Source: an optimization exercise on an open RTL-to-GDS flow (aim: small area and a short achievable clock period). Production flows keep margins and buffers that such runs may drop.
RTL that was checked went through simulation tests only; none was proved equivalent to the original.
The series may have gaps, and a smaller design here may also do less where the tests do not look.
Function not checked in runs 2 to 8 and 12 to 16: the RTL went through the layout flow alone.
Power and IR drop assume default switching activity.

Run 1, routed metal, one color a layer:
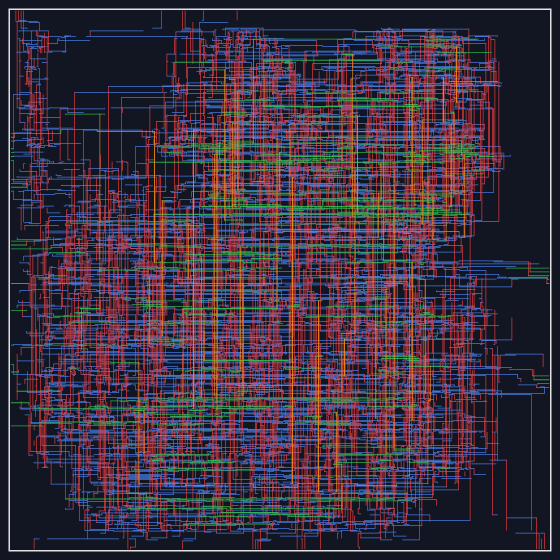
Run 1, I/O pins on the die edge:
Pins as bars across the die edge, other pins in gray.
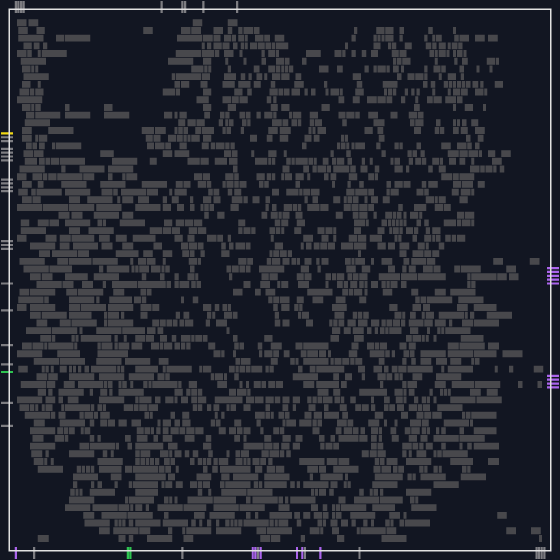
Run 1, port wiring:
Bar = 50 um.
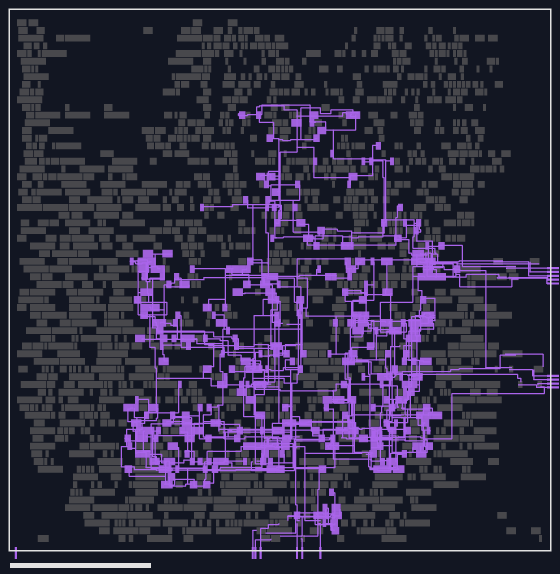
Run 1, final layout:
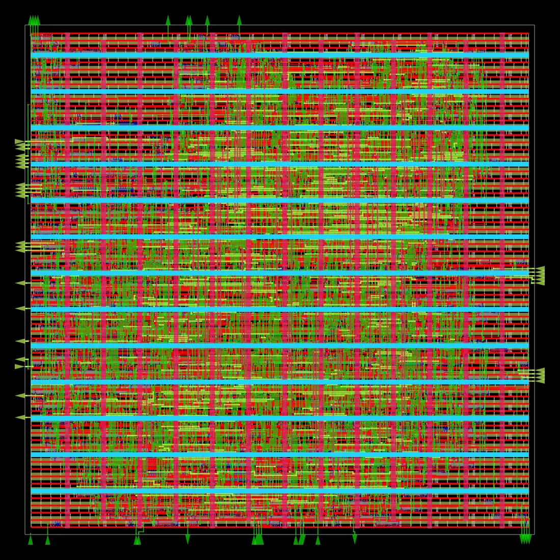
==> design/flow/constraint.sdc <==
create_clock -name core_clock -period 7.0 [get_ports {clk}]
set_input_delay 1.4000 -clock core_clock [delete_from_list [all_inputs] [get_ports {clk}]]
set_output_delay 1.4000 -clock core_clock [all_outputs]
set_load 0.01 [all_outputs]
==> design/flow/config.mk <==
export PLATFORM = sky130hd
export DESIGN_NAME = MY_CPU
export DESIGN_NICKNAME = MY_CPU
export VERILOG_FILES = /design/flow/design.v
export SDC_FILE = /design/flow/constraint.sdc
export NUM_CORES = 4
export LEC_CHECK = 0
export CAP_MARGIN = 20
export CORE_MARGIN = 2
export CORE_UTILIZATION = 40
export SLEW_MARGIN = 20
==> design/flow/design.v <==
module Shifter16_LR(out, shift, lr, in);
	input [15:0] shift;  
	input lr;  
	input [15:0] in;  
	output [15:0] out;  
	wire [15:0] ta;  
	wire [15:0] tb;  
	wire [15:0] tc;  
	wire [15:0] td;  
	assign ta = shift[0] ? (lr ? {in[14:0], 1'b0} : {1'b0, in[15:1]}) : in;  
	assign tb = shift[1] ? (lr ? {ta[13:0], 2'b0} : {2'b0, ta[15:2]}) : ta;  
	assign tc = shift[2] ? (lr ? {tb[11:0], 4'b0} : {4'b0, tb[15:4]}) : tb;  
	assign td = shift[3] ? (lr ? {tc[7:0], 8'b0} : {8'b0, tc[15:8]}) : tc;  
	assign out = td;
endmodule 
module ALU (result, cc, valA, valB, aluop);
	input [15:0] valA; 
	input [15:0] valB; 
	input [3:0] aluop; 
	wire sub; 
	output [3:0] cc;  
	output [15:0] result;  
	wire [15:0] and16b, or16b, not16b;
	wire [15:0] shift_out;
	wire [15:0] add_out, svalB;
	wire [15:0] result;
	wire [3:0] cc;
	wire shift_co, add_co; 
	wire shift_LR; 
	wire N, Z, C, V;  
	assign and16b = valA & valB; 
	assign or16b = valA | valB; 
	assign not16b = ~valB; 
	assign shift_LR = 
		(aluop == 3'b011) ? 1'b1 : 
		(aluop == 3'b100) ? 1'b0 : 1'b0; 
	Shifter16_LR myShifter(shift_out, valB, shift_LR, valA);
	assign sub = (aluop == 3'b010) ? 1'b1 : 1'b0;
	assign svalB = (aluop == 3'b010) ? ~valB : valB; 
	assign {add_co, add_out} = valA + svalB + sub;
	assign result =
		(aluop == 3'b001) ? add_out :
		(aluop == 3'b010) ? add_out :
		(aluop == 3'b011) ? shift_out :
		(aluop == 3'b100) ? shift_out :
		(aluop == 3'b101) ? and16b :
		(aluop == 3'b110) ? or16b :
		(aluop == 3'b111) ? not16b : 16'b0;
	assign N = result[15]; 
	assign Z = ~|result; 
	assign C = 
		(aluop == 3'b001) ? add_co :
		1'b0;
	assign V = 
		(aluop == 3'b011) ? valA[15] ^ shift_out[15] : 
		(aluop == 3'b001) ? 
			(~valA[15] & ~svalB[15] & add_out[15]) |   
			(valA[15] & svalB[15] & ~add_out[15]) :  
		1'b0;
	assign cc = {N, Z, C, V};
endmodule 
module Decoder_OP(instr, unary, imm, aluop, setcc, rD, rA, rB, immB, wben);
	input [15:0] instr;
	output unary;
	output imm;
	output [2:0] aluop;  
	output setcc;
	output [2:0] rD;
	output [2:0] rA;
	output [2:0] rB;
	output [4:0] immB;
	output wben;
	wire [3:0] opcode_i;
	reg unary;
	reg imm;
	reg [2:0] aluop;
	reg setcc;
	reg [2:0] rD;
	reg [2:0] rA;
	reg [2:0] rB;
	reg [4:0] immB;
	reg wben;
	assign opcode_i = {instr[15:12], instr[11]};  
	always @(opcode_i or instr)
		case (opcode_i)
			4'b0000: {unary, imm, aluop, setcc, rD, rA, rB, immB, wben} = 
				{1'b0, 1'b0, 3'b001, instr[11], instr[10:8], instr[7:5], instr[4:2], 5'b0, 1'b1};
			4'b0001: {unary, imm, aluop, setcc, rD, rA, rB, immB, wben} = 
				{1'b0, 1'b1, 3'b001, instr[11], instr[10:8], instr[7:5], 3'b0, instr[4:0], 1'b1};
			4'b0010: {unary, imm, aluop, setcc, rD, rA, rB, immB, wben} =
				{1'b1, 1'b0, 3'b001, instr[11], instr[10:8], instr[7:5], instr[4:2], 5'b0, 1'b1};
			4'b0011: {unary, imm, aluop, setcc, rD, rA, rB, immB, wben} =
				{1'b1, 1'b1, 3'b001, instr[11], instr[10:8], instr[7:5], 3'b0, instr[4:0], 1'b1};
			4'b0100: {unary, imm, aluop, setcc, rD, rA, rB, immB, wben} =
				{1'b0, 1'b0, 3'b010, instr[11], instr[10:8], instr[7:5], instr[4:2], 5'b0, 1'b1};
			4'b0101: {unary, imm, aluop, setcc, rD, rA, rB, immB, wben} =
				{1'b0, 1'b1, 3'b010, instr[11], instr[10:8], instr[7:5], 3'b0, instr[4:0], 1'b1};
			4'b0110: {unary, imm, aluop, setcc, rD, rA, rB, immB, wben} =
				{1'b0, 1'b0, 3'b011, instr[11], instr[10:8], instr[7:5], instr[4:2], 5'b0, 1'b1};
			4'b0111: {unary, imm, aluop, setcc, rD, rA, rB, immB, wben} =
				{1'b0, 1'b1, 3'b011, instr[11],instr[10:8], instr[7:5], 3'b0, instr[4:0], 1'b1};
			4'b1000: {unary, imm, aluop, setcc, rD, rA, rB, immB, wben} =
				{1'b0, 1'b0, 3'b100, instr[11], instr[10:8], instr[7:5], instr[4:2], 5'b0, 1'b1};
			4'b1001: {unary, imm, aluop, setcc, rD, rA, rB, immB, wben} =
				{1'b0, 1'b1, 3'b100, instr[11], instr[10:8], instr[7:5], 3'b0, instr[4:0], 1'b1};
			4'b1010: {unary, imm, aluop, setcc, rD, rA, rB, immB, wben} =
				{1'b0, 1'b0, 3'b101, instr[11], instr[10:8], instr[7:5], instr[4:2], 5'b0, 1'b1};
			4'b1011: {unary, imm, aluop, setcc, rD, rA, rB, immB, wben} =
				{1'b0, 1'b1, 3'b101, instr[11], instr[10:8], instr[7:5], 3'b0, instr[4:0], 1'b1};
			4'b1100: {unary, imm, aluop, setcc, rD, rA, rB, immB, wben} =
				{1'b0, 1'b0, 3'b110, instr[11], instr[10:8], instr[7:5], instr[4:2], 5'b0, 1'b1};
			4'b1101: {unary, imm, aluop, setcc, rD, rA, rB, immB, wben} =
				{1'b0, 1'b1, 3'b110, instr[11], instr[10:8], instr[7:5], 3'b0, instr[4:0], 1'b1};
			4'b1110: {unary, imm, aluop, setcc, rD, rA, rB, immB, wben} =
				{1'b0, 1'b0, 3'b111, instr[11], instr[10:8], instr[7:5], instr[4:2], 5'b0, 1'b1};
			default: {unary, imm, aluop, setcc, rD, rA, rB, immB, wben} =
				{1'b0, 1'b0, 3'b000, 1'b0, 3'b0, 3'b0, 3'b0, 5'b0, 1'b0};  
		endcase
endmodule 
module RegisterFile (clk, nRESET, write_en, write_addr, write_data, read_addrA,read_addrB, read_dataA,read_dataB, read_addrC, read_dataC);
	input clk,nRESET, write_en;
	input [3:0] write_addr, read_addrA, read_addrB, read_addrC;
	input [15:0] write_data;
	output [15:0] read_dataA, read_dataB, read_dataC;
	reg [15:0] reg_0, reg_1, reg_2, reg_3,
				  reg_4, reg_5, reg_6, reg_7,
				  reg_8, reg_9, reg_10, reg_11,
				  reg_12, reg_13, reg_14, reg_15;
	wire [15:0] decode_out;
	wire [15:0] reg_en; 
	assign decode_out = 
		(write_addr == 4'b0000) ? 16'b0000000000000001:
		(write_addr == 4'b0001) ? 16'b0000000000000010:
		(write_addr == 4'b0010) ? 16'b0000000000000100:
		(write_addr == 4'b0011) ? 16'b0000000000001000:
		(write_addr == 4'b0100) ? 16'b0000000000010000:
		(write_addr == 4'b0101) ? 16'b0000000000100000:
		(write_addr == 4'b0110) ? 16'b0000000001000000:
		(write_addr == 4'b0111) ? 16'b0000000010000000:
		(write_addr == 4'b1000) ? 16'b0000000100000000:
		(write_addr == 4'b1001) ? 16'b0000001000000000:
		(write_addr == 4'b1010) ? 16'b0000010000000000:
		(write_addr == 4'b1011) ? 16'b0000100000000000:
		(write_addr == 4'b1100) ? 16'b0001000000000000:
		(write_addr == 4'b1101) ? 16'b0010000000000000:
		(write_addr == 4'b1110) ? 16'b0100000000000000:
		(write_addr == 4'b1111) ? 16'b1000000000000000:16'bx;
	assign reg_en[0] = write_en & decode_out[0];
	assign reg_en[1] = write_en & decode_out[1];
	assign reg_en[2] = write_en & decode_out[2];
	assign reg_en[3] = write_en & decode_out[3];
	assign reg_en[4] = write_en & decode_out[4];
	assign reg_en[5] = write_en & decode_out[5];
	assign reg_en[6] = write_en & decode_out[6];
	assign reg_en[7] = write_en & decode_out[7];
	assign reg_en[8] = write_en & decode_out[8];
	assign reg_en[9] = write_en & decode_out[9];
	assign reg_en[10] = write_en & decode_out[10];
	assign reg_en[11] = write_en & decode_out[11];
	assign reg_en[12] = write_en & decode_out[12];
	assign reg_en[13] = write_en & decode_out[13];
	assign reg_en[14] = write_en & decode_out[14];
	assign reg_en[15] = write_en & decode_out[15];
	always @ (posedge clk or negedge nRESET)
		if(!nRESET)
			reg_0 <= 16'b0;
		else if (reg_en[0])
			reg_0 <= write_data;
	always @ (posedge clk or negedge nRESET)
		if(!nRESET)
			reg_1 <= 16'b0;
		else if (reg_en[1])
			reg_1 <= write_data;	
	always @ (posedge clk or negedge nRESET)
		if(!nRESET)
			reg_2 <= 16'b0;
		else if (reg_en[2])
			reg_2 <= write_data;
	always @ (posedge clk or negedge nRESET)
		if(!nRESET)
			reg_3 <= 16'b0;
		else if (reg_en[3])
			reg_3 <= write_data;
	always @ (posedge clk or negedge nRESET)
		if(!nRESET)
			reg_4 <= 16'b0;
		else if (reg_en[4])
			reg_4 <= write_data;		
	always @ (posedge clk or negedge nRESET)
		if(!nRESET)
			reg_5 <= 16'b0;
		else if (reg_en[5])
			reg_5 <= write_data;		
	always @ (posedge clk or negedge nRESET)
		if(!nRESET)
			reg_6 <= 16'b0;
		else if (reg_en[6])
			reg_6 <= write_data;
	always @ (posedge clk or negedge nRESET)
		if(!nRESET)
			reg_7 <= 16'b0;
		else if (reg_en[7])
			reg_7 <= write_data;
	always @ (posedge clk or negedge nRESET)
		if(!nRESET)
			reg_8 <= 16'b0;
		else if (reg_en[8])
			reg_8 <= write_data;
	always @ (posedge clk or negedge nRESET)
		if(!nRESET)
			reg_9 <= 16'b0;
		else if (reg_en[9])
			reg_9 <= write_data;
	always @ (posedge clk or negedge nRESET)
		if(!nRESET)
			reg_10 <= 16'b0;
		else if (reg_en[10])
			reg_10 <= write_data;
	always @ (posedge clk or negedge nRESET)
		if(!nRESET)
			reg_11 <= 16'b0;
		else if (reg_en[11])
			reg_11 <= write_data;
	always @ (posedge clk or negedge nRESET)
		if(!nRESET)
			reg_12 <= 16'b0;
		else if (reg_en[12])
			reg_12 <= write_data;
	always @ (posedge clk or negedge nRESET)
		if(!nRESET)
			reg_13 <= 16'b0;
		else if (reg_en[13])
			reg_13 <= write_data;		
	always @ (posedge clk or negedge nRESET)
		if(!nRESET)
			reg_14 <= 16'b0;
		else if (reg_en[14])
			reg_14 <= write_data;
	always @ (posedge clk or negedge nRESET)
		if(!nRESET)
			reg_15 <= 16'b0;
		else if (reg_en[15])
			reg_15 <= write_data;
	assign read_dataA = 
	(read_addrA == 4'b0000) ? reg_0 :
	(read_addrA == 4'b0001) ? reg_1 :
	(read_addrA == 4'b0010) ? reg_2 :
	(read_addrA == 4'b0011) ? reg_3 :
	(read_addrA == 4'b0100) ? reg_4 :
	(read_addrA == 4'b0101) ? reg_5 :
	(read_addrA == 4'b0110) ? reg_6 :
	(read_addrA == 4'b0111) ? reg_7 :
	(read_addrA == 4'b1000) ? reg_8 :
	(read_addrA == 4'b1001) ? reg_9 :
	(read_addrA == 4'b1010) ? reg_10 :
	(read_addrA == 4'b1011) ? reg_11 :
	(read_addrA == 4'b1100) ? reg_12 :
	(read_addrA == 4'b1101) ? reg_13 :
	(read_addrA == 4'b1110) ? reg_14 :
	(read_addrA == 4'b1111) ? reg_15 :16'bx;
	assign read_dataB = 
	(read_addrB == 4'b0000) ? reg_0 :
	(read_addrB == 4'b0001) ? reg_1 :
	(read_addrB == 4'b0010) ? reg_2 :
	(read_addrB == 4'b0011) ? reg_3 :
	(read_addrB == 4'b0100) ? reg_4 :
	(read_addrB == 4'b0101) ? reg_5 :
	(read_addrB == 4'b0110) ? reg_6 :
	(read_addrB == 4'b0111) ? reg_7 :
	(read_addrB == 4'b1000) ? reg_8 :
	(read_addrB == 4'b1001) ? reg_9 :
	(read_addrB == 4'b1010) ? reg_10 :
	(read_addrB == 4'b1011) ? reg_11 :
	(read_addrB == 4'b1100) ? reg_12 :
	(read_addrB == 4'b1101) ? reg_13 :
	(read_addrB == 4'b1110) ? reg_14 :
	(read_addrB == 4'b1111) ? reg_15 :16'bx;
	assign read_dataC = 
	(read_addrC == 4'b0000) ? reg_0 :
	(read_addrC == 4'b0001) ? reg_1 :
	(read_addrC == 4'b0010) ? reg_2 :
	(read_addrC == 4'b0011) ? reg_3 :
	(read_addrC == 4'b0100) ? reg_4 :
	(read_addrC == 4'b0101) ? reg_5 :
	(read_addrC == 4'b0110) ? reg_6 :
	(read_addrC == 4'b0111) ? reg_7 :
	(read_addrC == 4'b1000) ? reg_8 :
	(read_addrC == 4'b1001) ? reg_9 :
	(read_addrC == 4'b1010) ? reg_10 :
	(read_addrC == 4'b1011) ? reg_11 :
	(read_addrC == 4'b1100) ? reg_12 :
	(read_addrC == 4'b1101) ? reg_13 :
	(read_addrC == 4'b1110) ? reg_14 :
	(read_addrC == 4'b1111) ? reg_15 :16'bx;
endmodule
module MY_CPU (clk, nRESET, instr, pc, cc, dbg_addr, dbg_data);
	input clk;  
	input nRESET;  
	input [15:0] instr;  
	output [15:0] pc;  
	output [3:0] cc;  
	input [2:0] dbg_addr;  
	output [15:0] dbg_data;  
	reg [15:0] pc;  
	reg [3:0] cc;  
	wire [2:0] aluop;  
	wire unary;  
	wire imm;  
	wire setcc;  
	wire wben;  
	wire [2:0] rD, rA, rB; 
	wire [4:0] immB; 
	wire [15:0] valA, valB, svalA, svalB, valE; 
	wire [3:0] NZCV;  
	always @(posedge clk or negedge nRESET)
		if (!nRESET) 
			pc <= 16'b0;
		else 
			pc <= pc + 2;
	Decoder_OP idec(instr, unary, imm, aluop, setcc, rD, rA, rB, immB, wben);
	RegisterFile ireg_file(clk, nRESET, wben, {1'b0, rD}, valE, {1'b0, rA}, {1'b0, rB}, valA, valB,
		{1'b0, dbg_addr}, dbg_data);
	assign svalA = (unary == 1'b1) ? 16'b0 : valA;
	assign svalB = (imm == 1'b1) ? {{11{immB[4]}}, immB} : valB;  
	ALU ialu(valE, NZCV, svalA, svalB, {1'b0, aluop});
	always @(posedge clk or negedge nRESET)
		if (!nRESET) 
			cc <= 4'b0;
		else if(setcc) 
			cc <= NZCV;
		else
			cc <= 4'b0;
endmodule
==> design/flow/run.sh <==
#!/bin/bash
# synth_recipe.tcl (not shown) runs the flow's synth.tcl, then flattens the netlist and writes it again
# the make line also repeats each setting of config.mk as NAME=value (left out here)
make -C /OpenROAD-flow-scripts/flow DESIGN_CONFIG=/design/flow/config.mk WORK_HOME=/design/flow/orfs CLKGATE_MAP_FILE= SYNTH_SCRIPT=/design/flow/synth_recipe.tcl finish
==> impl_metrics.env, run 1 <==
export IMPL_synth_top_cell_area_share=0.263
export IMPL_vias_per_cell=6.72
export IMPL_status="complete, no violations"
export IMPL_hold_viol=0
export IMPL_switching_share=0.464
export IMPL_seq_cells=147
export IMPL_cp_arrival_ns=6.93
export IMPL_worst_clock_skew_ns=0.0155
export IMPL_ys_async_sr_fraction=1.00
export IMPL_nNetsFinal=1737
export IMPL_hpwl_um=44800
export IMPL_synth_edff_count=0
export IMPL_buf_share=0.0870
export IMPL_clk_share=0.0396
export IMPL_largest_class="multi-input combinational cells"
export IMPL_rr_worst_depth=18
export IMPL_hold_ws_ns=0.491
export IMPL_ir_drop_mv=0.235
export IMPL_ys_ff_latch=147
export IMPL_area_growth_pct=13.0
export IMPL_core_area_mm2=0.0345
export IMPL_r2r_end="cc[2]"
export IMPL_design_area_mm2=0.0158
export IMPL_post_drt_wl_per_cell_um=27.6
export IMPL_ff_latch_area_mm2=0.00368
export IMPL_ys_warn_count=3
export IMPL_timing_final_crit_period_ns=6.58
export IMPL_synthCells=1648
export IMPL_sh_seq_area=0.233
export IMPL_crit_buf_inv=4
export IMPL_max_cap_violations=0
export IMPL_die_w_um=191
export IMPL_row_count=68
export IMPL_pg_clk_mw=0.980
export IMPL_cts_resized=0
export IMPL_drv_slew=0
export IMPL_multi_input_area_share=0.596
export IMPL_grt_max_degree=83
export IMPL_crit_start="instr[4]"
export IMPL_worst_pin_slew_ns=1.21
export IMPL_postCtsSetupBuffers=0
export IMPL_syn_area_mm2=0.0140
export IMPL_comb_power_share=0.534
export IMPL_placed_area_mm2=0.0151
export IMPL_ys_seq_area_frac=0.263
export IMPL_top_layer="met4"
export IMPL_synth_compound_area_frac=0.284
export IMPL_setup_slack_ns=0.417
export IMPL_inv_count=33
export IMPL_fillers=3422
export IMPL_cts_hold_buf=0
export IMPL_wl_met2_um=26400
export IMPL_min_path_type="reg -> reg"
export IMPL_largestPowerGroup="combinational logic"
export IMPL_cp_endpoint="cc[2]"
export IMPL_dp_slack_ns=0.0637
export IMPL_synth_adder_area_share=0.0160
Notes on 'routed metal, one color a layer' above:
Red marks met2, wire length 26.4 mm. Orange marks met4, wire length 2440 um. Blue marks met1, wire length 25.3 mm. Green marks met3, wire length 5520 um.

Notes on 'I/O pins on the die edge' above:
Purple marks instr, pins 16, direction input, edge 9 right, 7 bottom. Green marks dbg_addr, pins 3, direction input, edge 2 bottom, 1 left. Yellow marks clk, pins 1, direction input, edge left.
All pins by edge: 21 left, 18 bottom, 9 top, 9 right.

Notes on 'port wiring' above:
Purple marks instr, bits 16, direction input, end cells 328, buffers 39, wire 5730 um.

Notes on 'final layout' above:
final cell count without fillers: 2167
die area: 0.0364 mm^2

--- run 2 (diff from run 1) ---
==> design/flow/design.v (replaced) <==
module MY_CPU (clk, nRESET, instr, pc, cc, dbg_addr, dbg_data);
	input clk;
	input nRESET;
	input [15:0] instr;
	output [15:0] pc;
	output [3:0] cc;
	input [2:0] dbg_addr;
	output [15:0] dbg_data;
	reg [14:0] pc_q;   
	reg [3:0] cc;
	assign pc = {pc_q, 1'b0};
	always @(posedge clk or negedge nRESET)
		if (!nRESET) pc_q <= 15'b0;
		else pc_q <= pc_q + 15'd1;
	wire [2:0] op = instr[14:12];
	wire i = instr[11];
	wire [2:0] rD = instr[10:8];
	wire [2:0] rA = instr[7:5];
	wire [2:0] rB = instr[4:2];
	wire [15:0] imm = {{11{instr[4]}}, instr[4:0]};
	wire valid = ~(op == 3'd7 & i);   
	reg [15:0] rf [0:7];
	reg [7:0] v;
	wire [15:0] res;
	wire [7:0] we;
	genvar k;
	generate for (k = 0; k < 8; k = k + 1) begin : g_rf
		assign we[k] = valid & (rD == k);
		always @(posedge clk)
			if (we[k]) rf[k] <= res;
	end endgenerate
	always @(posedge clk or negedge nRESET)
		if (!nRESET) v <= 8'b0;
		else v <= v | we;
	function [15:0] rd;
		input [2:0] a;
		input [7:0] vv;
		input [127:0] d;
		integer j;
		begin
			rd = 16'b0;
			for (j = 0; j < 8; j = j + 1)
				rd = rd | ({16{(a == j) & vv[j]}} & d[16*j +: 16]);
		end
	endfunction
	wire [127:0] rflat = {rf[7], rf[6], rf[5], rf[4], rf[3], rf[2], rf[1], rf[0]};
	wire [15:0] ra = rd(rA, v, rflat);
	wire [15:0] rb = rd(rB, v, rflat);
	assign dbg_data = rd(dbg_addr, v, rflat);
	wire [15:0] A = (op == 3'd1) ? 16'b0 : ra;
	wire [15:0] B = i ? imm : rb;
	wire sub = (op == 3'd2);
	wire [15:0] Bx = sub ? ~B : B;
	wire [16:0] sum = {1'b0, A} + {1'b0, Bx} + {16'b0, sub};
	wire [15:0] shl = A << B[3:0];
	wire [15:0] shr = A >> B[3:0];
	reg [15:0] r;
	always @(*)
		case (op)
			3'd0, 3'd1, 3'd2: r = sum[15:0];
			3'd3: r = shl;
			3'd4: r = shr;
			3'd5: r = A & B;
			3'd6: r = A | B;
			default: r = ~B;
		endcase
	assign res = r;
	wire N = r[15];
	wire Z = ~|r;
	wire C = (op == 3'd0 || op == 3'd1) ? sum[16] : 1'b0;
	wire V = (op == 3'd3) ? (A[15] ^ shl[15]) :
		(op == 3'd0 || op == 3'd1) ? ((~A[15] & ~B[15] & sum[15]) | (A[15] & B[15] & ~sum[15])) : 1'b0;
	always @(posedge clk or negedge nRESET)
		if (!nRESET) cc <= 4'b0;
		else if (valid & i) cc <= {N, Z, C, V};
		else cc <= 4'b0;
endmodule
Run 2, final layout:
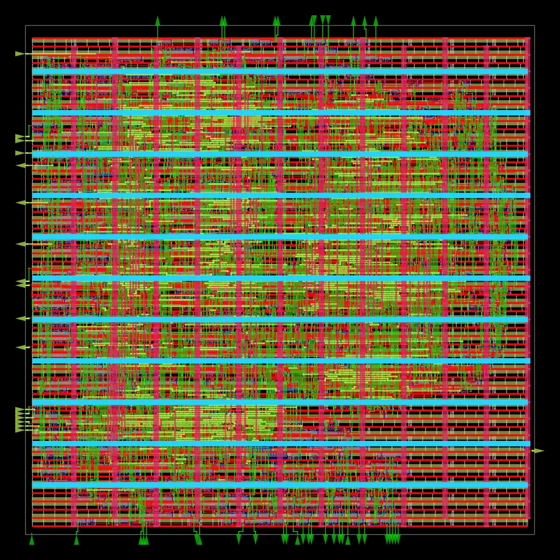
die area: 0.0280 mm^2
Die Height: 167 um
Die W: 167 um
final cell count without fillers: 1505
post-route cell area: 0.0125 mm^2

Run 2, metal 2:
Cells faint in the background.
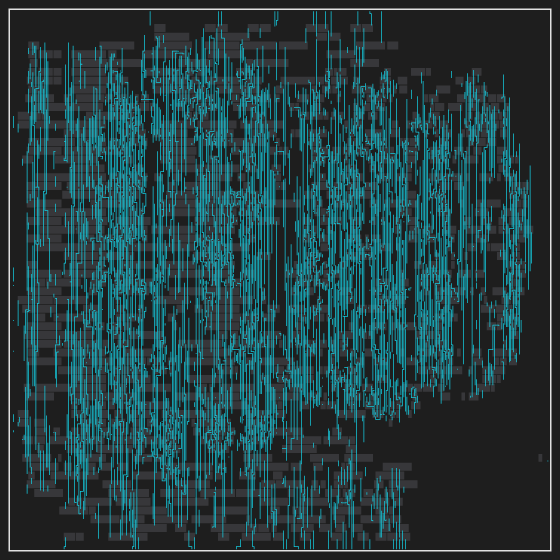
The wires run mostly vertical. The longest straight run is 87.7 um.

==> run 2 against run 1 <==
Effect of this change: still clean on timing, DRC and antenna; total power down 47%; die area down 23%; sequential cell count up 8; count of clock-buffer cells in the layout up 1; cell area down 21%; utilization up 2.0 points; critical path depth down 1; synthesized cell count down 33%; fmax up 0.34%; hold slack better by 0.0049 ns; area after synthesis down 23%; largest cell class unchanged.
==> impl_metrics.env, run 2 <==
export IMPL_crit_buf_inv=4
export IMPL_clk_share=0.0479
export IMPL_placed_area_mm2=0.0119
export IMPL_nNetsFinal=1195
export IMPL_hold_ws_ns=0.496
export IMPL_vias_per_cell=7.03
export IMPL_status="complete, no violations"
export IMPL_top_layer="met4"
export IMPL_core_area_mm2=0.0261
export IMPL_ys_seq_area_frac=0.423
export IMPL_cts_hold_buf=0
export IMPL_setup_slack_ns=0.439
export IMPL_worst_clock_skew_ns=0.0149
export IMPL_cts_resized=0
export IMPL_multi_input_area_share=0.465
export IMPL_synth_edff_count=128
export IMPL_grt_max_degree=39
export IMPL_hold_viol=0
export IMPL_area_growth_pct=16.9
export IMPL_cp_arrival_ns=6.87
export IMPL_largestPowerGroup="sequential cells"
export IMPL_comb_power_share=0.325
export IMPL_worst_pin_slew_ns=1.15
export IMPL_syn_area_mm2=0.0107
export IMPL_cp_endpoint="cc[2]"
export IMPL_hpwl_um=30100
export IMPL_dp_slack_ns=0.237
export IMPL_drv_slew=0
export IMPL_fillers=2485
export IMPL_inv_count=23
export IMPL_ir_drop_mv=0.162
export IMPL_ys_ff_latch=155
export IMPL_ff_latch_area_mm2=0.00452
export IMPL_r2r_end="cc[2]"
Run 2, I/O pins on the die edge:
Pins as bars across the die edge, other pins in gray.
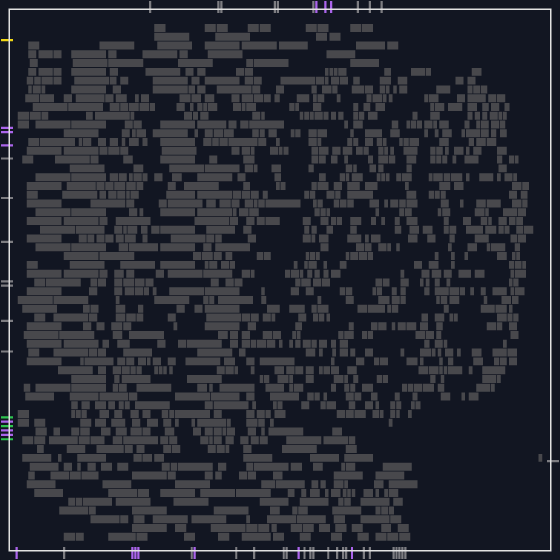
Green marks dbg_addr, pins 3, direction input, edge left. Yellow marks clk, pins 1, direction input, edge left. Purple marks instr, pins 16, direction input, edge 7 bottom, 6 left, 3 top.
All pins by edge: 27 bottom, 17 left, 12 top, 1 right.

--- run 3 (diff from run 2) ---
--- a/design/flow/design.v
+++ b/design/flow/design.v
@@ -46,28 +46,44 @@
 	wire [127:0] rflat = {rf[7], rf[6], rf[5], rf[4], rf[3], rf[2], rf[1], rf[0]};
-	wire [15:0] ra = rd(rA, v, rflat);
+	wire [15:0] A = rd(rA, v, rflat);
 	wire [15:0] rb = rd(rB, v, rflat);
 	assign dbg_data = rd(dbg_addr, v, rflat);
-	wire [15:0] A = (op == 3'd1) ? 16'b0 : ra;
 	wire [15:0] B = i ? imm : rb;
 	wire sub = (op == 3'd2);
-	wire [15:0] Bx = sub ? ~B : B;
-	wire [16:0] sum = {1'b0, A} + {1'b0, Bx} + {16'b0, sub};
+	wire [15:0] Bx = B ^ {16{sub}};
+	wire [15:0] g0 = A & Bx;
+	wire [15:0] p0 = (A ^ {16{sub}}) ^ B;
+	reg [15:0] G, P;
+	integer lv, b;
+	always @(*) begin
+		G = g0; P = p0;
+		G[0] = g0[0] | (p0[0] & sub);
+		for (lv = 0; lv < 4; lv = lv + 1)
+			for (b = 0; b < 16; b = b + 1)
+				if ((b >> lv) & 1) begin
+					G[b] = G[b] | (P[b] & G[((b >> lv) << lv) - 1]);
+					P[b] = P[b] & P[((b >> lv) << lv) - 1];
+				end
+	end
+	wire [16:0] cy = {G, sub};
+	wire [15:0] sum = p0 ^ cy[15:0];
+	wire cout = cy[16];
 	wire [15:0] shl = A << B[3:0];
 	wire [15:0] shr = A >> B[3:0];
-	reg [15:0] r;
-	always @(*)
-		case (op)
-			3'd0, 3'd1, 3'd2: r = sum[15:0];
-			3'd3: r = shl;
-			3'd4: r = shr;
-			3'd5: r = A & B;
-			3'd6: r = A | B;
-			default: r = ~B;
-		endcase
+	wire s_add = (op == 3'd0) | (op == 3'd2);
+	wire s_shl = (op == 3'd3);
+	wire s_shr = (op == 3'd4);
+	wire [15:0] lg = (op == 3'd1) ? B : (op == 3'd5) ? (A & B) : (op == 3'd6) ? (A | B) : ~B;
+	wire s_lg = ~s_add & ~s_shl & ~s_shr;
+	wire [15:0] r_na = ({16{s_shl}} & shl) | ({16{s_shr}} & shr) | ({16{s_lg}} & lg);
+	wire [15:0] r = s_add ? sum : r_na;
 	assign res = r;
+	wire [15:0] Bi = imm ^ {16{sub}};
+	wire [15:0] zx = A ^ Bi;
+	wire [15:0] zo = {A[14:0] | Bi[14:0], sub};
+	wire Z_add = ~|(zx ^ zo);
 	wire N = r[15];
-	wire Z = ~|r;
-	wire C = (op == 3'd0 || op == 3'd1) ? sum[16] : 1'b0;
+	wire Z = s_add ? Z_add : ~|r_na;
+	wire C = (op == 3'd0) & cout;
 	wire V = (op == 3'd3) ? (A[15] ^ shl[15]) :
-		(op == 3'd0 || op == 3'd1) ? ((~A[15] & ~B[15] & sum[15]) | (A[15] & B[15] & ~sum[15])) : 1'b0;
+		(op == 3'd0) ? ((A[15] == B[15]) & (sum[15] ^ A[15])) : 1'b0;
 	always @(posedge clk or negedge nRESET)
--- a/design/flow/config.mk
+++ b/design/flow/config.mk
@@ -10,2 +10,3 @@
 export CORE_UTILIZATION = 40
+export SETUP_SLACK_MARGIN = 2.5
 export SLEW_MARGIN = 20
Run 3, register map, names as in the netlist:
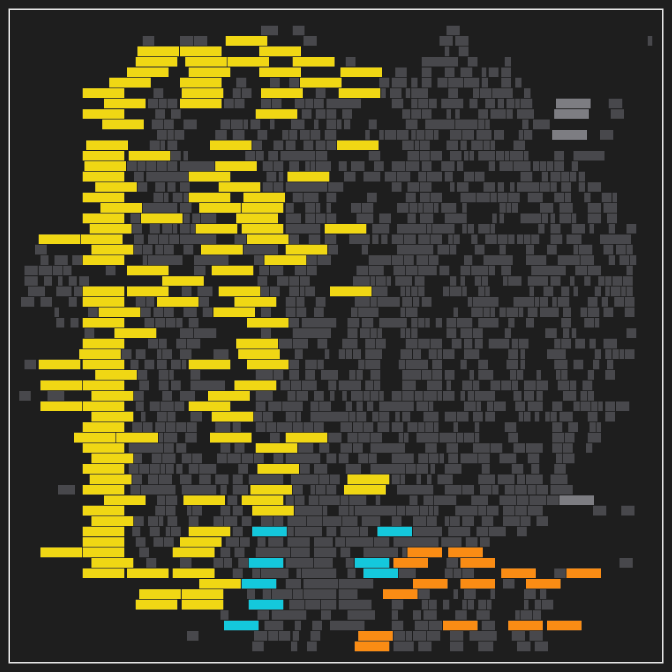
Cyan marks v, sequential cells 8, where bottom middle. Orange marks pc_q, sequential cells 15. Yellow marks rf, sequential cells 128.
Another 4 sequential cells are not colored.

Run 3, metal 2:
Cells faint in the background.
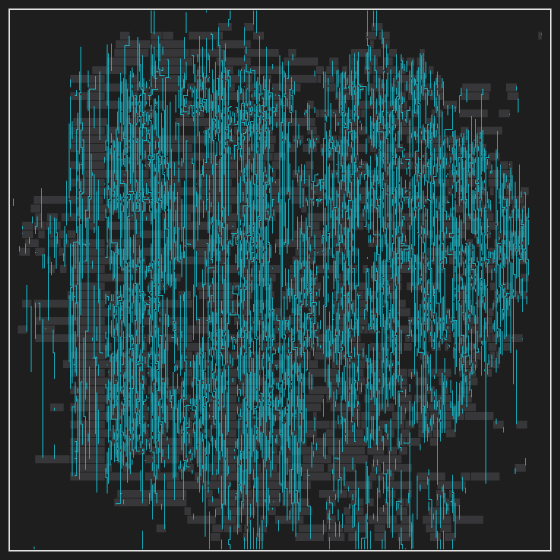
The longest straight run is 69.0 um. The layer holds 44% of the routed length.

==> run 3 against run 2 <==
Effect of this change: still clean on timing, DRC and antenna; sequential share of layout area shrank 5.2 points; synthesized cell count grew 3.7%; cell area grew 17%; critical path depth shrank 5; area after synthesis grew 3.0%; total power grew 7.6%; combinational power grew 23%; fmax grew 35%; count of clock-buffer cells in the layout shrank 3; critical path type unchanged; largest power group is now combinational logic.
==> impl_metrics.env, run 3 <==
export IMPL_min_path_type="reg -> reg"
export IMPL_ys_warn_count=2
export IMPL_timing_final_crit_period_ns=4.87
export IMPL_nNetsFinal=1334
export IMPL_synth_adder_area_share=0.0259
export IMPL_synth_compound_area_frac=0.283
export IMPL_ff_latch_area_mm2=0.00452
export IMPL_multi_input_area_share=0.473
export IMPL_pg_clk_mw=0.973
export IMPL_ys_async_sr_fraction=0.174
export IMPL_fin_cells=1644
export IMPL_rr_worst_depth=14
export IMPL_r2r_end="rf[5][15]"
export IMPL_top_layer="met4"
export IMPL_max_cap_violations=0
export IMPL_worst_clock_skew_ns=0.0210
export IMPL_largestPowerGroup="combinational logic"
export IMPL_area_growth_pct=32.6
export IMPL_synthCells=1139
export IMPL_crit_buf_inv=3
export IMPL_synth_edff_count=128
export IMPL_die_w_um=170
export IMPL_die_h_um=170
export IMPL_sh_seq_area=0.310
export IMPL_vias_per_cell=6.89
export IMPL_ys_seq_area_frac=0.411
export IMPL_wl_met2_um=19800
export IMPL_seq_cells=155
export IMPL_row_count=60
export IMPL_design_area_mm2=0.0146
export IMPL_cp_endpoint="rf[5][15]"
export IMPL_switching_share=0.354
export IMPL_cts_hold_buf=0
export IMPL_status="complete, no violations"
export IMPL_ys_ff_latch=155
export IMPL_worst_pin_slew_ns=1.38
export IMPL_grt_max_degree=32
export IMPL_hold_ws_ns=0.477
export IMPL_core_area_mm2=0.0270
export IMPL_setup_slack_ns=2.13
export IMPL_largest_class="multi-input combinational cells"
Run 3, final layout:
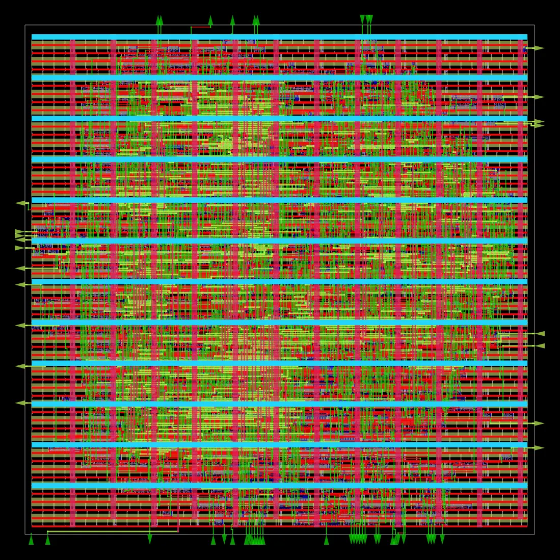
die area: 0.0289 mm^2
Top Ports: 57
Routed WL: 44800 um

--- run 4 (diff from run 3) ---
--- a/design/flow/config.mk
+++ b/design/flow/config.mk
@@ -10,3 +10,2 @@
 export CORE_UTILIZATION = 40
-export SETUP_SLACK_MARGIN = 2.5
 export SLEW_MARGIN = 20
Run 4, I/O pins on the die edge:
Pins as bars across the die edge, other pins in gray.
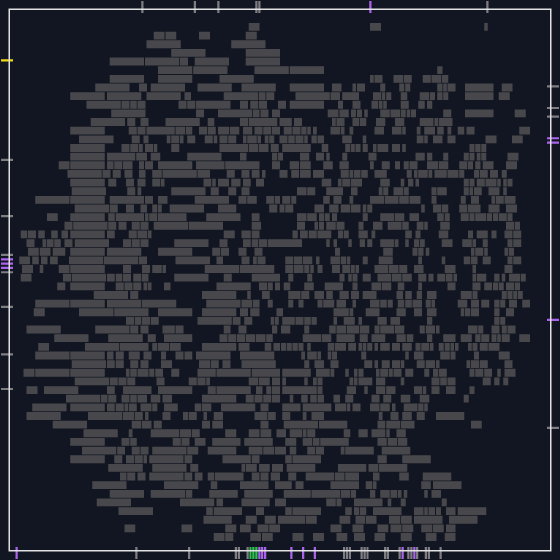
Purple marks instr, pins 16, direction input, edge 9 bottom, 3 right, 3 left, 1 top. Green marks dbg_addr, pins 3, direction input, edge bottom. Yellow marks clk, pins 1, direction input, edge left.

Run 4, register map, names as in the netlist:
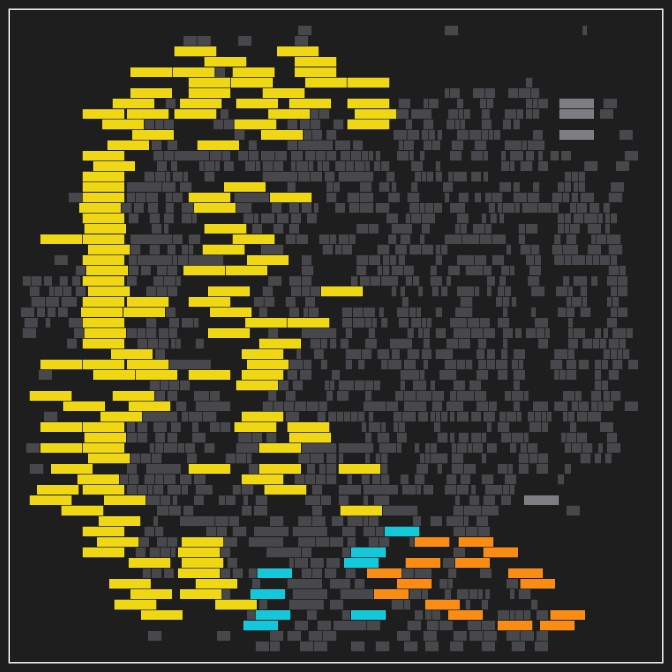
Seq/total area: 0.351
register area: 0.00452 mm^2
Seq. pwr: 1.12 mW

==> run 4 against run 3 <==
Effect of this change: still clean on timing, DRC and antenna; critical path depth grew 2; clock power rose by 1%; cell area fell by 12%; utilization decreased by 6.4 points; wire length shrank 6.4%; fmax is 21% lower; die area did not move; non-clock buffer count is 105 lower; global-route usage fell by 1.6 points; register-to-register slack worse by 0.51 ns; largest cell class unchanged; highest routed layer unchanged.
==> impl_metrics.env, run 4 <==
export IMPL_wl_met2_um=18000
export IMPL_status="complete, no violations"
export IMPL_hold_ws_ns=0.479
export IMPL_syn_area_mm2=0.0110
export IMPL_fin_cells=1540
export IMPL_r2r_end="rf[4][15]"
export IMPL_drv_slew=0
export IMPL_cp_endpoint="rf[4][15]"
export IMPL_ys_seq_area_frac=0.411
export IMPL_largest_class="multi-input combinational cells"
export IMPL_synth_adder_area_share=0.0259
export IMPL_die_w_um=170
export IMPL_crit_buf_inv=3
export IMPL_top_layer="met4"
export IMPL_cp_arrival_ns=6.26
export IMPL_worst_clock_skew_ns=0.0112
export IMPL_switching_share=0.357
export IMPL_dp_slack_ns=0.627
export IMPL_synthCells=1139
export IMPL_core_area_mm2=0.0270
export IMPL_worst_pin_slew_ns=1.10
export IMPL_min_path_type="reg -> reg"
export IMPL_comb_power_share=0.321
export IMPL_post_drt_wl_per_cell_um=27.2
export IMPL_design_area_mm2=0.0129
export IMPL_synth_compound_area_frac=0.283
export IMPL_synth_top_cell_area_share=0.349
export IMPL_postCtsSetupBuffers=0
Run 4, metal 2:
Cells faint in the background.
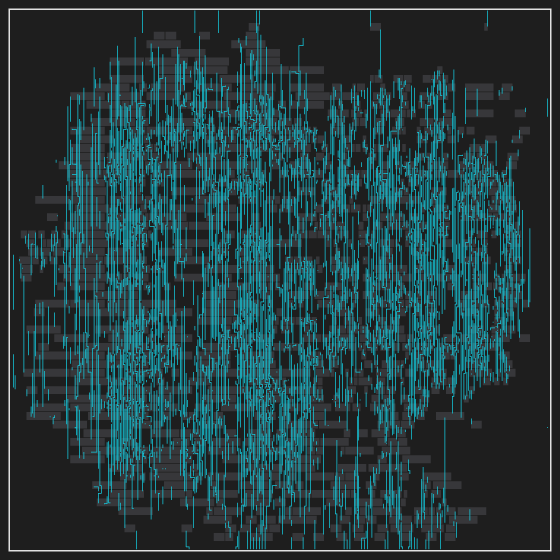
met2 Use GR: 0.435
Routed WL: 41900 um

--- run 5 (diff from run 4) ---
==> design/flow/flow/run.sh (new file) <==
#!/bin/bash
# Layout flow: the standard ORFS flow, with two changes:
#  - no full/half adder extraction in synthesis (ADDER_MAP_FILE empty), so ABC maps
#    the adder logic itself;
#  - port buffers are sky130_fd_sc_hd__buf_2 instead of the resizer's default pick.
# The make output is kept in flow_make.log; ORFS's own logs stay under orfs/logs.
set -euo pipefail
bash standard.sh ADDER_MAP_FILE= \
  "BUFFER_PORTS_ARGS=-buffer_cell sky130_fd_sc_hd__buf_2" \
  finish > flow_make.log 2>&1
==> design/flow/standard.sh (new file) <==
#!/bin/bash
# synth_recipe.tcl (not shown) runs the flow's synth.tcl, then flattens the netlist and writes it again
# the make line also repeats each setting of config.mk as NAME=value (left out here)
make -C /OpenROAD-flow-scripts/flow DESIGN_CONFIG=/design/flow/config.mk WORK_HOME=/design/flow/orfs CLKGATE_MAP_FILE= SYNTH_SCRIPT=/design/flow/synth_recipe.tcl "${@:-finish}"
--- a/design/flow/config.mk
+++ b/design/flow/config.mk
@@ -10,2 +10,3 @@
 export CORE_UTILIZATION = 40
+export SETUP_SLACK_MARGIN = 2.5
 export SLEW_MARGIN = 20
removed: design/flow/run.sh
Run 5, register map, names as in the netlist:
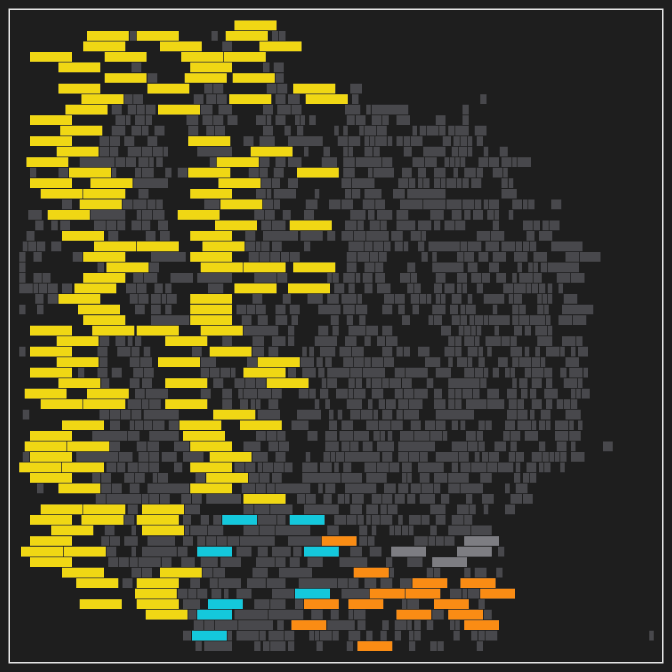
Seq/total area: 0.332
Seq. pwr: 1.13 mW
post-layout util: 0.508

Run 5, final layout:
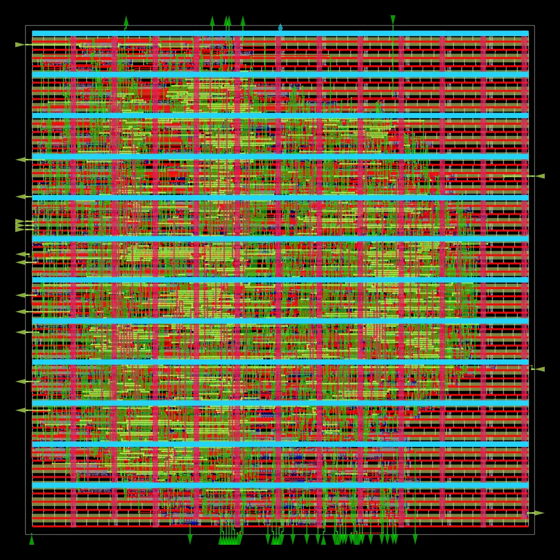
die area: 0.0284 mm^2
Routed WL: 42600 um
Die Height: 169 um
final cell count without fillers: 1598

==> run 5 against run 4 <==
Effect of this change: hold slack got worse by 0.0045 ns; sequential power hardly changed; cell count increased by 3.8%; register-to-register slack better by 0.62 ns; wire length is 1.6% higher; utilization rose by 3.0 points; clock power down 3.4%; critical path depth decreased by 1; clock skew rose by 0.0071 ns; critical endpoint is now cc[2]; highest routed layer unchanged.
==> impl_metrics.env, run 5 <==
export IMPL_synth_top_cell_area_share=0.355
export IMPL_cp_endpoint="cc[2]"
export IMPL_synth_edff_count=128
export IMPL_area_growth_pct=25.8
export IMPL_ys_warn_count=2
export IMPL_yosys_area_share_simple=0.167
export IMPL_rsz0062_at_grt="yes"
export IMPL_cts_hold_buf=0
export IMPL_rr_worst_depth=15
export IMPL_row_count=60
export IMPL_nNetsFinal=1265
export IMPL_postCtsSetupBuffers=70
export IMPL_multi_input_area_share=0.476
export IMPL_inv_count=15
export IMPL_die_w_um=169
export IMPL_syn_area_mm2=0.0108
export IMPL_met2_usage=0.469
export IMPL_ys_ff_latch=155
export IMPL_r2r_end="cc[2]"
export IMPL_top_layer="met4"
export IMPL_core_area_mm2=0.0268
export IMPL_fmax_mhz=211
export IMPL_ys_seq_area_frac=0.417
export IMPL_buf_share=0.113
export IMPL_io_pins=57
export IMPL_ff_latch_area_mm2=0.00452
export IMPL_seq_cells=155
export IMPL_largest_class="multi-input combinational cells"
export IMPL_wl_met2_um=19300
export IMPL_vias_per_cell=6.92
export IMPL_placed_area_mm2=0.0117
export IMPL_largestPowerGroup="combinational logic"
export IMPL_dp_slack_ns=0.992
export IMPL_hpwl_um=26800
export IMPL_synth_adder_area_share=0.00589
export IMPL_cts_resized=116
export IMPL_crit_start="instr[2]"
export IMPL_grt_total_usage=0.295
export IMPL_hold_ws_ns=0.475
export IMPL_ir_drop_mv=0.171
export IMPL_worst_clock_skew_ns=0.0182
export IMPL_drv_slew=0
export IMPL_crit_buf_inv=5
export IMPL_worst_pin_slew_ns=1.10
export IMPL_max_cap_violations=0
export IMPL_hold_viol=0
export IMPL_min_path_type="reg -> reg"
export IMPL_status="complete, no violations"
export IMPL_ys_async_sr_fraction=0.174
export IMPL_timing_final_crit_period_ns=4.74
export IMPL_synth_compound_area_frac=0.262
export IMPL_synthCells=1130
export IMPL_switching_share=0.354
export IMPL_comb_power_share=0.356
Run 5, I/O pins on the die edge:
Pins as bars across the die edge, other pins in gray.
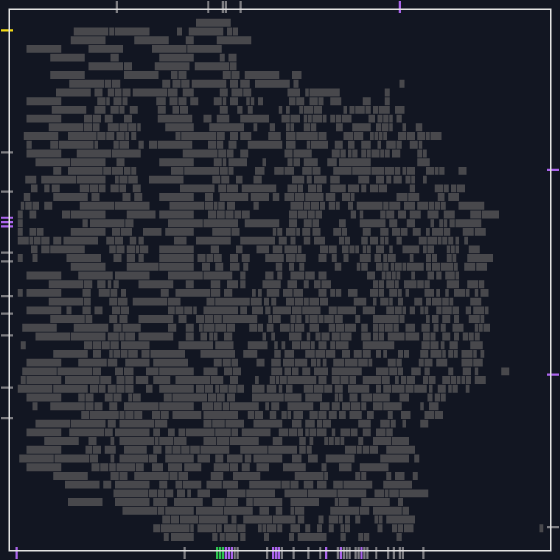
Yellow marks clk, pins 1, direction input, edge left. Green marks dbg_addr, pins 3, direction input, edge bottom. Purple marks instr, pins 16, direction input, edge 10 bottom, 3 left, 2 right, 1 top.

--- run 6 (diff from run 5) ---
--- a/design/flow/design.v
+++ b/design/flow/design.v
@@ -83,4 +83,18 @@
 	wire Z_add = ~|(zx ^ zo);
+	wire [3:0] s = instr[3:0];
+	reg [15:0] m;
+	integer q;
+	always @(*)
+		for (q = 0; q < 16; q = q + 1)
+			case (op)
+				3'd3: m[q] = (q <= 15 - s);    
+				3'd4: m[q] = (q >= s);         
+				3'd5: m[q] = imm[q];           
+				3'd6: m[q] = 1'b1;             
+				default: m[q] = 1'b0;          
+			endcase
+	wire imm_z = ~|instr[4:0];
+	wire Z_oth = ~|(A & m) & ((op == 3'd6 || op == 3'd1) ? imm_z : 1'b1);
 	wire N = r[15];
-	wire Z = s_add ? Z_add : ~|r_na;
+	wire Z = s_add ? Z_add : Z_oth;
 	wire C = (op == 3'd0) & cout;
Run 6, register map, names as in the netlist:
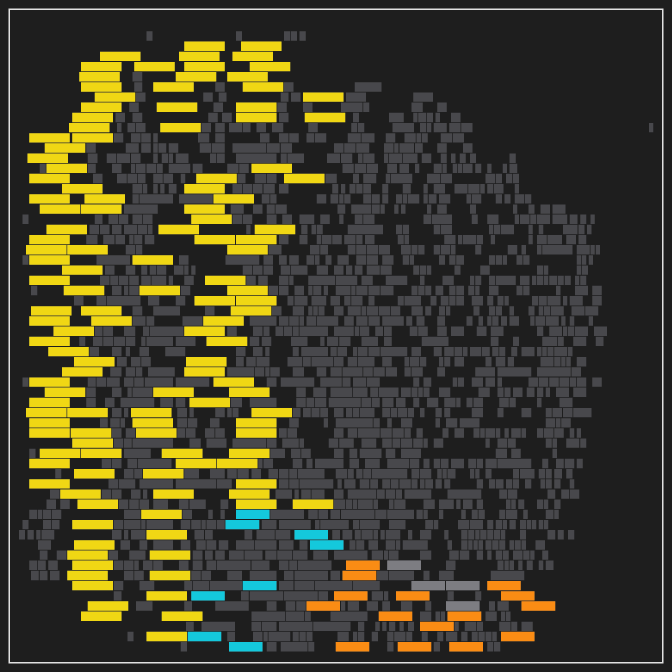
Orange marks pc_q, sequential cells 15. Yellow marks rf, sequential cells 128. Cyan marks v, sequential cells 8.
Another 4 sequential cells are not colored.

Run 6, routed metal, one color a layer:
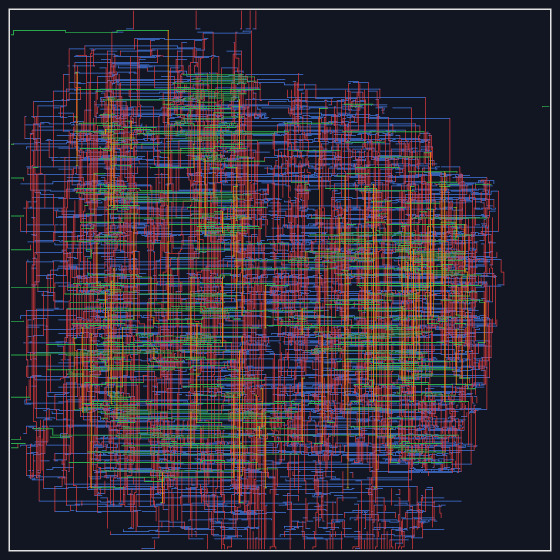
Blue marks met1, wire length 18700 um. Red marks met2, wire length 21.3 mm. Green marks met3, wire length 5480 um. Orange marks met4, wire length 2360 um.

==> run 6 against run 5 <==
Effect of this change: still clean on timing, DRC and antenna; first-iteration DRC count increased by 7.2%; sequential cell count stayed put; register-to-register slack better by 0.22 ns; via count rose by 11%; sequential share of layout area down 2.9 points; wire length rose by 12%; cell area rose by 9.5%; total power grew 2.5%; critical path type unchanged; count of clock-buffer cells in the layout rose by 2; hold slack better by 0.014 ns; die area grew 6.9%.
==> impl_metrics.env, run 6 <==
export IMPL_status="complete, no violations"
export IMPL_comb_power_share=0.374
export IMPL_grt_total_usage=0.297
export IMPL_cts_resized=76
export IMPL_ys_async_sr_fraction=0.174
export IMPL_switching_share=0.355
export IMPL_max_cap_violations=0
export IMPL_final_core_utilization=0.521
export IMPL_post_drt_wl_per_cell_um=26.4
export IMPL_pg_clk_mw=0.961
export IMPL_grt_max_degree=44
export IMPL_inv_count=13
export IMPL_die_area_mm2=0.0304
export IMPL_worst_clock_skew_ns=0.0147
export IMPL_largest_class="multi-input combinational cells"
export IMPL_ys_warn_count=2
export IMPL_syn_area_mm2=0.0116
export IMPL_die_w_um=174
export IMPL_met2_usage=0.458
export IMPL_postCtsSetupBuffers=54
export IMPL_cp_endpoint="rf[0][11]"
export IMPL_synth_adder_area_share=0.00518
export IMPL_fillers=2510
export IMPL_cts_hold_buf=0
export IMPL_area_growth_pct=28.7
export IMPL_hold_viol=0
export IMPL_ff_latch_area_mm2=0.00452
export IMPL_crit_buf_inv=5
export IMPL_design_area_mm2=0.0149
export IMPL_synth_compound_area_frac=0.294
export IMPL_setup_slack_ns=2.41
export IMPL_pg_seq_mw=1.11
export IMPL_wl_met2_um=21300
export IMPL_top_layer="met4"
export IMPL_largestPowerGroup="combinational logic"
export IMPL_synth_edff_count=128
export IMPL_seq_cells=155
export IMPL_clk_share=0.0404
export IMPL_r2r_end="rf[0][11]"
export IMPL_crit_start="instr[6]"
export IMPL_ys_ff_latch=155
export IMPL_io_pins=57
export IMPL_placed_area_mm2=0.0125
export IMPL_dp_slack_ns=1.02
export IMPL_rr_worst_depth=14
export IMPL_cp_arrival_ns=4.89
export IMPL_min_path_type="reg -> reg"
export IMPL_synth_top_cell_area_share=0.332
export IMPL_nNetsFinal=1436
Run 6, final layout:
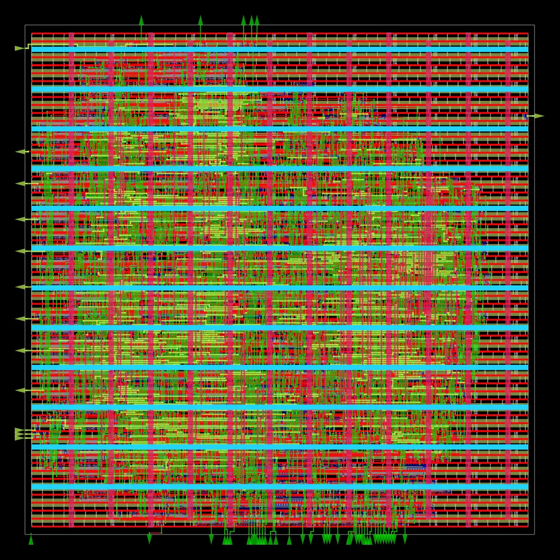
Routed WL: 47800 um
row cnt: 62

--- run 7 (diff from run 6) ---
==> design/flow/flow/run.sh (replaced) <==
#!/bin/bash
# Layout flow: the standard ORFS flow with these changes:
#  - synthesis maps with flow/abc.script (flow/my_synth.tcl swaps it into ORFS's
#    synthesis; everything else there is the standard synthesis);
#  - no full/half adder extraction in synthesis (ADDER_MAP_FILE empty);
#  - port buffers are sky130_fd_sc_hd__buf_2 instead of the resizer's default pick.
# The make output is kept in flow_make.log; ORFS's own logs stay under orfs/logs.
set -euo pipefail
here=$(pwd)
export MY_ABC_SCRIPT=$here/flow/abc.script
bash standard.sh ADDER_MAP_FILE= \
  SYNTH_SCRIPT=$here/flow/my_synth.tcl \
  "BUFFER_PORTS_ARGS=-buffer_cell sky130_fd_sc_hd__buf_2" \
  finish > flow_make.log 2>&1
==> design/flow/flow/abc.script (new file) <==
strash
dch
map -D 2500
topo
buffer -c
upsize -c
dnsize -c
==> design/flow/flow/my_synth.tcl (new file) <==
proc synth {args} { yosys synth -nofsm -noshare {*}$args }
# Replace the ABC script ORFS picks with MY_ABC_SCRIPT, keeping its other arguments.
proc abc {args} {
  set i [lsearch -exact $args -script]
  if { $i >= 0 && [info exists ::env(MY_ABC_SCRIPT)] } {
    set args [lreplace $args [expr {$i + 1}] [expr {$i + 1}] $::env(MY_ABC_SCRIPT)]
  }
  puts "my abc: $args"
  yosys abc {*}$args
}
source $::env(SCRIPTS_DIR)/synth.tcl
# left out here: clear keep_hierarchy, flatten, clean up, hide names made inside functions, write 1_2_yosys.v
Run 7, register map, names as in the netlist:
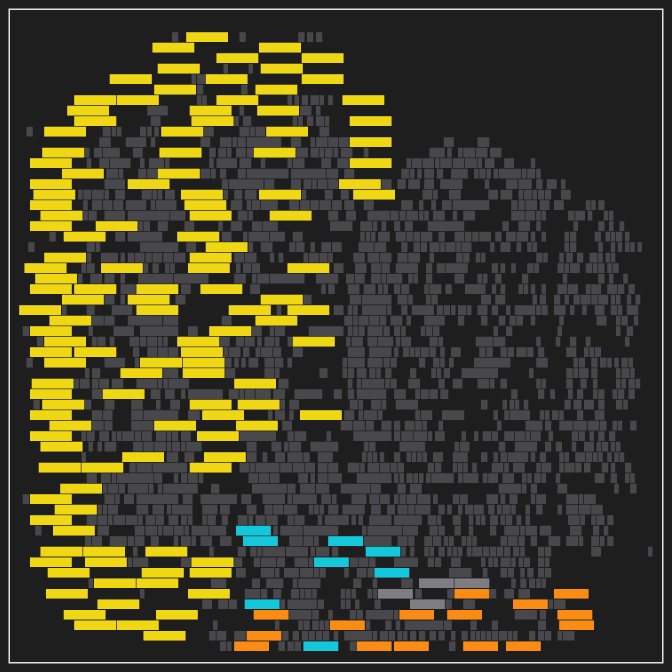
Orange marks pc_q, sequential cells 15. Cyan marks v, sequential cells 8, where bottom middle. Yellow marks rf, sequential cells 128.
Another 4 sequential cells are not colored.

Run 7, final layout:
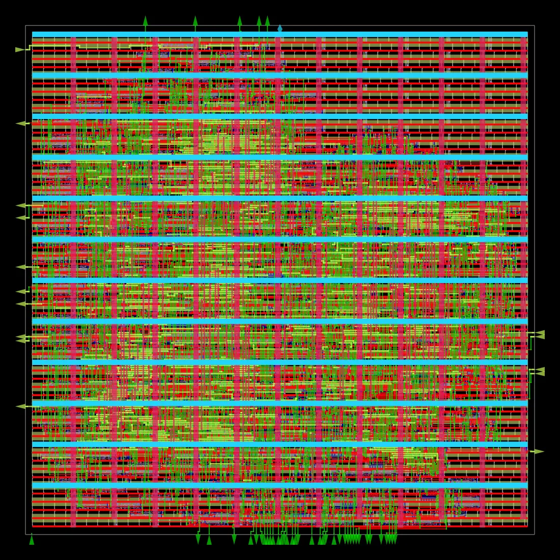
Die Height: 169 um
row cnt: 60
post-route cell area: 0.0140 mm^2
die area: 0.0285 mm^2
post-layout util: 0.522

==> run 7 against run 6 <==
Effect of this change: cell count rose by 1.9%; die area fell by 6.1%; combinational power fell by 18%; cell area fell by 6.2%; count of clock-buffer cells in the layout fell by 1; synthesized cell count rose by 3.2%; non-clock buffer count fell by 23; via count fell by 3.1%; area after synthesis fell by 6.2%; sequential share of layout area rose by 2.0 points; hold slack got worse by 0.010 ns; sequential cell count did not move; largest cell class unchanged; largest power group is now sequential cells.
==> impl_metrics.env, run 7 <==
export IMPL_fillers=2464
export IMPL_nNetsFinal=1513
export IMPL_synth_top_cell_area_share=0.354
export IMPL_grt_total_usage=0.315
export IMPL_synth_adder_area_share=0
export IMPL_rsz0062_at_grt="yes"
export IMPL_status="complete, no violations"
export IMPL_wl_met2_um=20500
export IMPL_ir_drop_mv=0.158
export IMPL_cp_arrival_ns=4.81
export IMPL_die_w_um=169
export IMPL_ys_seq_area_frac=0.416
export IMPL_ys_async_sr_fraction=0.174
export IMPL_core_area_mm2=0.0268
export IMPL_hold_viol=0
export IMPL_top_layer="met4"
export IMPL_largestPowerGroup="sequential cells"
export IMPL_hpwl_um=31300
export IMPL_wl_um=46400
export IMPL_worst_clock_skew_ns=0.0184
export IMPL_synth_compound_area_frac=0.270
export IMPL_cts_resized=108
export IMPL_worst_pin_slew_ns=0.796
export IMPL_ys_warn_count=2
export IMPL_buf_share=0.104
export IMPL_max_cap_violations=0
export IMPL_min_path_type="reg -> reg"
export IMPL_comb_power_share=0.327
export IMPL_rr_worst_depth=20
export IMPL_ys_ff_latch=155
export IMPL_multi_input_area_share=0.445
export IMPL_dp_slack_ns=0.858
export IMPL_clk_share=0.0438
export IMPL_crit_start="instr[4]"
export IMPL_yosys_area_share_simple=0.182
export IMPL_syn_area_mm2=0.0109
export IMPL_ff_latch_area_mm2=0.00452
export IMPL_pg_seq_mw=1.11
export IMPL_post_drt_wl_per_cell_um=25.1
export IMPL_io_pins=57
export IMPL_postCtsSetupBuffers=42
export IMPL_timing_final_crit_period_ns=4.64
export IMPL_drv_slew=0
export IMPL_cp_endpoint="rf[0][11]"
Run 7, routed metal, one color a layer:
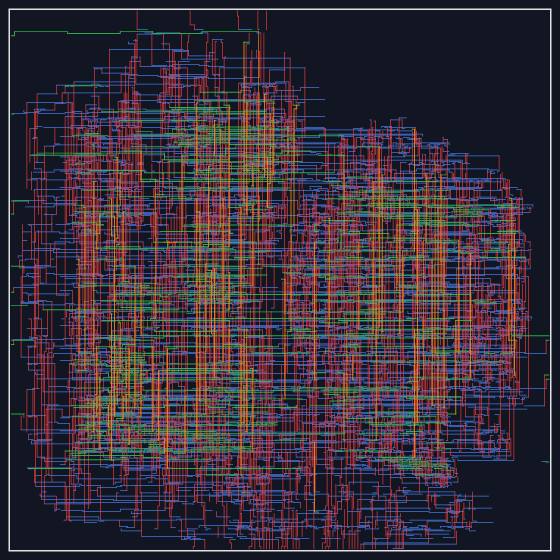
Orange marks met4, wire length 2930 um. Red marks met2, wire length 20.5 mm. Green marks met3, wire length 5210 um. Blue marks met1, wire length 17800 um.

--- run 8 (diff from run 7) ---
==> design/flow/flow/abc.script (replaced) <==
strash
&get -n
&st
&dch
&nf -p -R 0
&put
topo
Run 8, final layout:
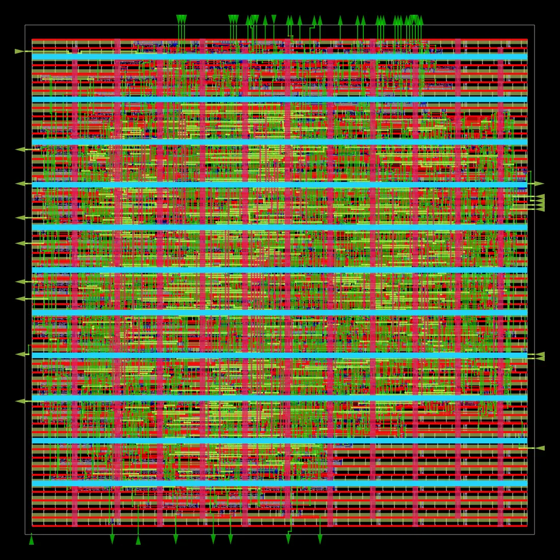
final cell count without fillers: 1605
Die Height: 162 um
Routed WL: 43900 um
row cnt: 57

Run 8, routed metal, one color a layer:
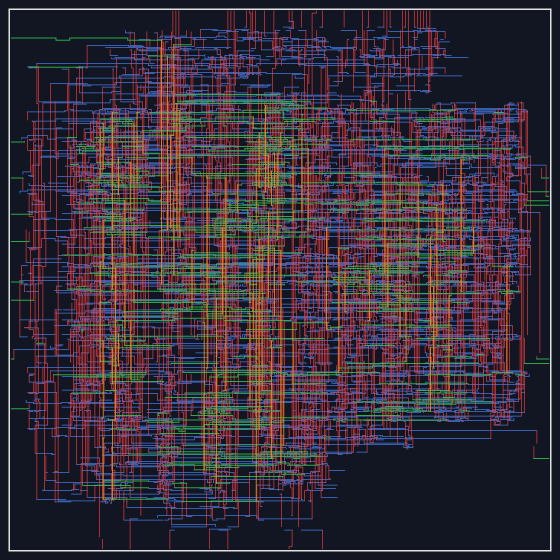
Blue marks met1, wire length 16800 um. Green marks met3, wire length 4860 um. Red marks met2, wire length 20.2 mm. Orange marks met4, wire length 2100 um.

==> run 8 against run 7 <==
Effect of this change: total power fell by 1.2%; register-to-register slack got worse by 0.12 ns; highest routed layer unchanged; still clean; sequential share of layout area up 1.8 points; global-route usage increased by 1.0 points; cell count shrank 13%; sequential cell count is the same; fmax fell by 0.78%.
==> impl_metrics.env, run 8 <==
export IMPL_status="complete, no violations"
export IMPL_worst_pin_slew_ns=1.00
export IMPL_rsz0062_at_grt="yes"
export IMPL_timing_final_crit_period_ns=4.67
export IMPL_die_w_um=162
export IMPL_switching_share=0.362
export IMPL_ys_ff_latch=155
export IMPL_rr_worst_depth=15
export IMPL_area_growth_pct=32.0
export IMPL_post_drt_wl_per_cell_um=27.4
export IMPL_sh_seq_area=0.341
export IMPL_placed_area_mm2=0.0114
export IMPL_cp_arrival_ns=4.90
export IMPL_crit_start="instr[3]"
export IMPL_multi_input_area_share=0.474
export IMPL_synth_adder_area_share=0.000997
export IMPL_ys_async_sr_fraction=0.174
export IMPL_comb_power_share=0.357
export IMPL_synth_top_cell_area_share=0.383
export IMPL_final_core_utilization=0.542
export IMPL_io_pins=57
export IMPL_yosys_area_share_simple=0.196
export IMPL_crit_buf_inv=3
export IMPL_hold_viol=0
export IMPL_max_cap_violations=0
export IMPL_pg_seq_mw=1.13
export IMPL_hold_ws_ns=0.498
export IMPL_pg_clk_mw=0.865
export IMPL_min_path_type="reg -> reg"
export IMPL_r2r_end="rf[4][13]"
export IMPL_largest_class="multi-input combinational cells"
export IMPL_grt_total_usage=0.325
export IMPL_die_area_mm2=0.0264
export IMPL_fillers=2169
export IMPL_synth_edff_count=128
export IMPL_design_area_mm2=0.0133
export IMPL_io_buffer_count=54
export IMPL_inv_count=6
export IMPL_ys_warn_count=2
export IMPL_ys_seq_area_frac=0.450
export IMPL_ir_drop_mv=0.171
export IMPL_cts_hold_buf=0
export IMPL_synthCells=1055
export IMPL_tap_cell_count=324
export IMPL_worst_clock_skew_ns=0.0153
export IMPL_ff_latch_area_mm2=0.00452
export IMPL_fmax_mhz=214
export IMPL_largestPowerGroup="sequential cells"
export IMPL_drv_slew=0
export IMPL_nNetsFinal=1288
export IMPL_top_layer="met4"
export IMPL_core_area_mm2=0.0245
export IMPL_synth_compound_area_frac=0.284
export IMPL_buf_share=0.112
export IMPL_postCtsSetupBuffers=53
export IMPL_wl_met2_um=20200
export IMPL_hpwl_um=27800
export IMPL_cts_resized=80
Run 8, metal 2:
Cells faint in the background.
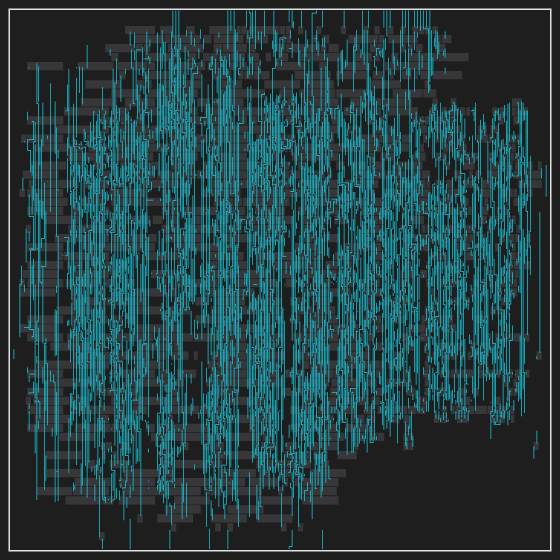
via count: 11096
met2 Use GR: 0.509

--- run 9 (diff from run 8) ---
--- a/design/flow/design.v
+++ b/design/flow/design.v
@@ -34,5 +34,11 @@
 		else v <= v | we;
-	function [15:0] rd;
+	function [7:0] sel;
 		input [2:0] a;
 		input [7:0] vv;
+		integer j;
+		for (j = 0; j < 8; j = j + 1)
+			sel[j] = (a == j) & vv[j];
+	endfunction
+	function [15:0] rd;
+		input [7:0] s;
 		input [127:0] d;
@@ -42,3 +48,3 @@
 			for (j = 0; j < 8; j = j + 1)
-				rd = rd | ({16{(a == j) & vv[j]}} & d[16*j +: 16]);
+				rd = rd | ({16{s[j]}} & d[16*j +: 16]);
 		end
@@ -46,5 +52,5 @@
 	wire [127:0] rflat = {rf[7], rf[6], rf[5], rf[4], rf[3], rf[2], rf[1], rf[0]};
-	wire [15:0] A = rd(rA, v, rflat);
-	wire [15:0] rb = rd(rB, v, rflat);
-	assign dbg_data = rd(dbg_addr, v, rflat);
+	wire [15:0] A = rd(sel(rA, v), rflat);
+	wire [15:0] rb = rd(sel(rB, v), rflat);
+	assign dbg_data = rd(sel(dbg_addr, v), rflat);
 	wire [15:0] B = i ? imm : rb;
@@ -53,3 +59,3 @@
 	wire [15:0] g0 = A & Bx;
-	wire [15:0] p0 = (A ^ {16{sub}}) ^ B;
+	wire [15:0] p0 = A ^ Bx;
 	reg [15:0] G, P;
@@ -69,11 +75,21 @@
 	wire cout = cy[16];
-	wire [15:0] shl = A << B[3:0];
-	wire [15:0] shr = A >> B[3:0];
-	wire s_add = (op == 3'd0) | (op == 3'd2);
 	wire s_shl = (op == 3'd3);
 	wire s_shr = (op == 3'd4);
-	wire [15:0] lg = (op == 3'd1) ? B : (op == 3'd5) ? (A & B) : (op == 3'd6) ? (A | B) : ~B;
-	wire s_lg = ~s_add & ~s_shl & ~s_shr;
-	wire [15:0] r_na = ({16{s_shl}} & shl) | ({16{s_shr}} & shr) | ({16{s_lg}} & lg);
-	wire [15:0] r = s_add ? sum : r_na;
+	reg [15:0] sh, nx;
+	integer sl;
+	always @(*) begin
+		sh = A;
+		for (sl = 0; sl < 4; sl = sl + 1) begin
+			for (b = 0; b < 16; b = b + 1)
+				nx[b] = (B[sl] & s_shl & (b >= (1 << sl)) & sh[(b - (1 << sl)) & 15]) |
+					(B[sl] & s_shr & (b + (1 << sl) < 16) & sh[(b + (1 << sl)) & 15]) |
+					(~B[sl] & (s_shl | s_shr) & sh[b]);
+			sh = nx;
+		end
+	end
+	wire [15:0] shl = A << B[3:0];   
+	wire s_mov = (op == 3'd1), s_and = (op == 3'd5), s_or = (op == 3'd6), s_not = (op == 3'd7);
+	wire [15:0] lg = ({16{s_mov}} & B) | ({16{s_and | s_or}} & g0) | ({16{s_or}} & p0) | ({16{s_not}} & ~B);
+	wire s_add = (op == 3'd0) | (op == 3'd2);
+	wire [15:0] r = ({16{s_add}} & sum) | sh | lg;
 	assign res = r;
--- a/design/flow/config.mk
+++ b/design/flow/config.mk
@@ -10,2 +10,3 @@
 export CORE_UTILIZATION = 40
+export CTS_BUF_LIST = sky130_fd_sc_hd__clkbuf_4 sky130_fd_sc_hd__clkbuf_8
 export SETUP_SLACK_MARGIN = 2.5
Run 9, metal 2:
Cells faint in the background.
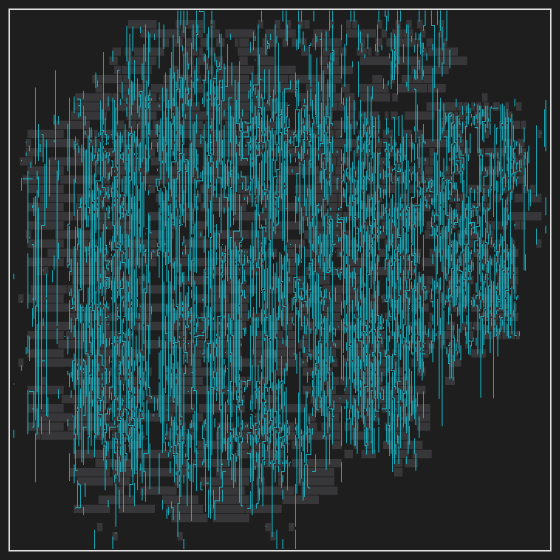
The wires run mostly vertical. 1030 nets have wire on it. The layer holds 45% of the routed length. The longest straight run is 81.6 um. The layer carries 18500 um of wire.

Run 9, I/O pins on the die edge:
Pins as bars across the die edge, other pins in gray.
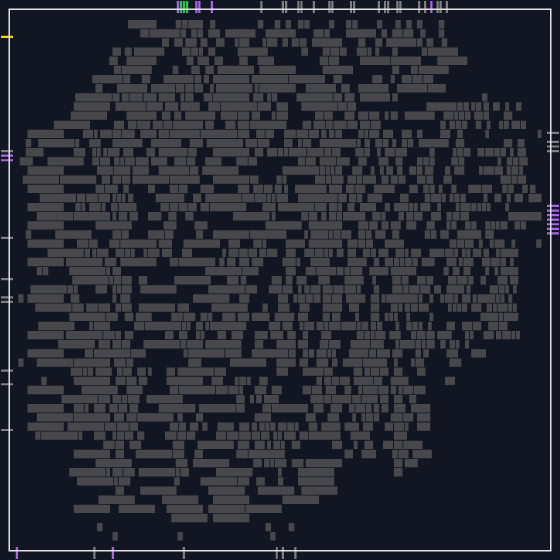
Yellow marks clk, pins 1, direction input, edge left. Purple marks instr, pins 16, direction input, edge 7 right, 5 top, 2 bottom, 2 left. Green marks dbg_addr, pins 3, direction input, edge top.

==> run 9 against run 8 <==
Effect of this change: critical endpoint is now rf[2][15]; largest power group unchanged; fmax shrank 0.65%; non-clock buffer count is 10 lower; clock power is 26% lower; first-iteration DRC count up 4.0%; total power is 12% lower; cell area is 3.4% lower; clock skew grew 0.0041 ns; synthesized cell count shrank 8.3%; highest routed layer unchanged.
==> impl_metrics.env, run 9 <==
export IMPL_status="complete, no violations"
export IMPL_rsz0062_at_grt="yes"
export IMPL_tap_cell_count=324
export IMPL_yosys_area_share_simple=0.182
export IMPL_met2_usage=0.467
export IMPL_final_core_utilization=0.530
export IMPL_io_buffer_count=54
export IMPL_grt_max_degree=28
export IMPL_synth_edff_count=128
export IMPL_post_drt_wl_per_cell_um=27.4
export IMPL_nNetsFinal=1188
export IMPL_switching_share=0.366
export IMPL_hold_ws_ns=0.473
export IMPL_r2r_end="rf[7][14]"
export IMPL_worst_clock_skew_ns=0.0194
export IMPL_cts_resized=68
export IMPL_hpwl_um=25100
export IMPL_multi_input_area_share=0.478
export IMPL_fmax_mhz=213
export IMPL_fillers=2127
export IMPL_core_area_mm2=0.0242
export IMPL_design_area_mm2=0.0128
export IMPL_die_h_um=161
export IMPL_die_area_mm2=0.0258
export IMPL_num_vias=10607
export IMPL_cts_hold_buf=0
export IMPL_setup_slack_ns=2.30
export IMPL_synthCells=967
export IMPL_synth_compound_area_frac=0.278
export IMPL_clk_share=0.0285
Run 9, routed metal, one color a layer:
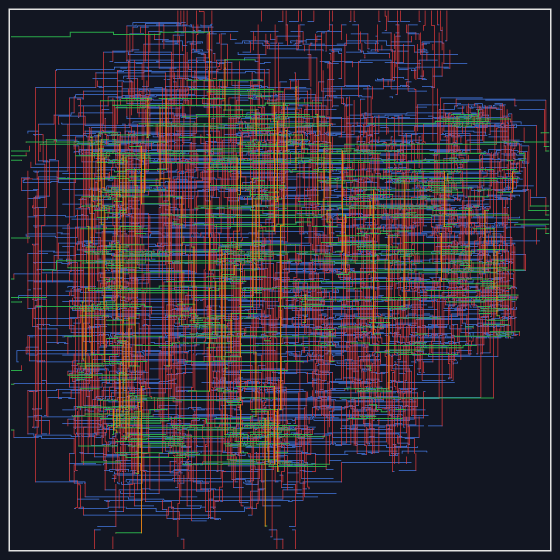
Blue marks met1, wire length 15400 um. Orange marks met4, wire length 1910 um. Green marks met3, wire length 5280 um. Red marks met2, wire length 18500 um.

--- run 10 (diff from run 9) ---
==> design/flow/flow/abc.script (replaced) <==
strash
dch
map -D 2500
topo
buffer -c
upsize -c
dnsize -c
--- a/design/flow/config.mk
+++ b/design/flow/config.mk
@@ -13 +13,2 @@
 export SLEW_MARGIN = 20
+export TNS_END_PERCENT = 0
Run 10, final layout:
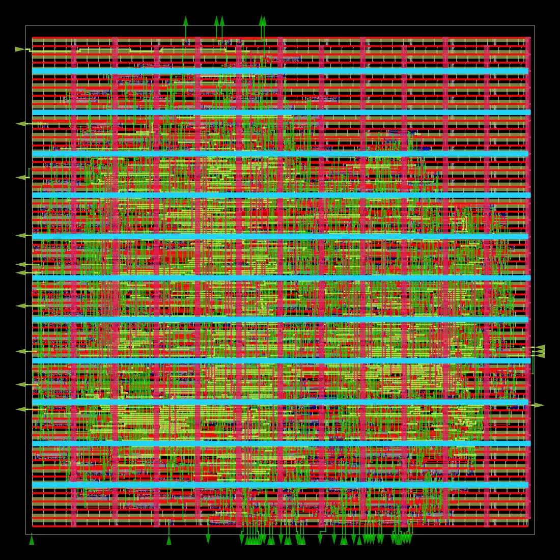
Die Height: 167 um
die area: 0.0280 mm^2
post-route cell area: 0.0132 mm^2

Run 10, routed metal, one color a layer:
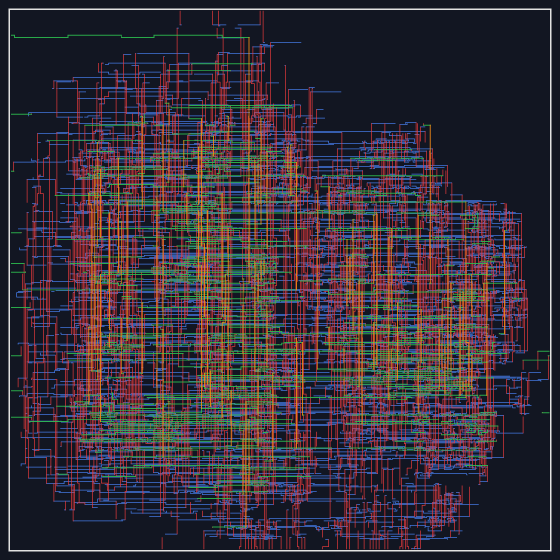
via count: 11297
Routed WL: 44000 um
WL/cell: 25.2 um
gr usage total: 0.303

==> run 10 against run 9 <==
Effect of this change: still clean on timing, DRC and antenna; utilization decreased by 2.5 points; hold slack improved by 0.0078 ns; synthesized cell count increased by 29%; total power decreased by 1.8%.
==> impl_metrics.env, run 10 <==
export IMPL_status="complete, no violations"
export IMPL_max_cap_violations=0
export IMPL_io_pins=57
export IMPL_yosys_area_share_simple=0.165
export IMPL_worst_pin_slew_ns=1.07
export IMPL_setup_slack_ns=2.42
export IMPL_dp_slack_ns=0.951
export IMPL_drv_slew=0
export IMPL_ys_warn_count=2
export IMPL_core_area_mm2=0.0261
export IMPL_sh_seq_area=0.343
export IMPL_tap_cell_count=335
export IMPL_cts_resized=69
export IMPL_multi_input_area_share=0.436
export IMPL_grt_max_degree=28
export IMPL_cts_hold_buf=0
export IMPL_synth_compound_area_frac=0.286
export IMPL_cp_arrival_ns=3.18
export IMPL_rsz0062_at_grt="yes"
export IMPL_synth_edff_count=128
export IMPL_switching_share=0.365
export IMPL_synth_adder_area_share=0
export IMPL_synth_top_cell_area_share=0.360
export IMPL_wl_met2_um=19200
export IMPL_met2_usage=0.468
export IMPL_vias_per_cell=6.47
export IMPL_row_count=59
export IMPL_timing_final_crit_period_ns=4.58
export IMPL_postCtsSetupBuffers=30
Run 10, register map, names as in the netlist:
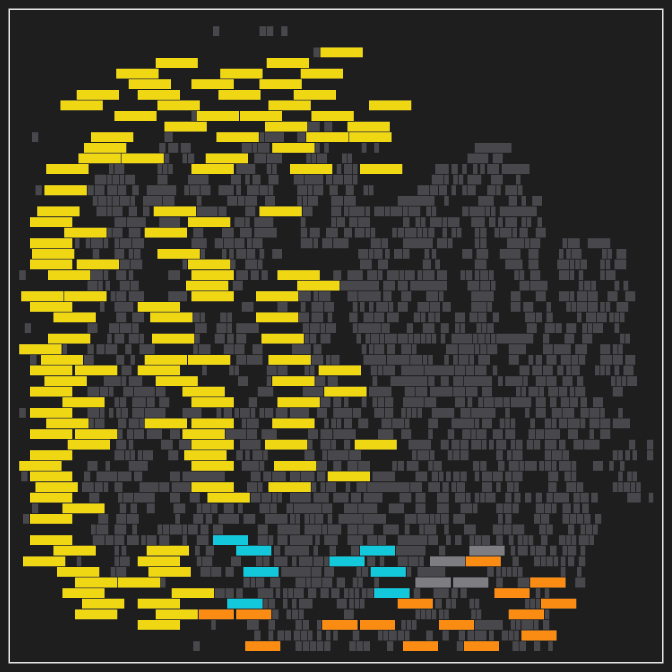
Orange marks pc_q, sequential cells 15. Yellow marks rf, sequential cells 128. Cyan marks v, sequential cells 8, where bottom middle.
Another 4 sequential cells are not colored.

--- run 11 (diff from run 10) ---
--- a/design/flow/config.mk
+++ b/design/flow/config.mk
@@ -13,2 +13 @@
 export SLEW_MARGIN = 20
-export TNS_END_PERCENT = 0
Run 11, I/O pins on the die edge:
Pins as bars across the die edge, other pins in gray.
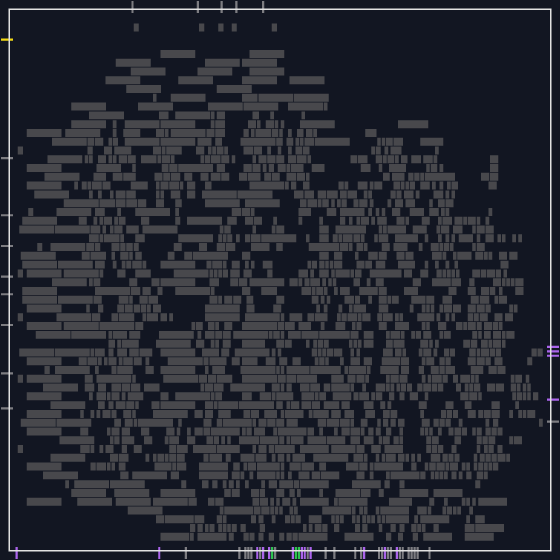
IO Port Bufs: 54
Die W: 167 um

Run 11, register map, names as in the netlist:
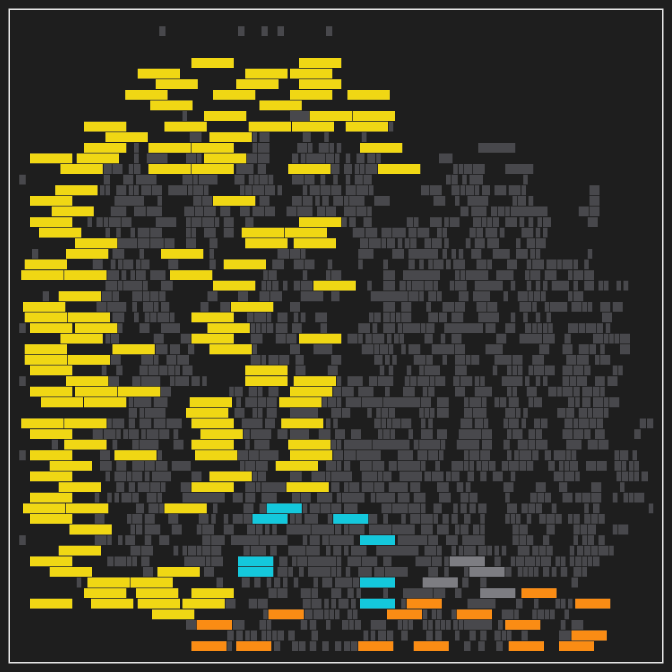
Cyan marks v, sequential cells 8, where bottom middle. Yellow marks rf, sequential cells 128. Orange marks pc_q, sequential cells 15.

==> run 11 against run 10 <==
Effect of this change: still clean on timing, DRC and antenna; via count down 1.7%; fmax grew 2.0%; count of clock-buffer cells in the layout did not move; wire length down 2.2%; register-to-register slack better by 0.10 ns; global-route usage shrank 0.62 points; sequential share of layout area is 0.24 points higher; clock skew down 0.0020 ns; sequential cell count stayed put; first-iteration DRC count increased by 12%; die area unchanged; largest cell class unchanged; largest power group unchanged.
==> impl_metrics.env, run 11 <==
export IMPL_status="complete, no violations"
export IMPL_rr_worst_depth=20
export IMPL_hpwl_um=28900
export IMPL_inv_count=194
export IMPL_postCtsSetupBuffers=37
export IMPL_setup_slack_ns=2.51
export IMPL_min_path_type="reg -> reg"
export IMPL_placed_area_mm2=0.0115
export IMPL_synth_adder_area_share=0
export IMPL_syn_area_mm2=0.0107
export IMPL_nNetsFinal=1411
export IMPL_met2_usage=0.455
export IMPL_ir_drop_mv=0.119
export IMPL_ys_seq_area_frac=0.424
export IMPL_synth_top_cell_area_share=0.360
export IMPL_pg_clk_mw=0.708
export IMPL_cp_endpoint="dbg_data[0]"
export IMPL_drv_slew=0
export IMPL_r2r_end="rf[2][7]"
export IMPL_dp_slack_ns=1.15
export IMPL_worst_pin_slew_ns=1.10
export IMPL_largest_class="multi-input combinational cells"
export IMPL_max_cap_violations=0
export IMPL_pg_seq_mw=1.11
export IMPL_die_area_mm2=0.0280
export IMPL_ys_async_sr_fraction=0.174
export IMPL_multi_input_area_share=0.432
export IMPL_fmax_mhz=223
export IMPL_row_count=59
export IMPL_synth_compound_area_frac=0.286
export IMPL_timing_final_crit_period_ns=4.49
export IMPL_top_layer="met4"
export IMPL_crit_start="dbg_addr[1]"
export IMPL_cts_hold_buf=0
export IMPL_largestPowerGroup="sequential cells"
export IMPL_worst_clock_skew_ns=0.0244
export IMPL_hold_viol=0
export IMPL_hold_ws_ns=0.508
export IMPL_clk_share=0.0302
export IMPL_vias_per_cell=6.39
export IMPL_grt_max_degree=28
export IMPL_switching_share=0.362
export IMPL_ff_latch_area_mm2=0.00452
export IMPL_io_pins=57
export IMPL_tap_cell_count=335
export IMPL_fin_cells=1738
Run 11, routed metal, one color a layer:
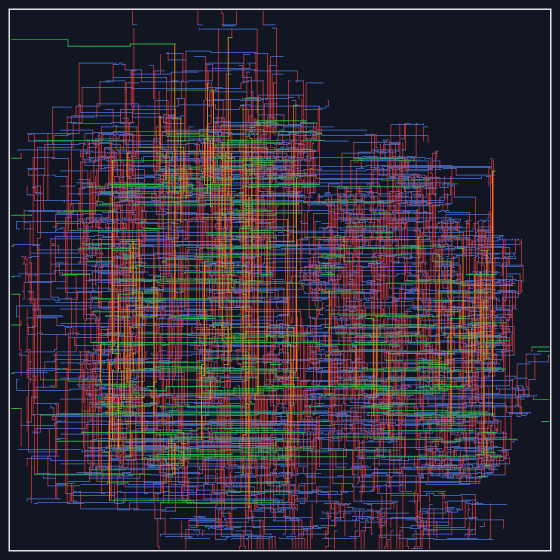
via count: 11104
WL/cell: 24.7 um

--- run 12 (diff from run 11) ---
--- a/design/flow/design.v
+++ b/design/flow/design.v
@@ -89,3 +89,2 @@
 	end
-	wire [15:0] shl = A << B[3:0];   
 	wire s_mov = (op == 3'd1), s_and = (op == 3'd5), s_or = (op == 3'd6), s_not = (op == 3'd7);
@@ -95,24 +94,6 @@
 	assign res = r;
-	wire [15:0] Bi = imm ^ {16{sub}};
-	wire [15:0] zx = A ^ Bi;
-	wire [15:0] zo = {A[14:0] | Bi[14:0], sub};
-	wire Z_add = ~|(zx ^ zo);
-	wire [3:0] s = instr[3:0];
-	reg [15:0] m;
-	integer q;
-	always @(*)
-		for (q = 0; q < 16; q = q + 1)
-			case (op)
-				3'd3: m[q] = (q <= 15 - s);    
-				3'd4: m[q] = (q >= s);         
-				3'd5: m[q] = imm[q];           
-				3'd6: m[q] = 1'b1;             
-				default: m[q] = 1'b0;          
-			endcase
-	wire imm_z = ~|instr[4:0];
-	wire Z_oth = ~|(A & m) & ((op == 3'd6 || op == 3'd1) ? imm_z : 1'b1);
 	wire N = r[15];
-	wire Z = s_add ? Z_add : Z_oth;
+	wire Z = ~|r;
 	wire C = (op == 3'd0) & cout;
-	wire V = (op == 3'd3) ? (A[15] ^ shl[15]) :
+	wire V = (op == 3'd3) ? (A[15] ^ sh[15]) :
 		(op == 3'd0) ? ((A[15] == B[15]) & (sum[15] ^ A[15])) : 1'b0;
Run 12, I/O pins on the die edge:
Pins as bars across the die edge, other pins in gray.
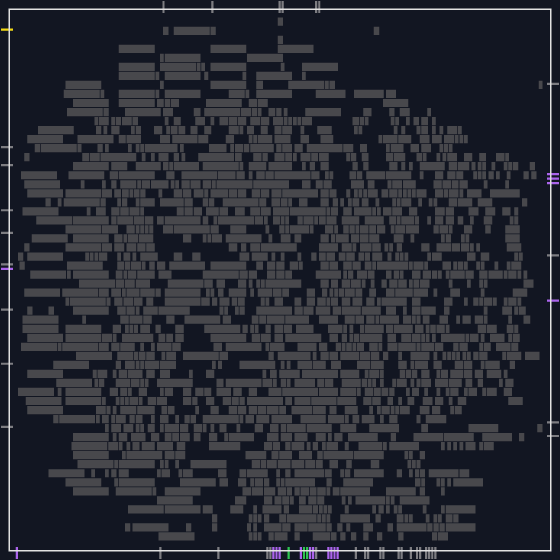
Yellow marks clk, pins 1, direction input, edge left. Purple marks instr, pins 16, direction input, edge 11 bottom, 4 right, 1 left. Green marks dbg_addr, pins 3, direction input, edge bottom.

Run 12, routed metal, one color a layer:
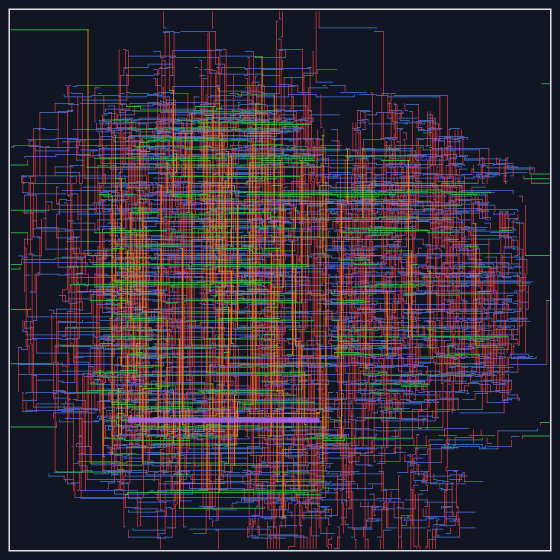
WL/cell: 24.3 um
Routed WL: 42100 um
via count: 10749

==> run 12 against run 11 <==
Effect of this change: cell count is 0.46% lower; combinational power is 5.2% higher; area after synthesis is 5.6% lower; hold slack worse by 0.039 ns; clock power is 7.2% lower; global-route usage is 0.90 points higher; critical path depth is 13 higher; clock skew is 0.0092 ns lower; total power is 0.46% lower; count of clock-buffer cells in the layout stayed put; register-to-register slack worse by 0.24 ns; critical endpoint is now cc[2]; largest power group unchanged; highest routed layer is now met5.
==> impl_metrics.env, run 12 <==
export IMPL_status="complete, no violations"
export IMPL_pg_seq_mw=1.11
export IMPL_die_w_um=163
export IMPL_area_growth_pct=34.0
export IMPL_grt_total_usage=0.306
export IMPL_buf_share=0.132
export IMPL_placed_area_mm2=0.0109
export IMPL_synth_adder_area_share=0
export IMPL_ys_ff_latch=155
export IMPL_vias_per_cell=6.21
export IMPL_cp_arrival_ns=4.98
export IMPL_io_pins=57
export IMPL_timing_final_crit_period_ns=4.58
export IMPL_largest_class="multi-input combinational cells"
export IMPL_drv_slew=0
export IMPL_core_area_mm2=0.0250
export IMPL_tap_cell_count=330
export IMPL_multi_input_area_share=0.410
export IMPL_ir_drop_mv=0.126
export IMPL_fin_cells=1730
export IMPL_met2_usage=0.476
export IMPL_postCtsSetupBuffers=73
export IMPL_nNetsFinal=1407
export IMPL_setup_slack_ns=2.42
export IMPL_cp_endpoint="cc[2]"
export IMPL_synth_compound_area_frac=0.252
export IMPL_synth_top_cell_area_share=0.382
export IMPL_synthCells=1168
export IMPL_crit_buf_inv=8
export IMPL_yosys_area_top_type="edfxtp_1"
export IMPL_pg_clk_mw=0.657
export IMPL_max_cap_violations=0
export IMPL_cts_resized=88
export IMPL_synth_edff_count=128
export IMPL_ys_async_sr_fraction=0.174
export IMPL_r2r_end="cc[2]"
export IMPL_rr_worst_depth=21
export IMPL_largestPowerGroup="sequential cells"
export IMPL_final_core_utilization=0.540
export IMPL_fmax_mhz=218
export IMPL_crit_start="instr[5]"
export IMPL_switching_share=0.368
export IMPL_clk_share=0.0274
export IMPL_cts_hold_buf=0
export IMPL_min_path_type="reg -> reg"
export IMPL_inv_count=204
export IMPL_die_area_mm2=0.0265
export IMPL_hpwl_um=27500
export IMPL_design_area_mm2=0.0135
export IMPL_grt_max_degree=28
export IMPL_syn_area_mm2=0.0101
export IMPL_comb_power_share=0.326
export IMPL_seq_cells=155
export IMPL_wl_met2_um=18500
export IMPL_worst_clock_skew_ns=0.0152
export IMPL_io_buffer_count=54
Run 12, register map, names as in the netlist:
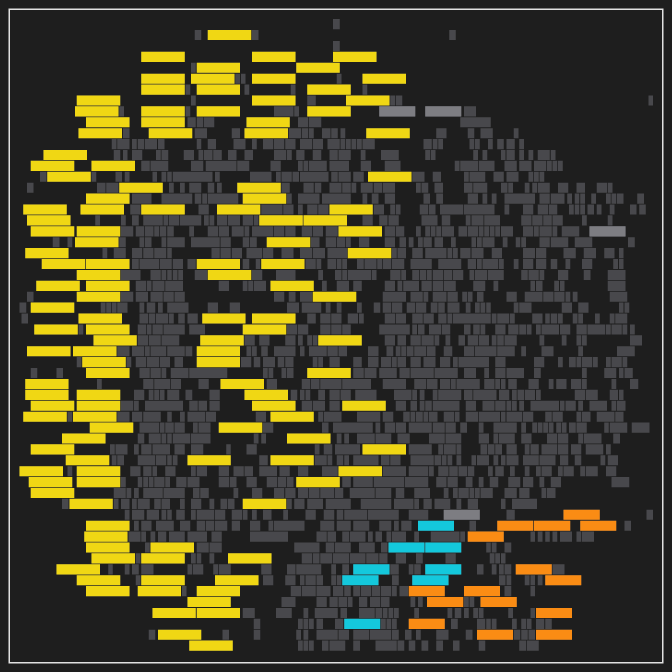
Cyan marks v, sequential cells 8. Yellow marks rf, sequential cells 128. Orange marks pc_q, sequential cells 15, where bottom right.

--- run 13 (diff from run 12) ---
--- a/design/flow/flow/run.sh
+++ b/design/flow/flow/run.sh
@@ -5,3 +5,4 @@
 #  - no full/half adder extraction in synthesis (ADDER_MAP_FILE empty);
-#  - port buffers are sky130_fd_sc_hd__buf_2 instead of the resizer's default pick.
+#  - port buffers are sky130_fd_sc_hd__buf_1 instead of the resizer's default pick;
+#  - clock tree from clkbuf_4/clkbuf_8 without dummy loads.
 # The make output is kept in flow_make.log; ORFS's own logs stay under orfs/logs.
@@ -12,3 +13,4 @@
   SYNTH_SCRIPT=$here/flow/my_synth.tcl \
-  "BUFFER_PORTS_ARGS=-buffer_cell sky130_fd_sc_hd__buf_2" \
+  "BUFFER_PORTS_ARGS=-buffer_cell sky130_fd_sc_hd__buf_1" \
+  "CTS_ARGS=-sink_clustering_enable -repair_clock_nets -dont_use_dummy_load -buf_list {sky130_fd_sc_hd__clkbuf_4 sky130_fd_sc_hd__clkbuf_8}" \
   finish > flow_make.log 2>&1
==> design/flow/config.mk (replaced) <==
export PLATFORM = sky130hd
export DESIGN_NAME = MY_CPU
export DESIGN_NICKNAME = MY_CPU
export VERILOG_FILES = /design/flow/design.v
export SDC_FILE = /design/flow/constraint.sdc
export NUM_CORES = 4
export LEC_CHECK = 0
export CAP_MARGIN = 10
export CORE_MARGIN = 2
export CORE_UTILIZATION = 40
export SETUP_SLACK_MARGIN = 2.5
export SLEW_MARGIN = 10
Run 13, final layout:
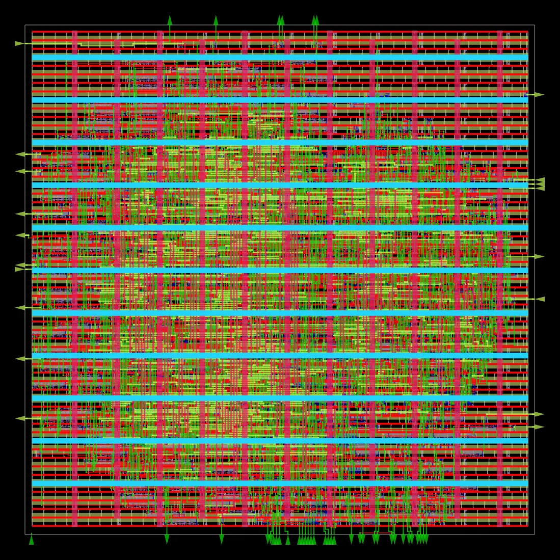
row cnt: 58
post-route cell area: 0.0134 mm^2
Routed WL: 42000 um

Run 13, register map, names as in the netlist:
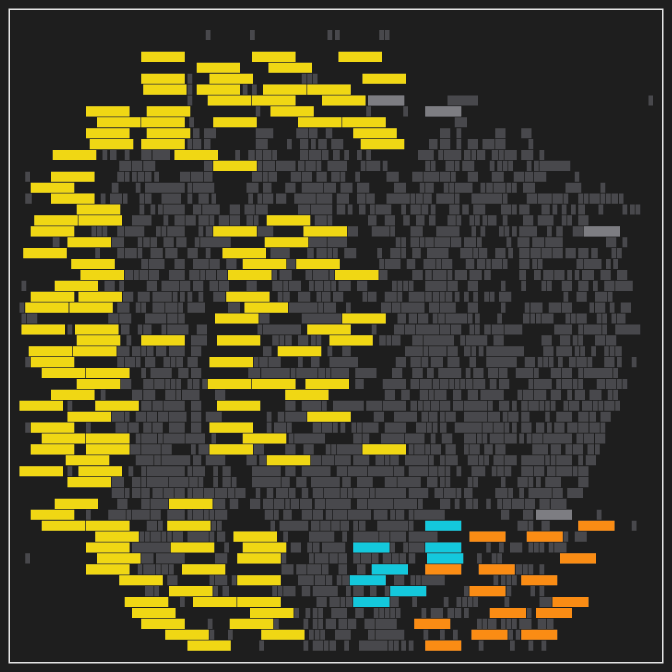
Cyan marks v, sequential cells 8, where bottom middle. Yellow marks rf, sequential cells 128. Orange marks pc_q, sequential cells 15, where bottom right.
Another 4 sequential cells are not colored.

==> run 13 against run 12 <==
Effect of this change: still clean on timing, DRC and antenna; register-to-register slack worse by 0.11 ns; via count grew 0.85%; clock skew rose by 0.019 ns; area after synthesis is the same; highest routed layer is now met4.
==> impl_metrics.env, run 13 <==
export IMPL_fillers=2237
export IMPL_clk_share=0.0174
export IMPL_synth_adder_area_share=0
export IMPL_cp_arrival_ns=5.03
export IMPL_grt_total_usage=0.309
export IMPL_die_w_um=163
export IMPL_tap_cell_count=330
export IMPL_setup_slack_ns=2.33
export IMPL_syn_area_mm2=0.0101
export IMPL_die_area_mm2=0.0265
export IMPL_io_pins=57
export IMPL_crit_buf_inv=9
export IMPL_core_area_mm2=0.0250
export IMPL_pg_seq_mw=1.11
export IMPL_ys_ff_latch=155
export IMPL_ys_seq_area_frac=0.449
export IMPL_seq_cells=155
export IMPL_fmax_mhz=214
export IMPL_cts_hold_buf=0
export IMPL_status="complete, no violations"
export IMPL_worst_pin_slew_ns=1.14
export IMPL_ff_latch_area_mm2=0.00452
export IMPL_multi_input_area_share=0.409
export IMPL_pg_clk_mw=0.521
export IMPL_final_core_utilization=0.538
export IMPL_hpwl_um=27200
export IMPL_r2r_end="cc[2]"
export IMPL_io_buffer_count=54
export IMPL_min_path_type="reg -> reg"
export IMPL_cts_resized=133
export IMPL_top_layer="met4"
export IMPL_num_vias=10840
export IMPL_drv_slew=0
export IMPL_grt_max_degree=28
export IMPL_inv_count=204
export IMPL_fin_cells=1724
export IMPL_postCtsSetupBuffers=83
export IMPL_crit_start="instr[5]"
export IMPL_ys_async_sr_fraction=0.174
export IMPL_met2_usage=0.482
export IMPL_vias_per_cell=6.29
export IMPL_timing_final_crit_period_ns=4.67
Run 13, I/O pins on the die edge:
Pins as bars across the die edge, other pins in gray.
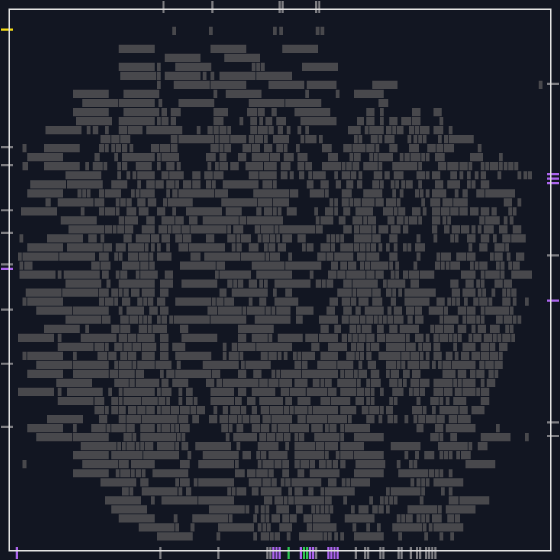
Purple marks instr, pins 16, direction input, edge 11 bottom, 4 right, 1 left. Yellow marks clk, pins 1, direction input, edge left. Green marks dbg_addr, pins 3, direction input, edge bottom.

--- run 14 (diff from run 13) ---
--- a/design/flow/design.v
+++ b/design/flow/design.v
@@ -94,4 +94,16 @@
 	assign res = r;
+	wire [15:0] Bi = imm ^ {16{sub}};
+	wire [15:0] zx = A ^ Bi;
+	wire [15:0] zo = {A[14:0] | Bi[14:0], sub};
+	wire Z_add = ~|(zx ^ zo);
+	wire [3:0] s = instr[3:0];
+	reg [15:0] m;
+	integer q;
+	always @(*)
+		for (q = 0; q < 16; q = q + 1)
+			m[q] = s_shl ? (q <= 15 - s) : (q >= s);
+	wire Z_sh = ~|(A & m);
+	wire Z_lg = ~|lg;
 	wire N = r[15];
-	wire Z = ~|r;
+	wire Z = s_add ? Z_add : (s_shl | s_shr) ? Z_sh : Z_lg;
 	wire C = (op == 3'd0) & cout;
==> design/flow/flow/abc.script (replaced) <==
strash
dch
map -D 2000
topo
buffer -c
upsize -c
dnsize -c
Run 14, register map, names as in the netlist:
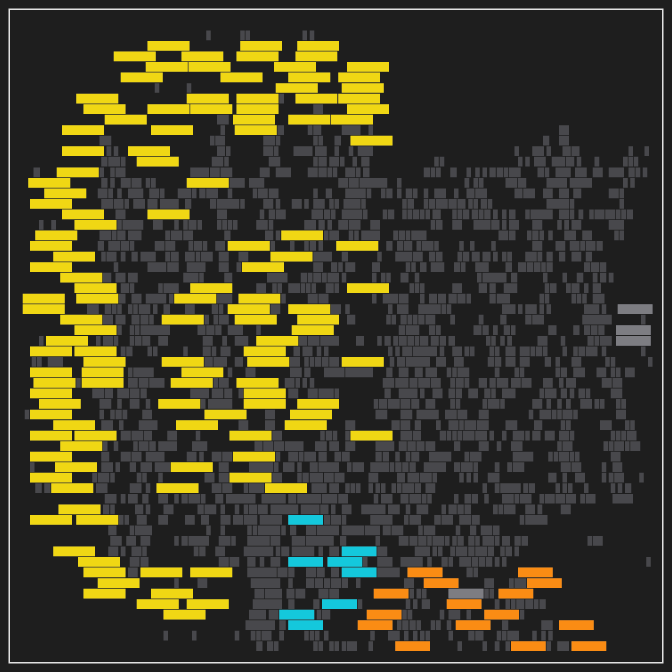
Orange marks pc_q, sequential cells 15. Yellow marks rf, sequential cells 128. Cyan marks v, sequential cells 8, where bottom middle.
Another 4 sequential cells are not colored.

Run 14, metal 2:
Cells faint in the background.
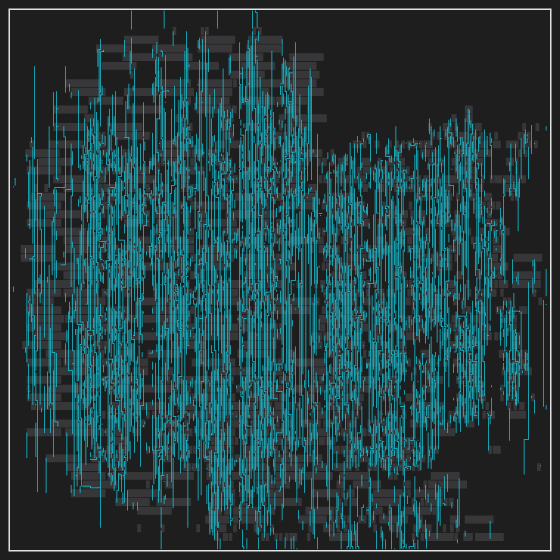
The layer carries 20000 um of wire. The layer holds 45% of the routed length. The wires run mostly vertical.

==> run 14 against run 13 <==
Effect of this change: clock skew is 0.011 ns higher; worst setup slack improved by 0.16 ns; largest power group unchanged; largest cell class unchanged; sequential power hardly changed; critical endpoint is now rf[6][9]; synthesized cell count rose by 10%; cell count grew 2.0%; still clean on timing, DRC and antenna.
==> impl_metrics.env, run 14 <==
export IMPL_status="complete, no violations"
export IMPL_rsz0062_at_grt="yes"
export IMPL_die_w_um=168
export IMPL_yosys_area_share_simple=0.218
export IMPL_design_area_mm2=0.0128
export IMPL_clk_share=0.0183
export IMPL_hpwl_um=31300
export IMPL_cp_arrival_ns=4.62
export IMPL_fmax_mhz=222
export IMPL_postCtsSetupBuffers=25
export IMPL_ys_seq_area_frac=0.418
export IMPL_synthCells=1286
export IMPL_synth_compound_area_frac=0.255
export IMPL_core_area_mm2=0.0267
export IMPL_dp_slack_ns=1.30
export IMPL_multi_input_area_share=0.456
export IMPL_die_h_um=168
export IMPL_yosys_area_top_type="edfxtp_1"
export IMPL_min_path_type="reg -> reg"
export IMPL_ff_latch_area_mm2=0.00452
export IMPL_seq_cells=155
export IMPL_placed_area_mm2=0.0115
export IMPL_comb_power_share=0.325
export IMPL_fillers=2620
export IMPL_row_count=60
export IMPL_timing_final_crit_period_ns=4.51
export IMPL_rr_worst_depth=17
export IMPL_switching_share=0.362
export IMPL_ys_ff_latch=155
export IMPL_synth_top_cell_area_share=0.356
export IMPL_io_buffer_count=54
export IMPL_synth_adder_area_share=0
export IMPL_crit_buf_inv=4
export IMPL_die_area_mm2=0.0284
export IMPL_hold_viol=0
export IMPL_area_growth_pct=18.4
export IMPL_wl_met2_um=20000
export IMPL_ys_async_sr_fraction=0.174
export IMPL_drv_slew=0
export IMPL_sh_seq_area=0.353
export IMPL_io_pins=57
export IMPL_post_drt_wl_per_cell_um=25.5
export IMPL_wl_um=44900
export IMPL_top_layer="met4"
export IMPL_hold_ws_ns=0.478
export IMPL_setup_slack_ns=2.49
export IMPL_cp_endpoint="rf[6][9]"
export IMPL_crit_start="instr[6]"
export IMPL_grt_total_usage=0.309
export IMPL_fin_cells=1758
export IMPL_ir_drop_mv=0.103
export IMPL_vias_per_cell=6.44
export IMPL_cts_resized=43
Run 14, routed metal, one color a layer:
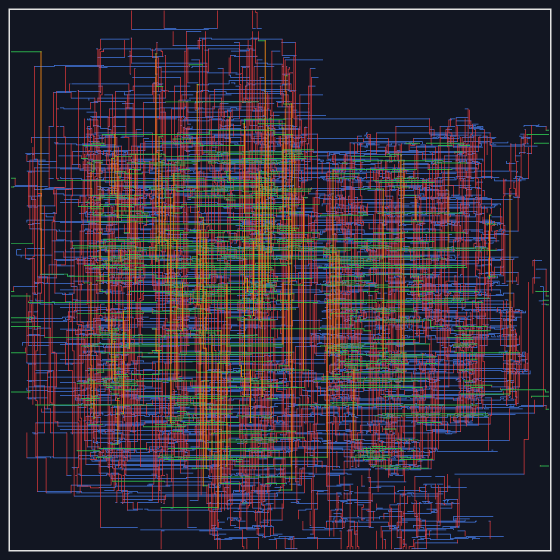
Orange marks met4, wire length 2480 um. Green marks met3, wire length 5250 um. Red marks met2, wire length 20000 um. Blue marks met1, wire length 17100 um.

--- run 15 (diff from run 14) ---
--- a/design/flow/config.mk
+++ b/design/flow/config.mk
@@ -10,3 +10,3 @@
 export CORE_UTILIZATION = 40
-export SETUP_SLACK_MARGIN = 2.5
+export SETUP_SLACK_MARGIN = 2.0
 export SLEW_MARGIN = 10
Run 15, register map, names as in the netlist:
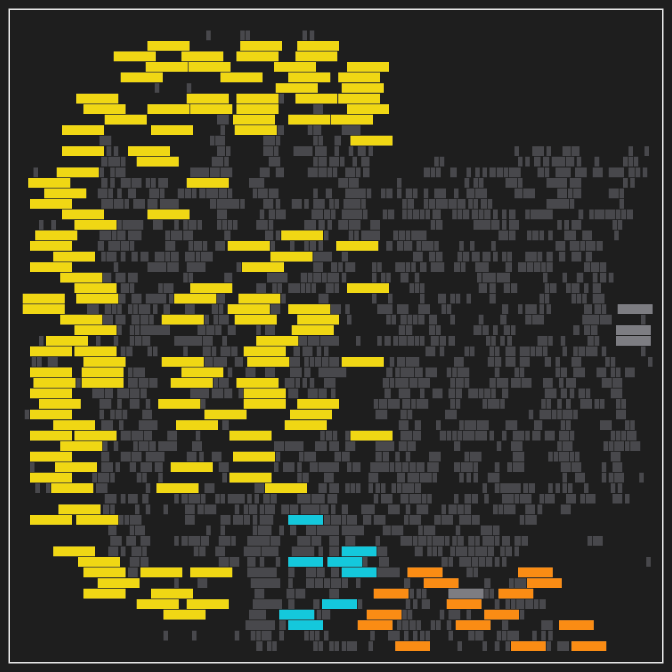
Yellow marks rf, sequential cells 128. Cyan marks v, sequential cells 8, where bottom middle. Orange marks pc_q, sequential cells 15.

Run 15, routed metal, one color a layer:
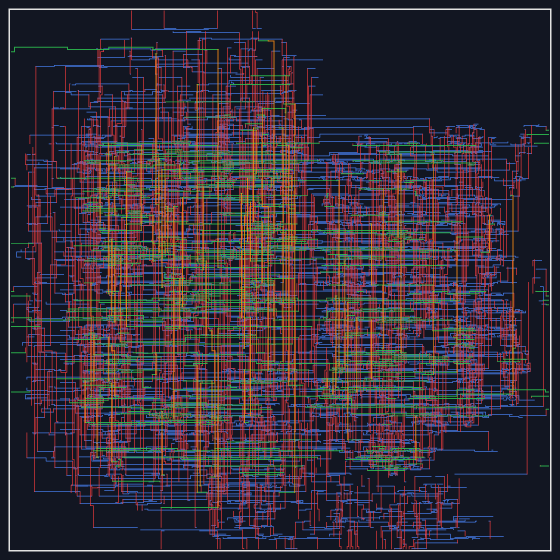
Red marks met2, wire length 19300 um. Green marks met3, wire length 5250 um. Orange marks met4, wire length 2390 um. Blue marks met1, wire length 16800 um.

==> run 15 against run 14 <==
Effect of this change: hold slack hardly changed; clock skew increased by 0.0027 ns; register-to-register slack worse by 0.26 ns; total power is 3.5% lower; critical path type is now in -> out; worst setup slack lost 0.46 ns; die area unchanged; sequential cell count stayed put; non-clock buffer count decreased by 49; critical path depth is 9 lower; highest routed layer unchanged; still clean; area after synthesis stayed put; global-route usage is 0.38 points lower.
==> impl_metrics.env, run 15 <==
export IMPL_synth_edff_count=128
export IMPL_die_area_mm2=0.0284
export IMPL_hold_viol=0
export IMPL_setup_slack_ns=2.04
export IMPL_syn_area_mm2=0.0108
export IMPL_vias_per_cell=6.41
export IMPL_fmax_mhz=201
export IMPL_io_buffer_count=54
export IMPL_row_count=60
export IMPL_tap_cell_count=341
export IMPL_final_core_utilization=0.448
export IMPL_multi_input_area_share=0.455
export IMPL_timing_final_crit_period_ns=4.96
export IMPL_synth_adder_area_share=0
export IMPL_cp_endpoint="dbg_data[1]"
export IMPL_core_area_mm2=0.0267
export IMPL_area_growth_pct=10.7
export IMPL_min_path_type="reg -> reg"
export IMPL_status="complete, no violations"
export IMPL_synth_top_cell_area_share=0.356
export IMPL_wl_um=43700
export IMPL_comb_power_share=0.299
export IMPL_fillers=2697
export IMPL_hold_ws_ns=0.478
export IMPL_grt_total_usage=0.305
export IMPL_top_layer="met4"
export IMPL_placed_area_mm2=0.0115
export IMPL_synth_compound_area_frac=0.255
export IMPL_crit_start="dbg_addr[1]"
export IMPL_num_vias=10969
export IMPL_cp_arrival_ns=3.56
export IMPL_ys_warn_count=2
export IMPL_largest_class="multi-input combinational cells"
export IMPL_sh_seq_area=0.378
export IMPL_grt_max_degree=28
export IMPL_wl_met2_um=19300
export IMPL_synthCells=1286
export IMPL_buf_share=0.0563
export IMPL_pg_clk_mw=0.523
export IMPL_clk_share=0.0195
export IMPL_inv_count=173
export IMPL_ys_seq_area_frac=0.418
export IMPL_fin_cells=1711
export IMPL_yosys_area_top_type="edfxtp_1"
Run 15, I/O pins on the die edge:
Pins as bars across the die edge, other pins in gray.
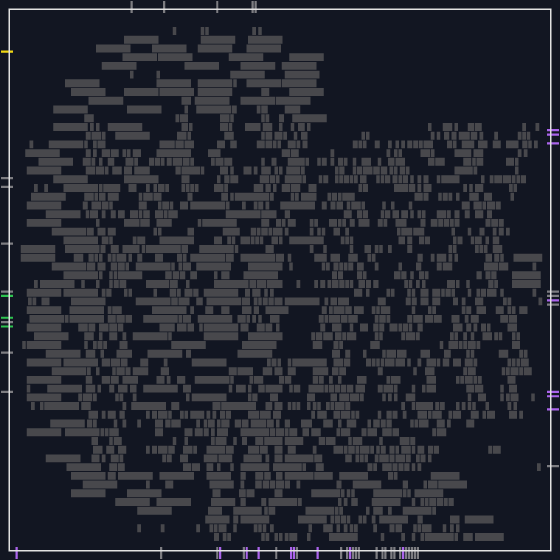
Die Height: 168 um
Die W: 168 um

--- run 16 (diff from run 15) ---
--- a/design/flow/config.mk
+++ b/design/flow/config.mk
@@ -10,3 +10,3 @@
 export CORE_UTILIZATION = 40
-export SETUP_SLACK_MARGIN = 2.0
+export SETUP_SLACK_MARGIN = 3.0
 export SLEW_MARGIN = 10
Run 16, metal 2:
Cells faint in the background.
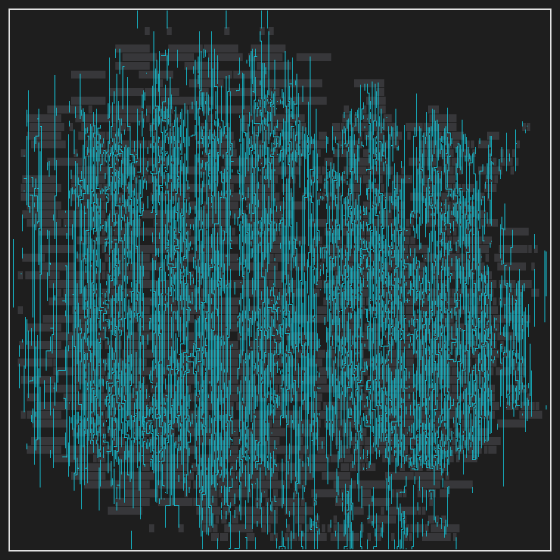
The layer holds 43% of the routed length. 1375 nets have wire on it. The wires run mostly vertical. The longest straight run is 74.8 um. The layer carries 21.8 mm of wire.

Run 16, final layout:
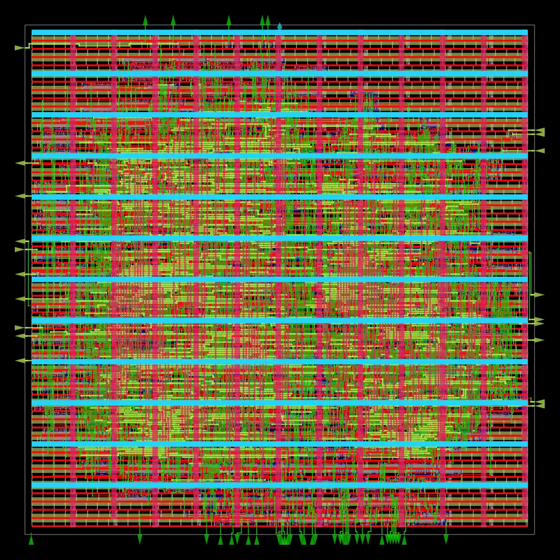
post-layout util: 0.586
post-route cell area: 0.0157 mm^2

==> run 16 against run 15 <==
Effect of this change: synthesized cell count did not move; register-to-register slack improved by 0.50 ns; sequential cell count did not move; utilization rose by 14 points; critical path type is now in -> reg; largest power group unchanged; highest routed layer unchanged.
==> impl_metrics.env, run 16 <==
export IMPL_status="complete, no violations"
export IMPL_timing_final_crit_period_ns=4.24
export IMPL_hold_ws_ns=0.493
export IMPL_seq_cells=155
export IMPL_rsz0062_at_grt="yes"
export IMPL_wl_met2_um=21800
export IMPL_row_count=60
export IMPL_max_cap_violations=0
export IMPL_cp_arrival_ns=4.38
export IMPL_cts_resized=249
export IMPL_grt_total_usage=0.329
export IMPL_hold_viol=0
export IMPL_num_vias=12568
export IMPL_post_drt_wl_per_cell_um=26.8
export IMPL_worst_pin_slew_ns=1.21
export IMPL_crit_buf_inv=6
export IMPL_rr_worst_depth=17
export IMPL_die_w_um=168
export IMPL_top_layer="met4"
export IMPL_ys_async_sr_fraction=0.174
export IMPL_fin_cells=1899
export IMPL_inv_count=173
export IMPL_wl_um=51000
export IMPL_die_h_um=168
export IMPL_io_buffer_count=54
export IMPL_cp_endpoint="rf[0][2]"
export IMPL_tap_cell_count=341
export IMPL_area_growth_pct=44.9
export IMPL_die_area_mm2=0.0284
export IMPL_drv_slew=0
export IMPL_synth_compound_area_frac=0.255
export IMPL_buf_share=0.168
export IMPL_synth_adder_area_share=0
export IMPL_fmax_mhz=236
export IMPL_ff_latch_area_mm2=0.00452
export IMPL_ys_ff_latch=155
export IMPL_comb_power_share=0.394
export IMPL_worst_clock_skew_ns=0.0365
export IMPL_placed_area_mm2=0.0116
export IMPL_yosys_area_share_simple=0.218
export IMPL_pg_seq_mw=1.11
export IMPL_postCtsSetupBuffers=131
export IMPL_dp_slack_ns=1.26
export IMPL_vias_per_cell=6.62
export IMPL_synth_top_cell_area_share=0.356
export IMPL_cts_hold_buf=0
export IMPL_io_pins=57
export IMPL_ys_warn_count=2
export IMPL_syn_area_mm2=0.0108
export IMPL_switching_share=0.378
export IMPL_synth_edff_count=128
export IMPL_r2r_end="rf[2][13]"
export IMPL_fillers=2184
Run 16, routed metal, one color a layer:
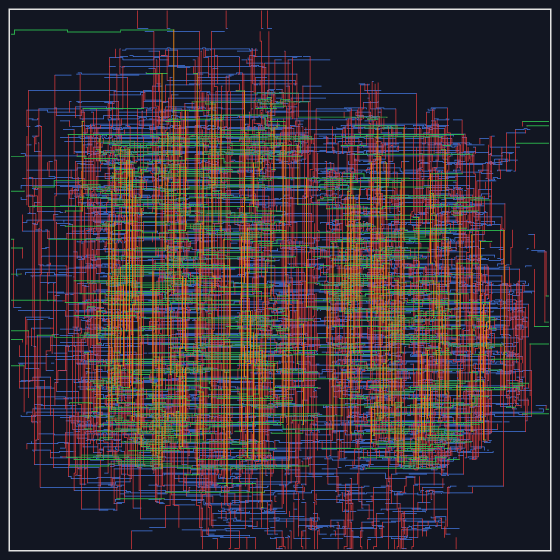
Blue marks met1, wire length 17600 um. Red marks met2, wire length 21.8 mm. Orange marks met4, wire length 4470 um. Green marks met3, wire length 7100 um.


==> screenshots <==
Routed metal, one color a layer.
image #1
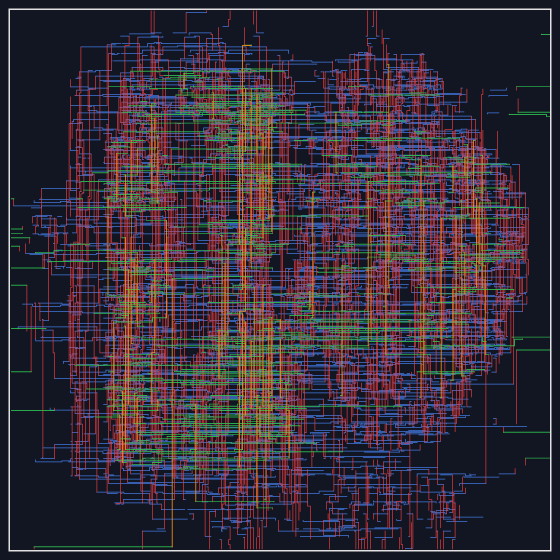
image #2
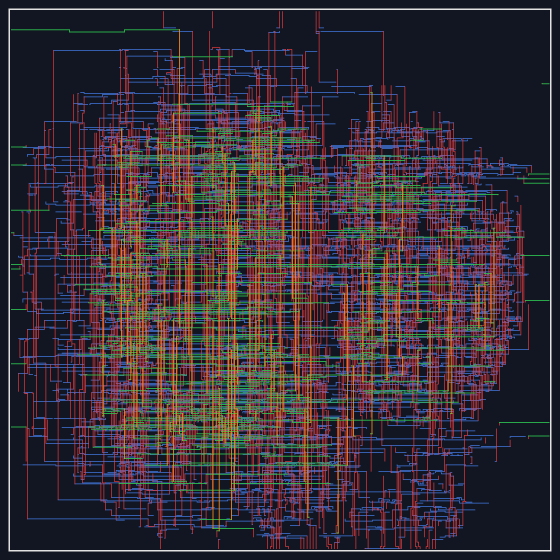
image #3
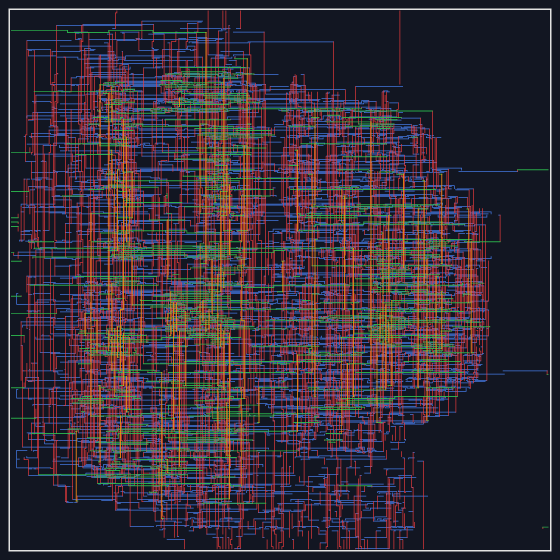
For run 13, see image #2.
For run 5, see image #3.
For run 3, see image #1.

Key to image #2:
Blue marks met1, wire length 14900 um. Green marks met3, wire length 5450 um. Red marks met2, wire length 18600 um. Orange marks met4, wire length 3050 um.


## Gallery

Final layout.
panel A
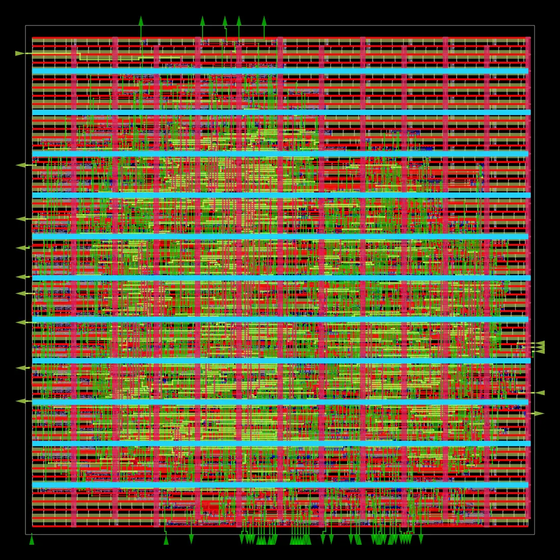
panel B
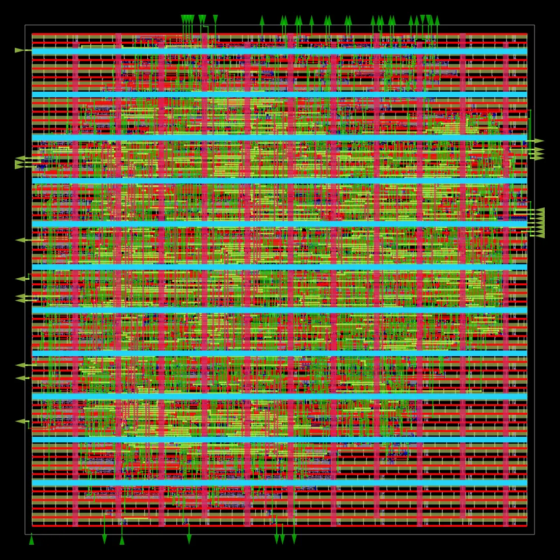
panel C
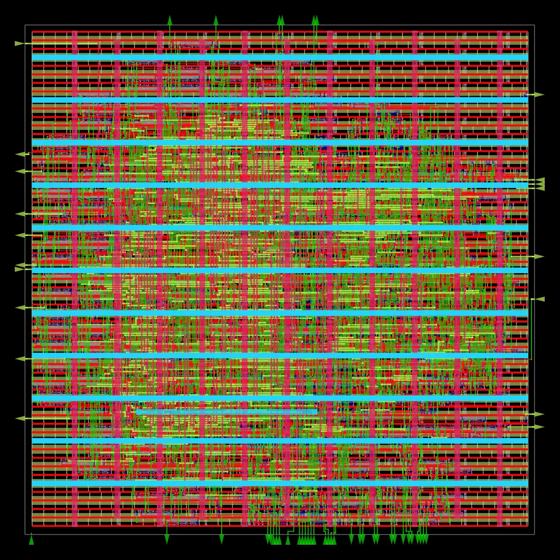
panel D
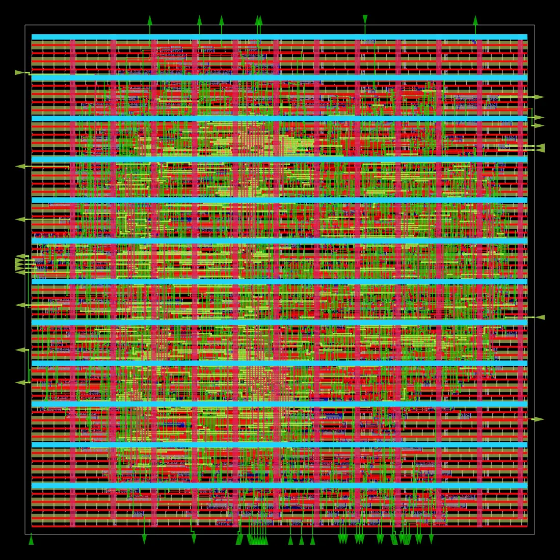
panel D -> run 4
panel B -> run 9
panel A -> run 11
panel C -> run 12

[port drivers added, routing unchanged]
How much do the figures lean on ideal ports? The routed layouts below were timed once more, with nothing changed but the port constraints. Step 1: set_driving_cell puts a clkbuf_16 on clk and a buf_2 on each other input, an assumption about the parent block. Step 2 adds t to the input delays and takes it off the output delays; t is the mean of the earliest and latest rising clock arrival at the registers after step 1. Input paths then give back, and output paths get back, about the clock's delay inside the block. a / b / c = ideal / step 1 / step 2; a / b = the first two.
run	t (ns)	setup slack, ns	clock arrival spread, ns	worst data-port slew with drivers (ns)
run 1	0.493	0.417 / 0.437 / -0.056	0.016 / 0.015	0.04
run 2	0.472	0.439 / 0.464 / -0.008	0.016 / 0.016	0.04
run 3	0.480	2.129 / 2.105 / 1.625	0.021 / 0.021	0.10
run 4	0.486	0.873 / 0.898 / 0.411	0.011 / 0.011	0.03
run 5	0.483	2.256 / 2.158 / 1.675	0.019 / 0.019	0.14
run 6	0.476	2.407 / 2.320 / 1.844	0.015 / 0.015	0.25
run 7	0.481	2.365 / 2.328 / 1.847	0.019 / 0.018	0.08
run 8	0.480	2.329 / 2.329 / 1.849	0.016 / 0.015	0.08
run 9	0.518	2.298 / 2.252 / 1.734	0.021 / 0.021	0.16
run 10	0.503	2.416 / 2.394 / 1.953	0.028 / 0.028	0.07
run 11	0.504	2.508 / 2.478 / 2.077	0.024 / 0.025	0.07
run 12	0.511	2.416 / 2.420 / 1.909	0.016 / 0.016	0.05
run 13	0.498	2.327 / 2.339 / 1.841	0.034 / 0.034	0.06
run 14	0.500	2.491 / 2.510 / 2.010	0.045 / 0.045	0.05
run 15	0.500	2.035 / 1.994 / 1.635	0.048 / 0.047	0.05
run 16	0.498	2.764 / 2.717 / 2.287	0.036 / 0.037	0.07
Met with ideal ports but missed after step 2: setup timing in run 1 and run 2. For run 5, which loses most, drivers alone change the setup slack by -0.098 ns; drivers and shift together by -0.581 ns.
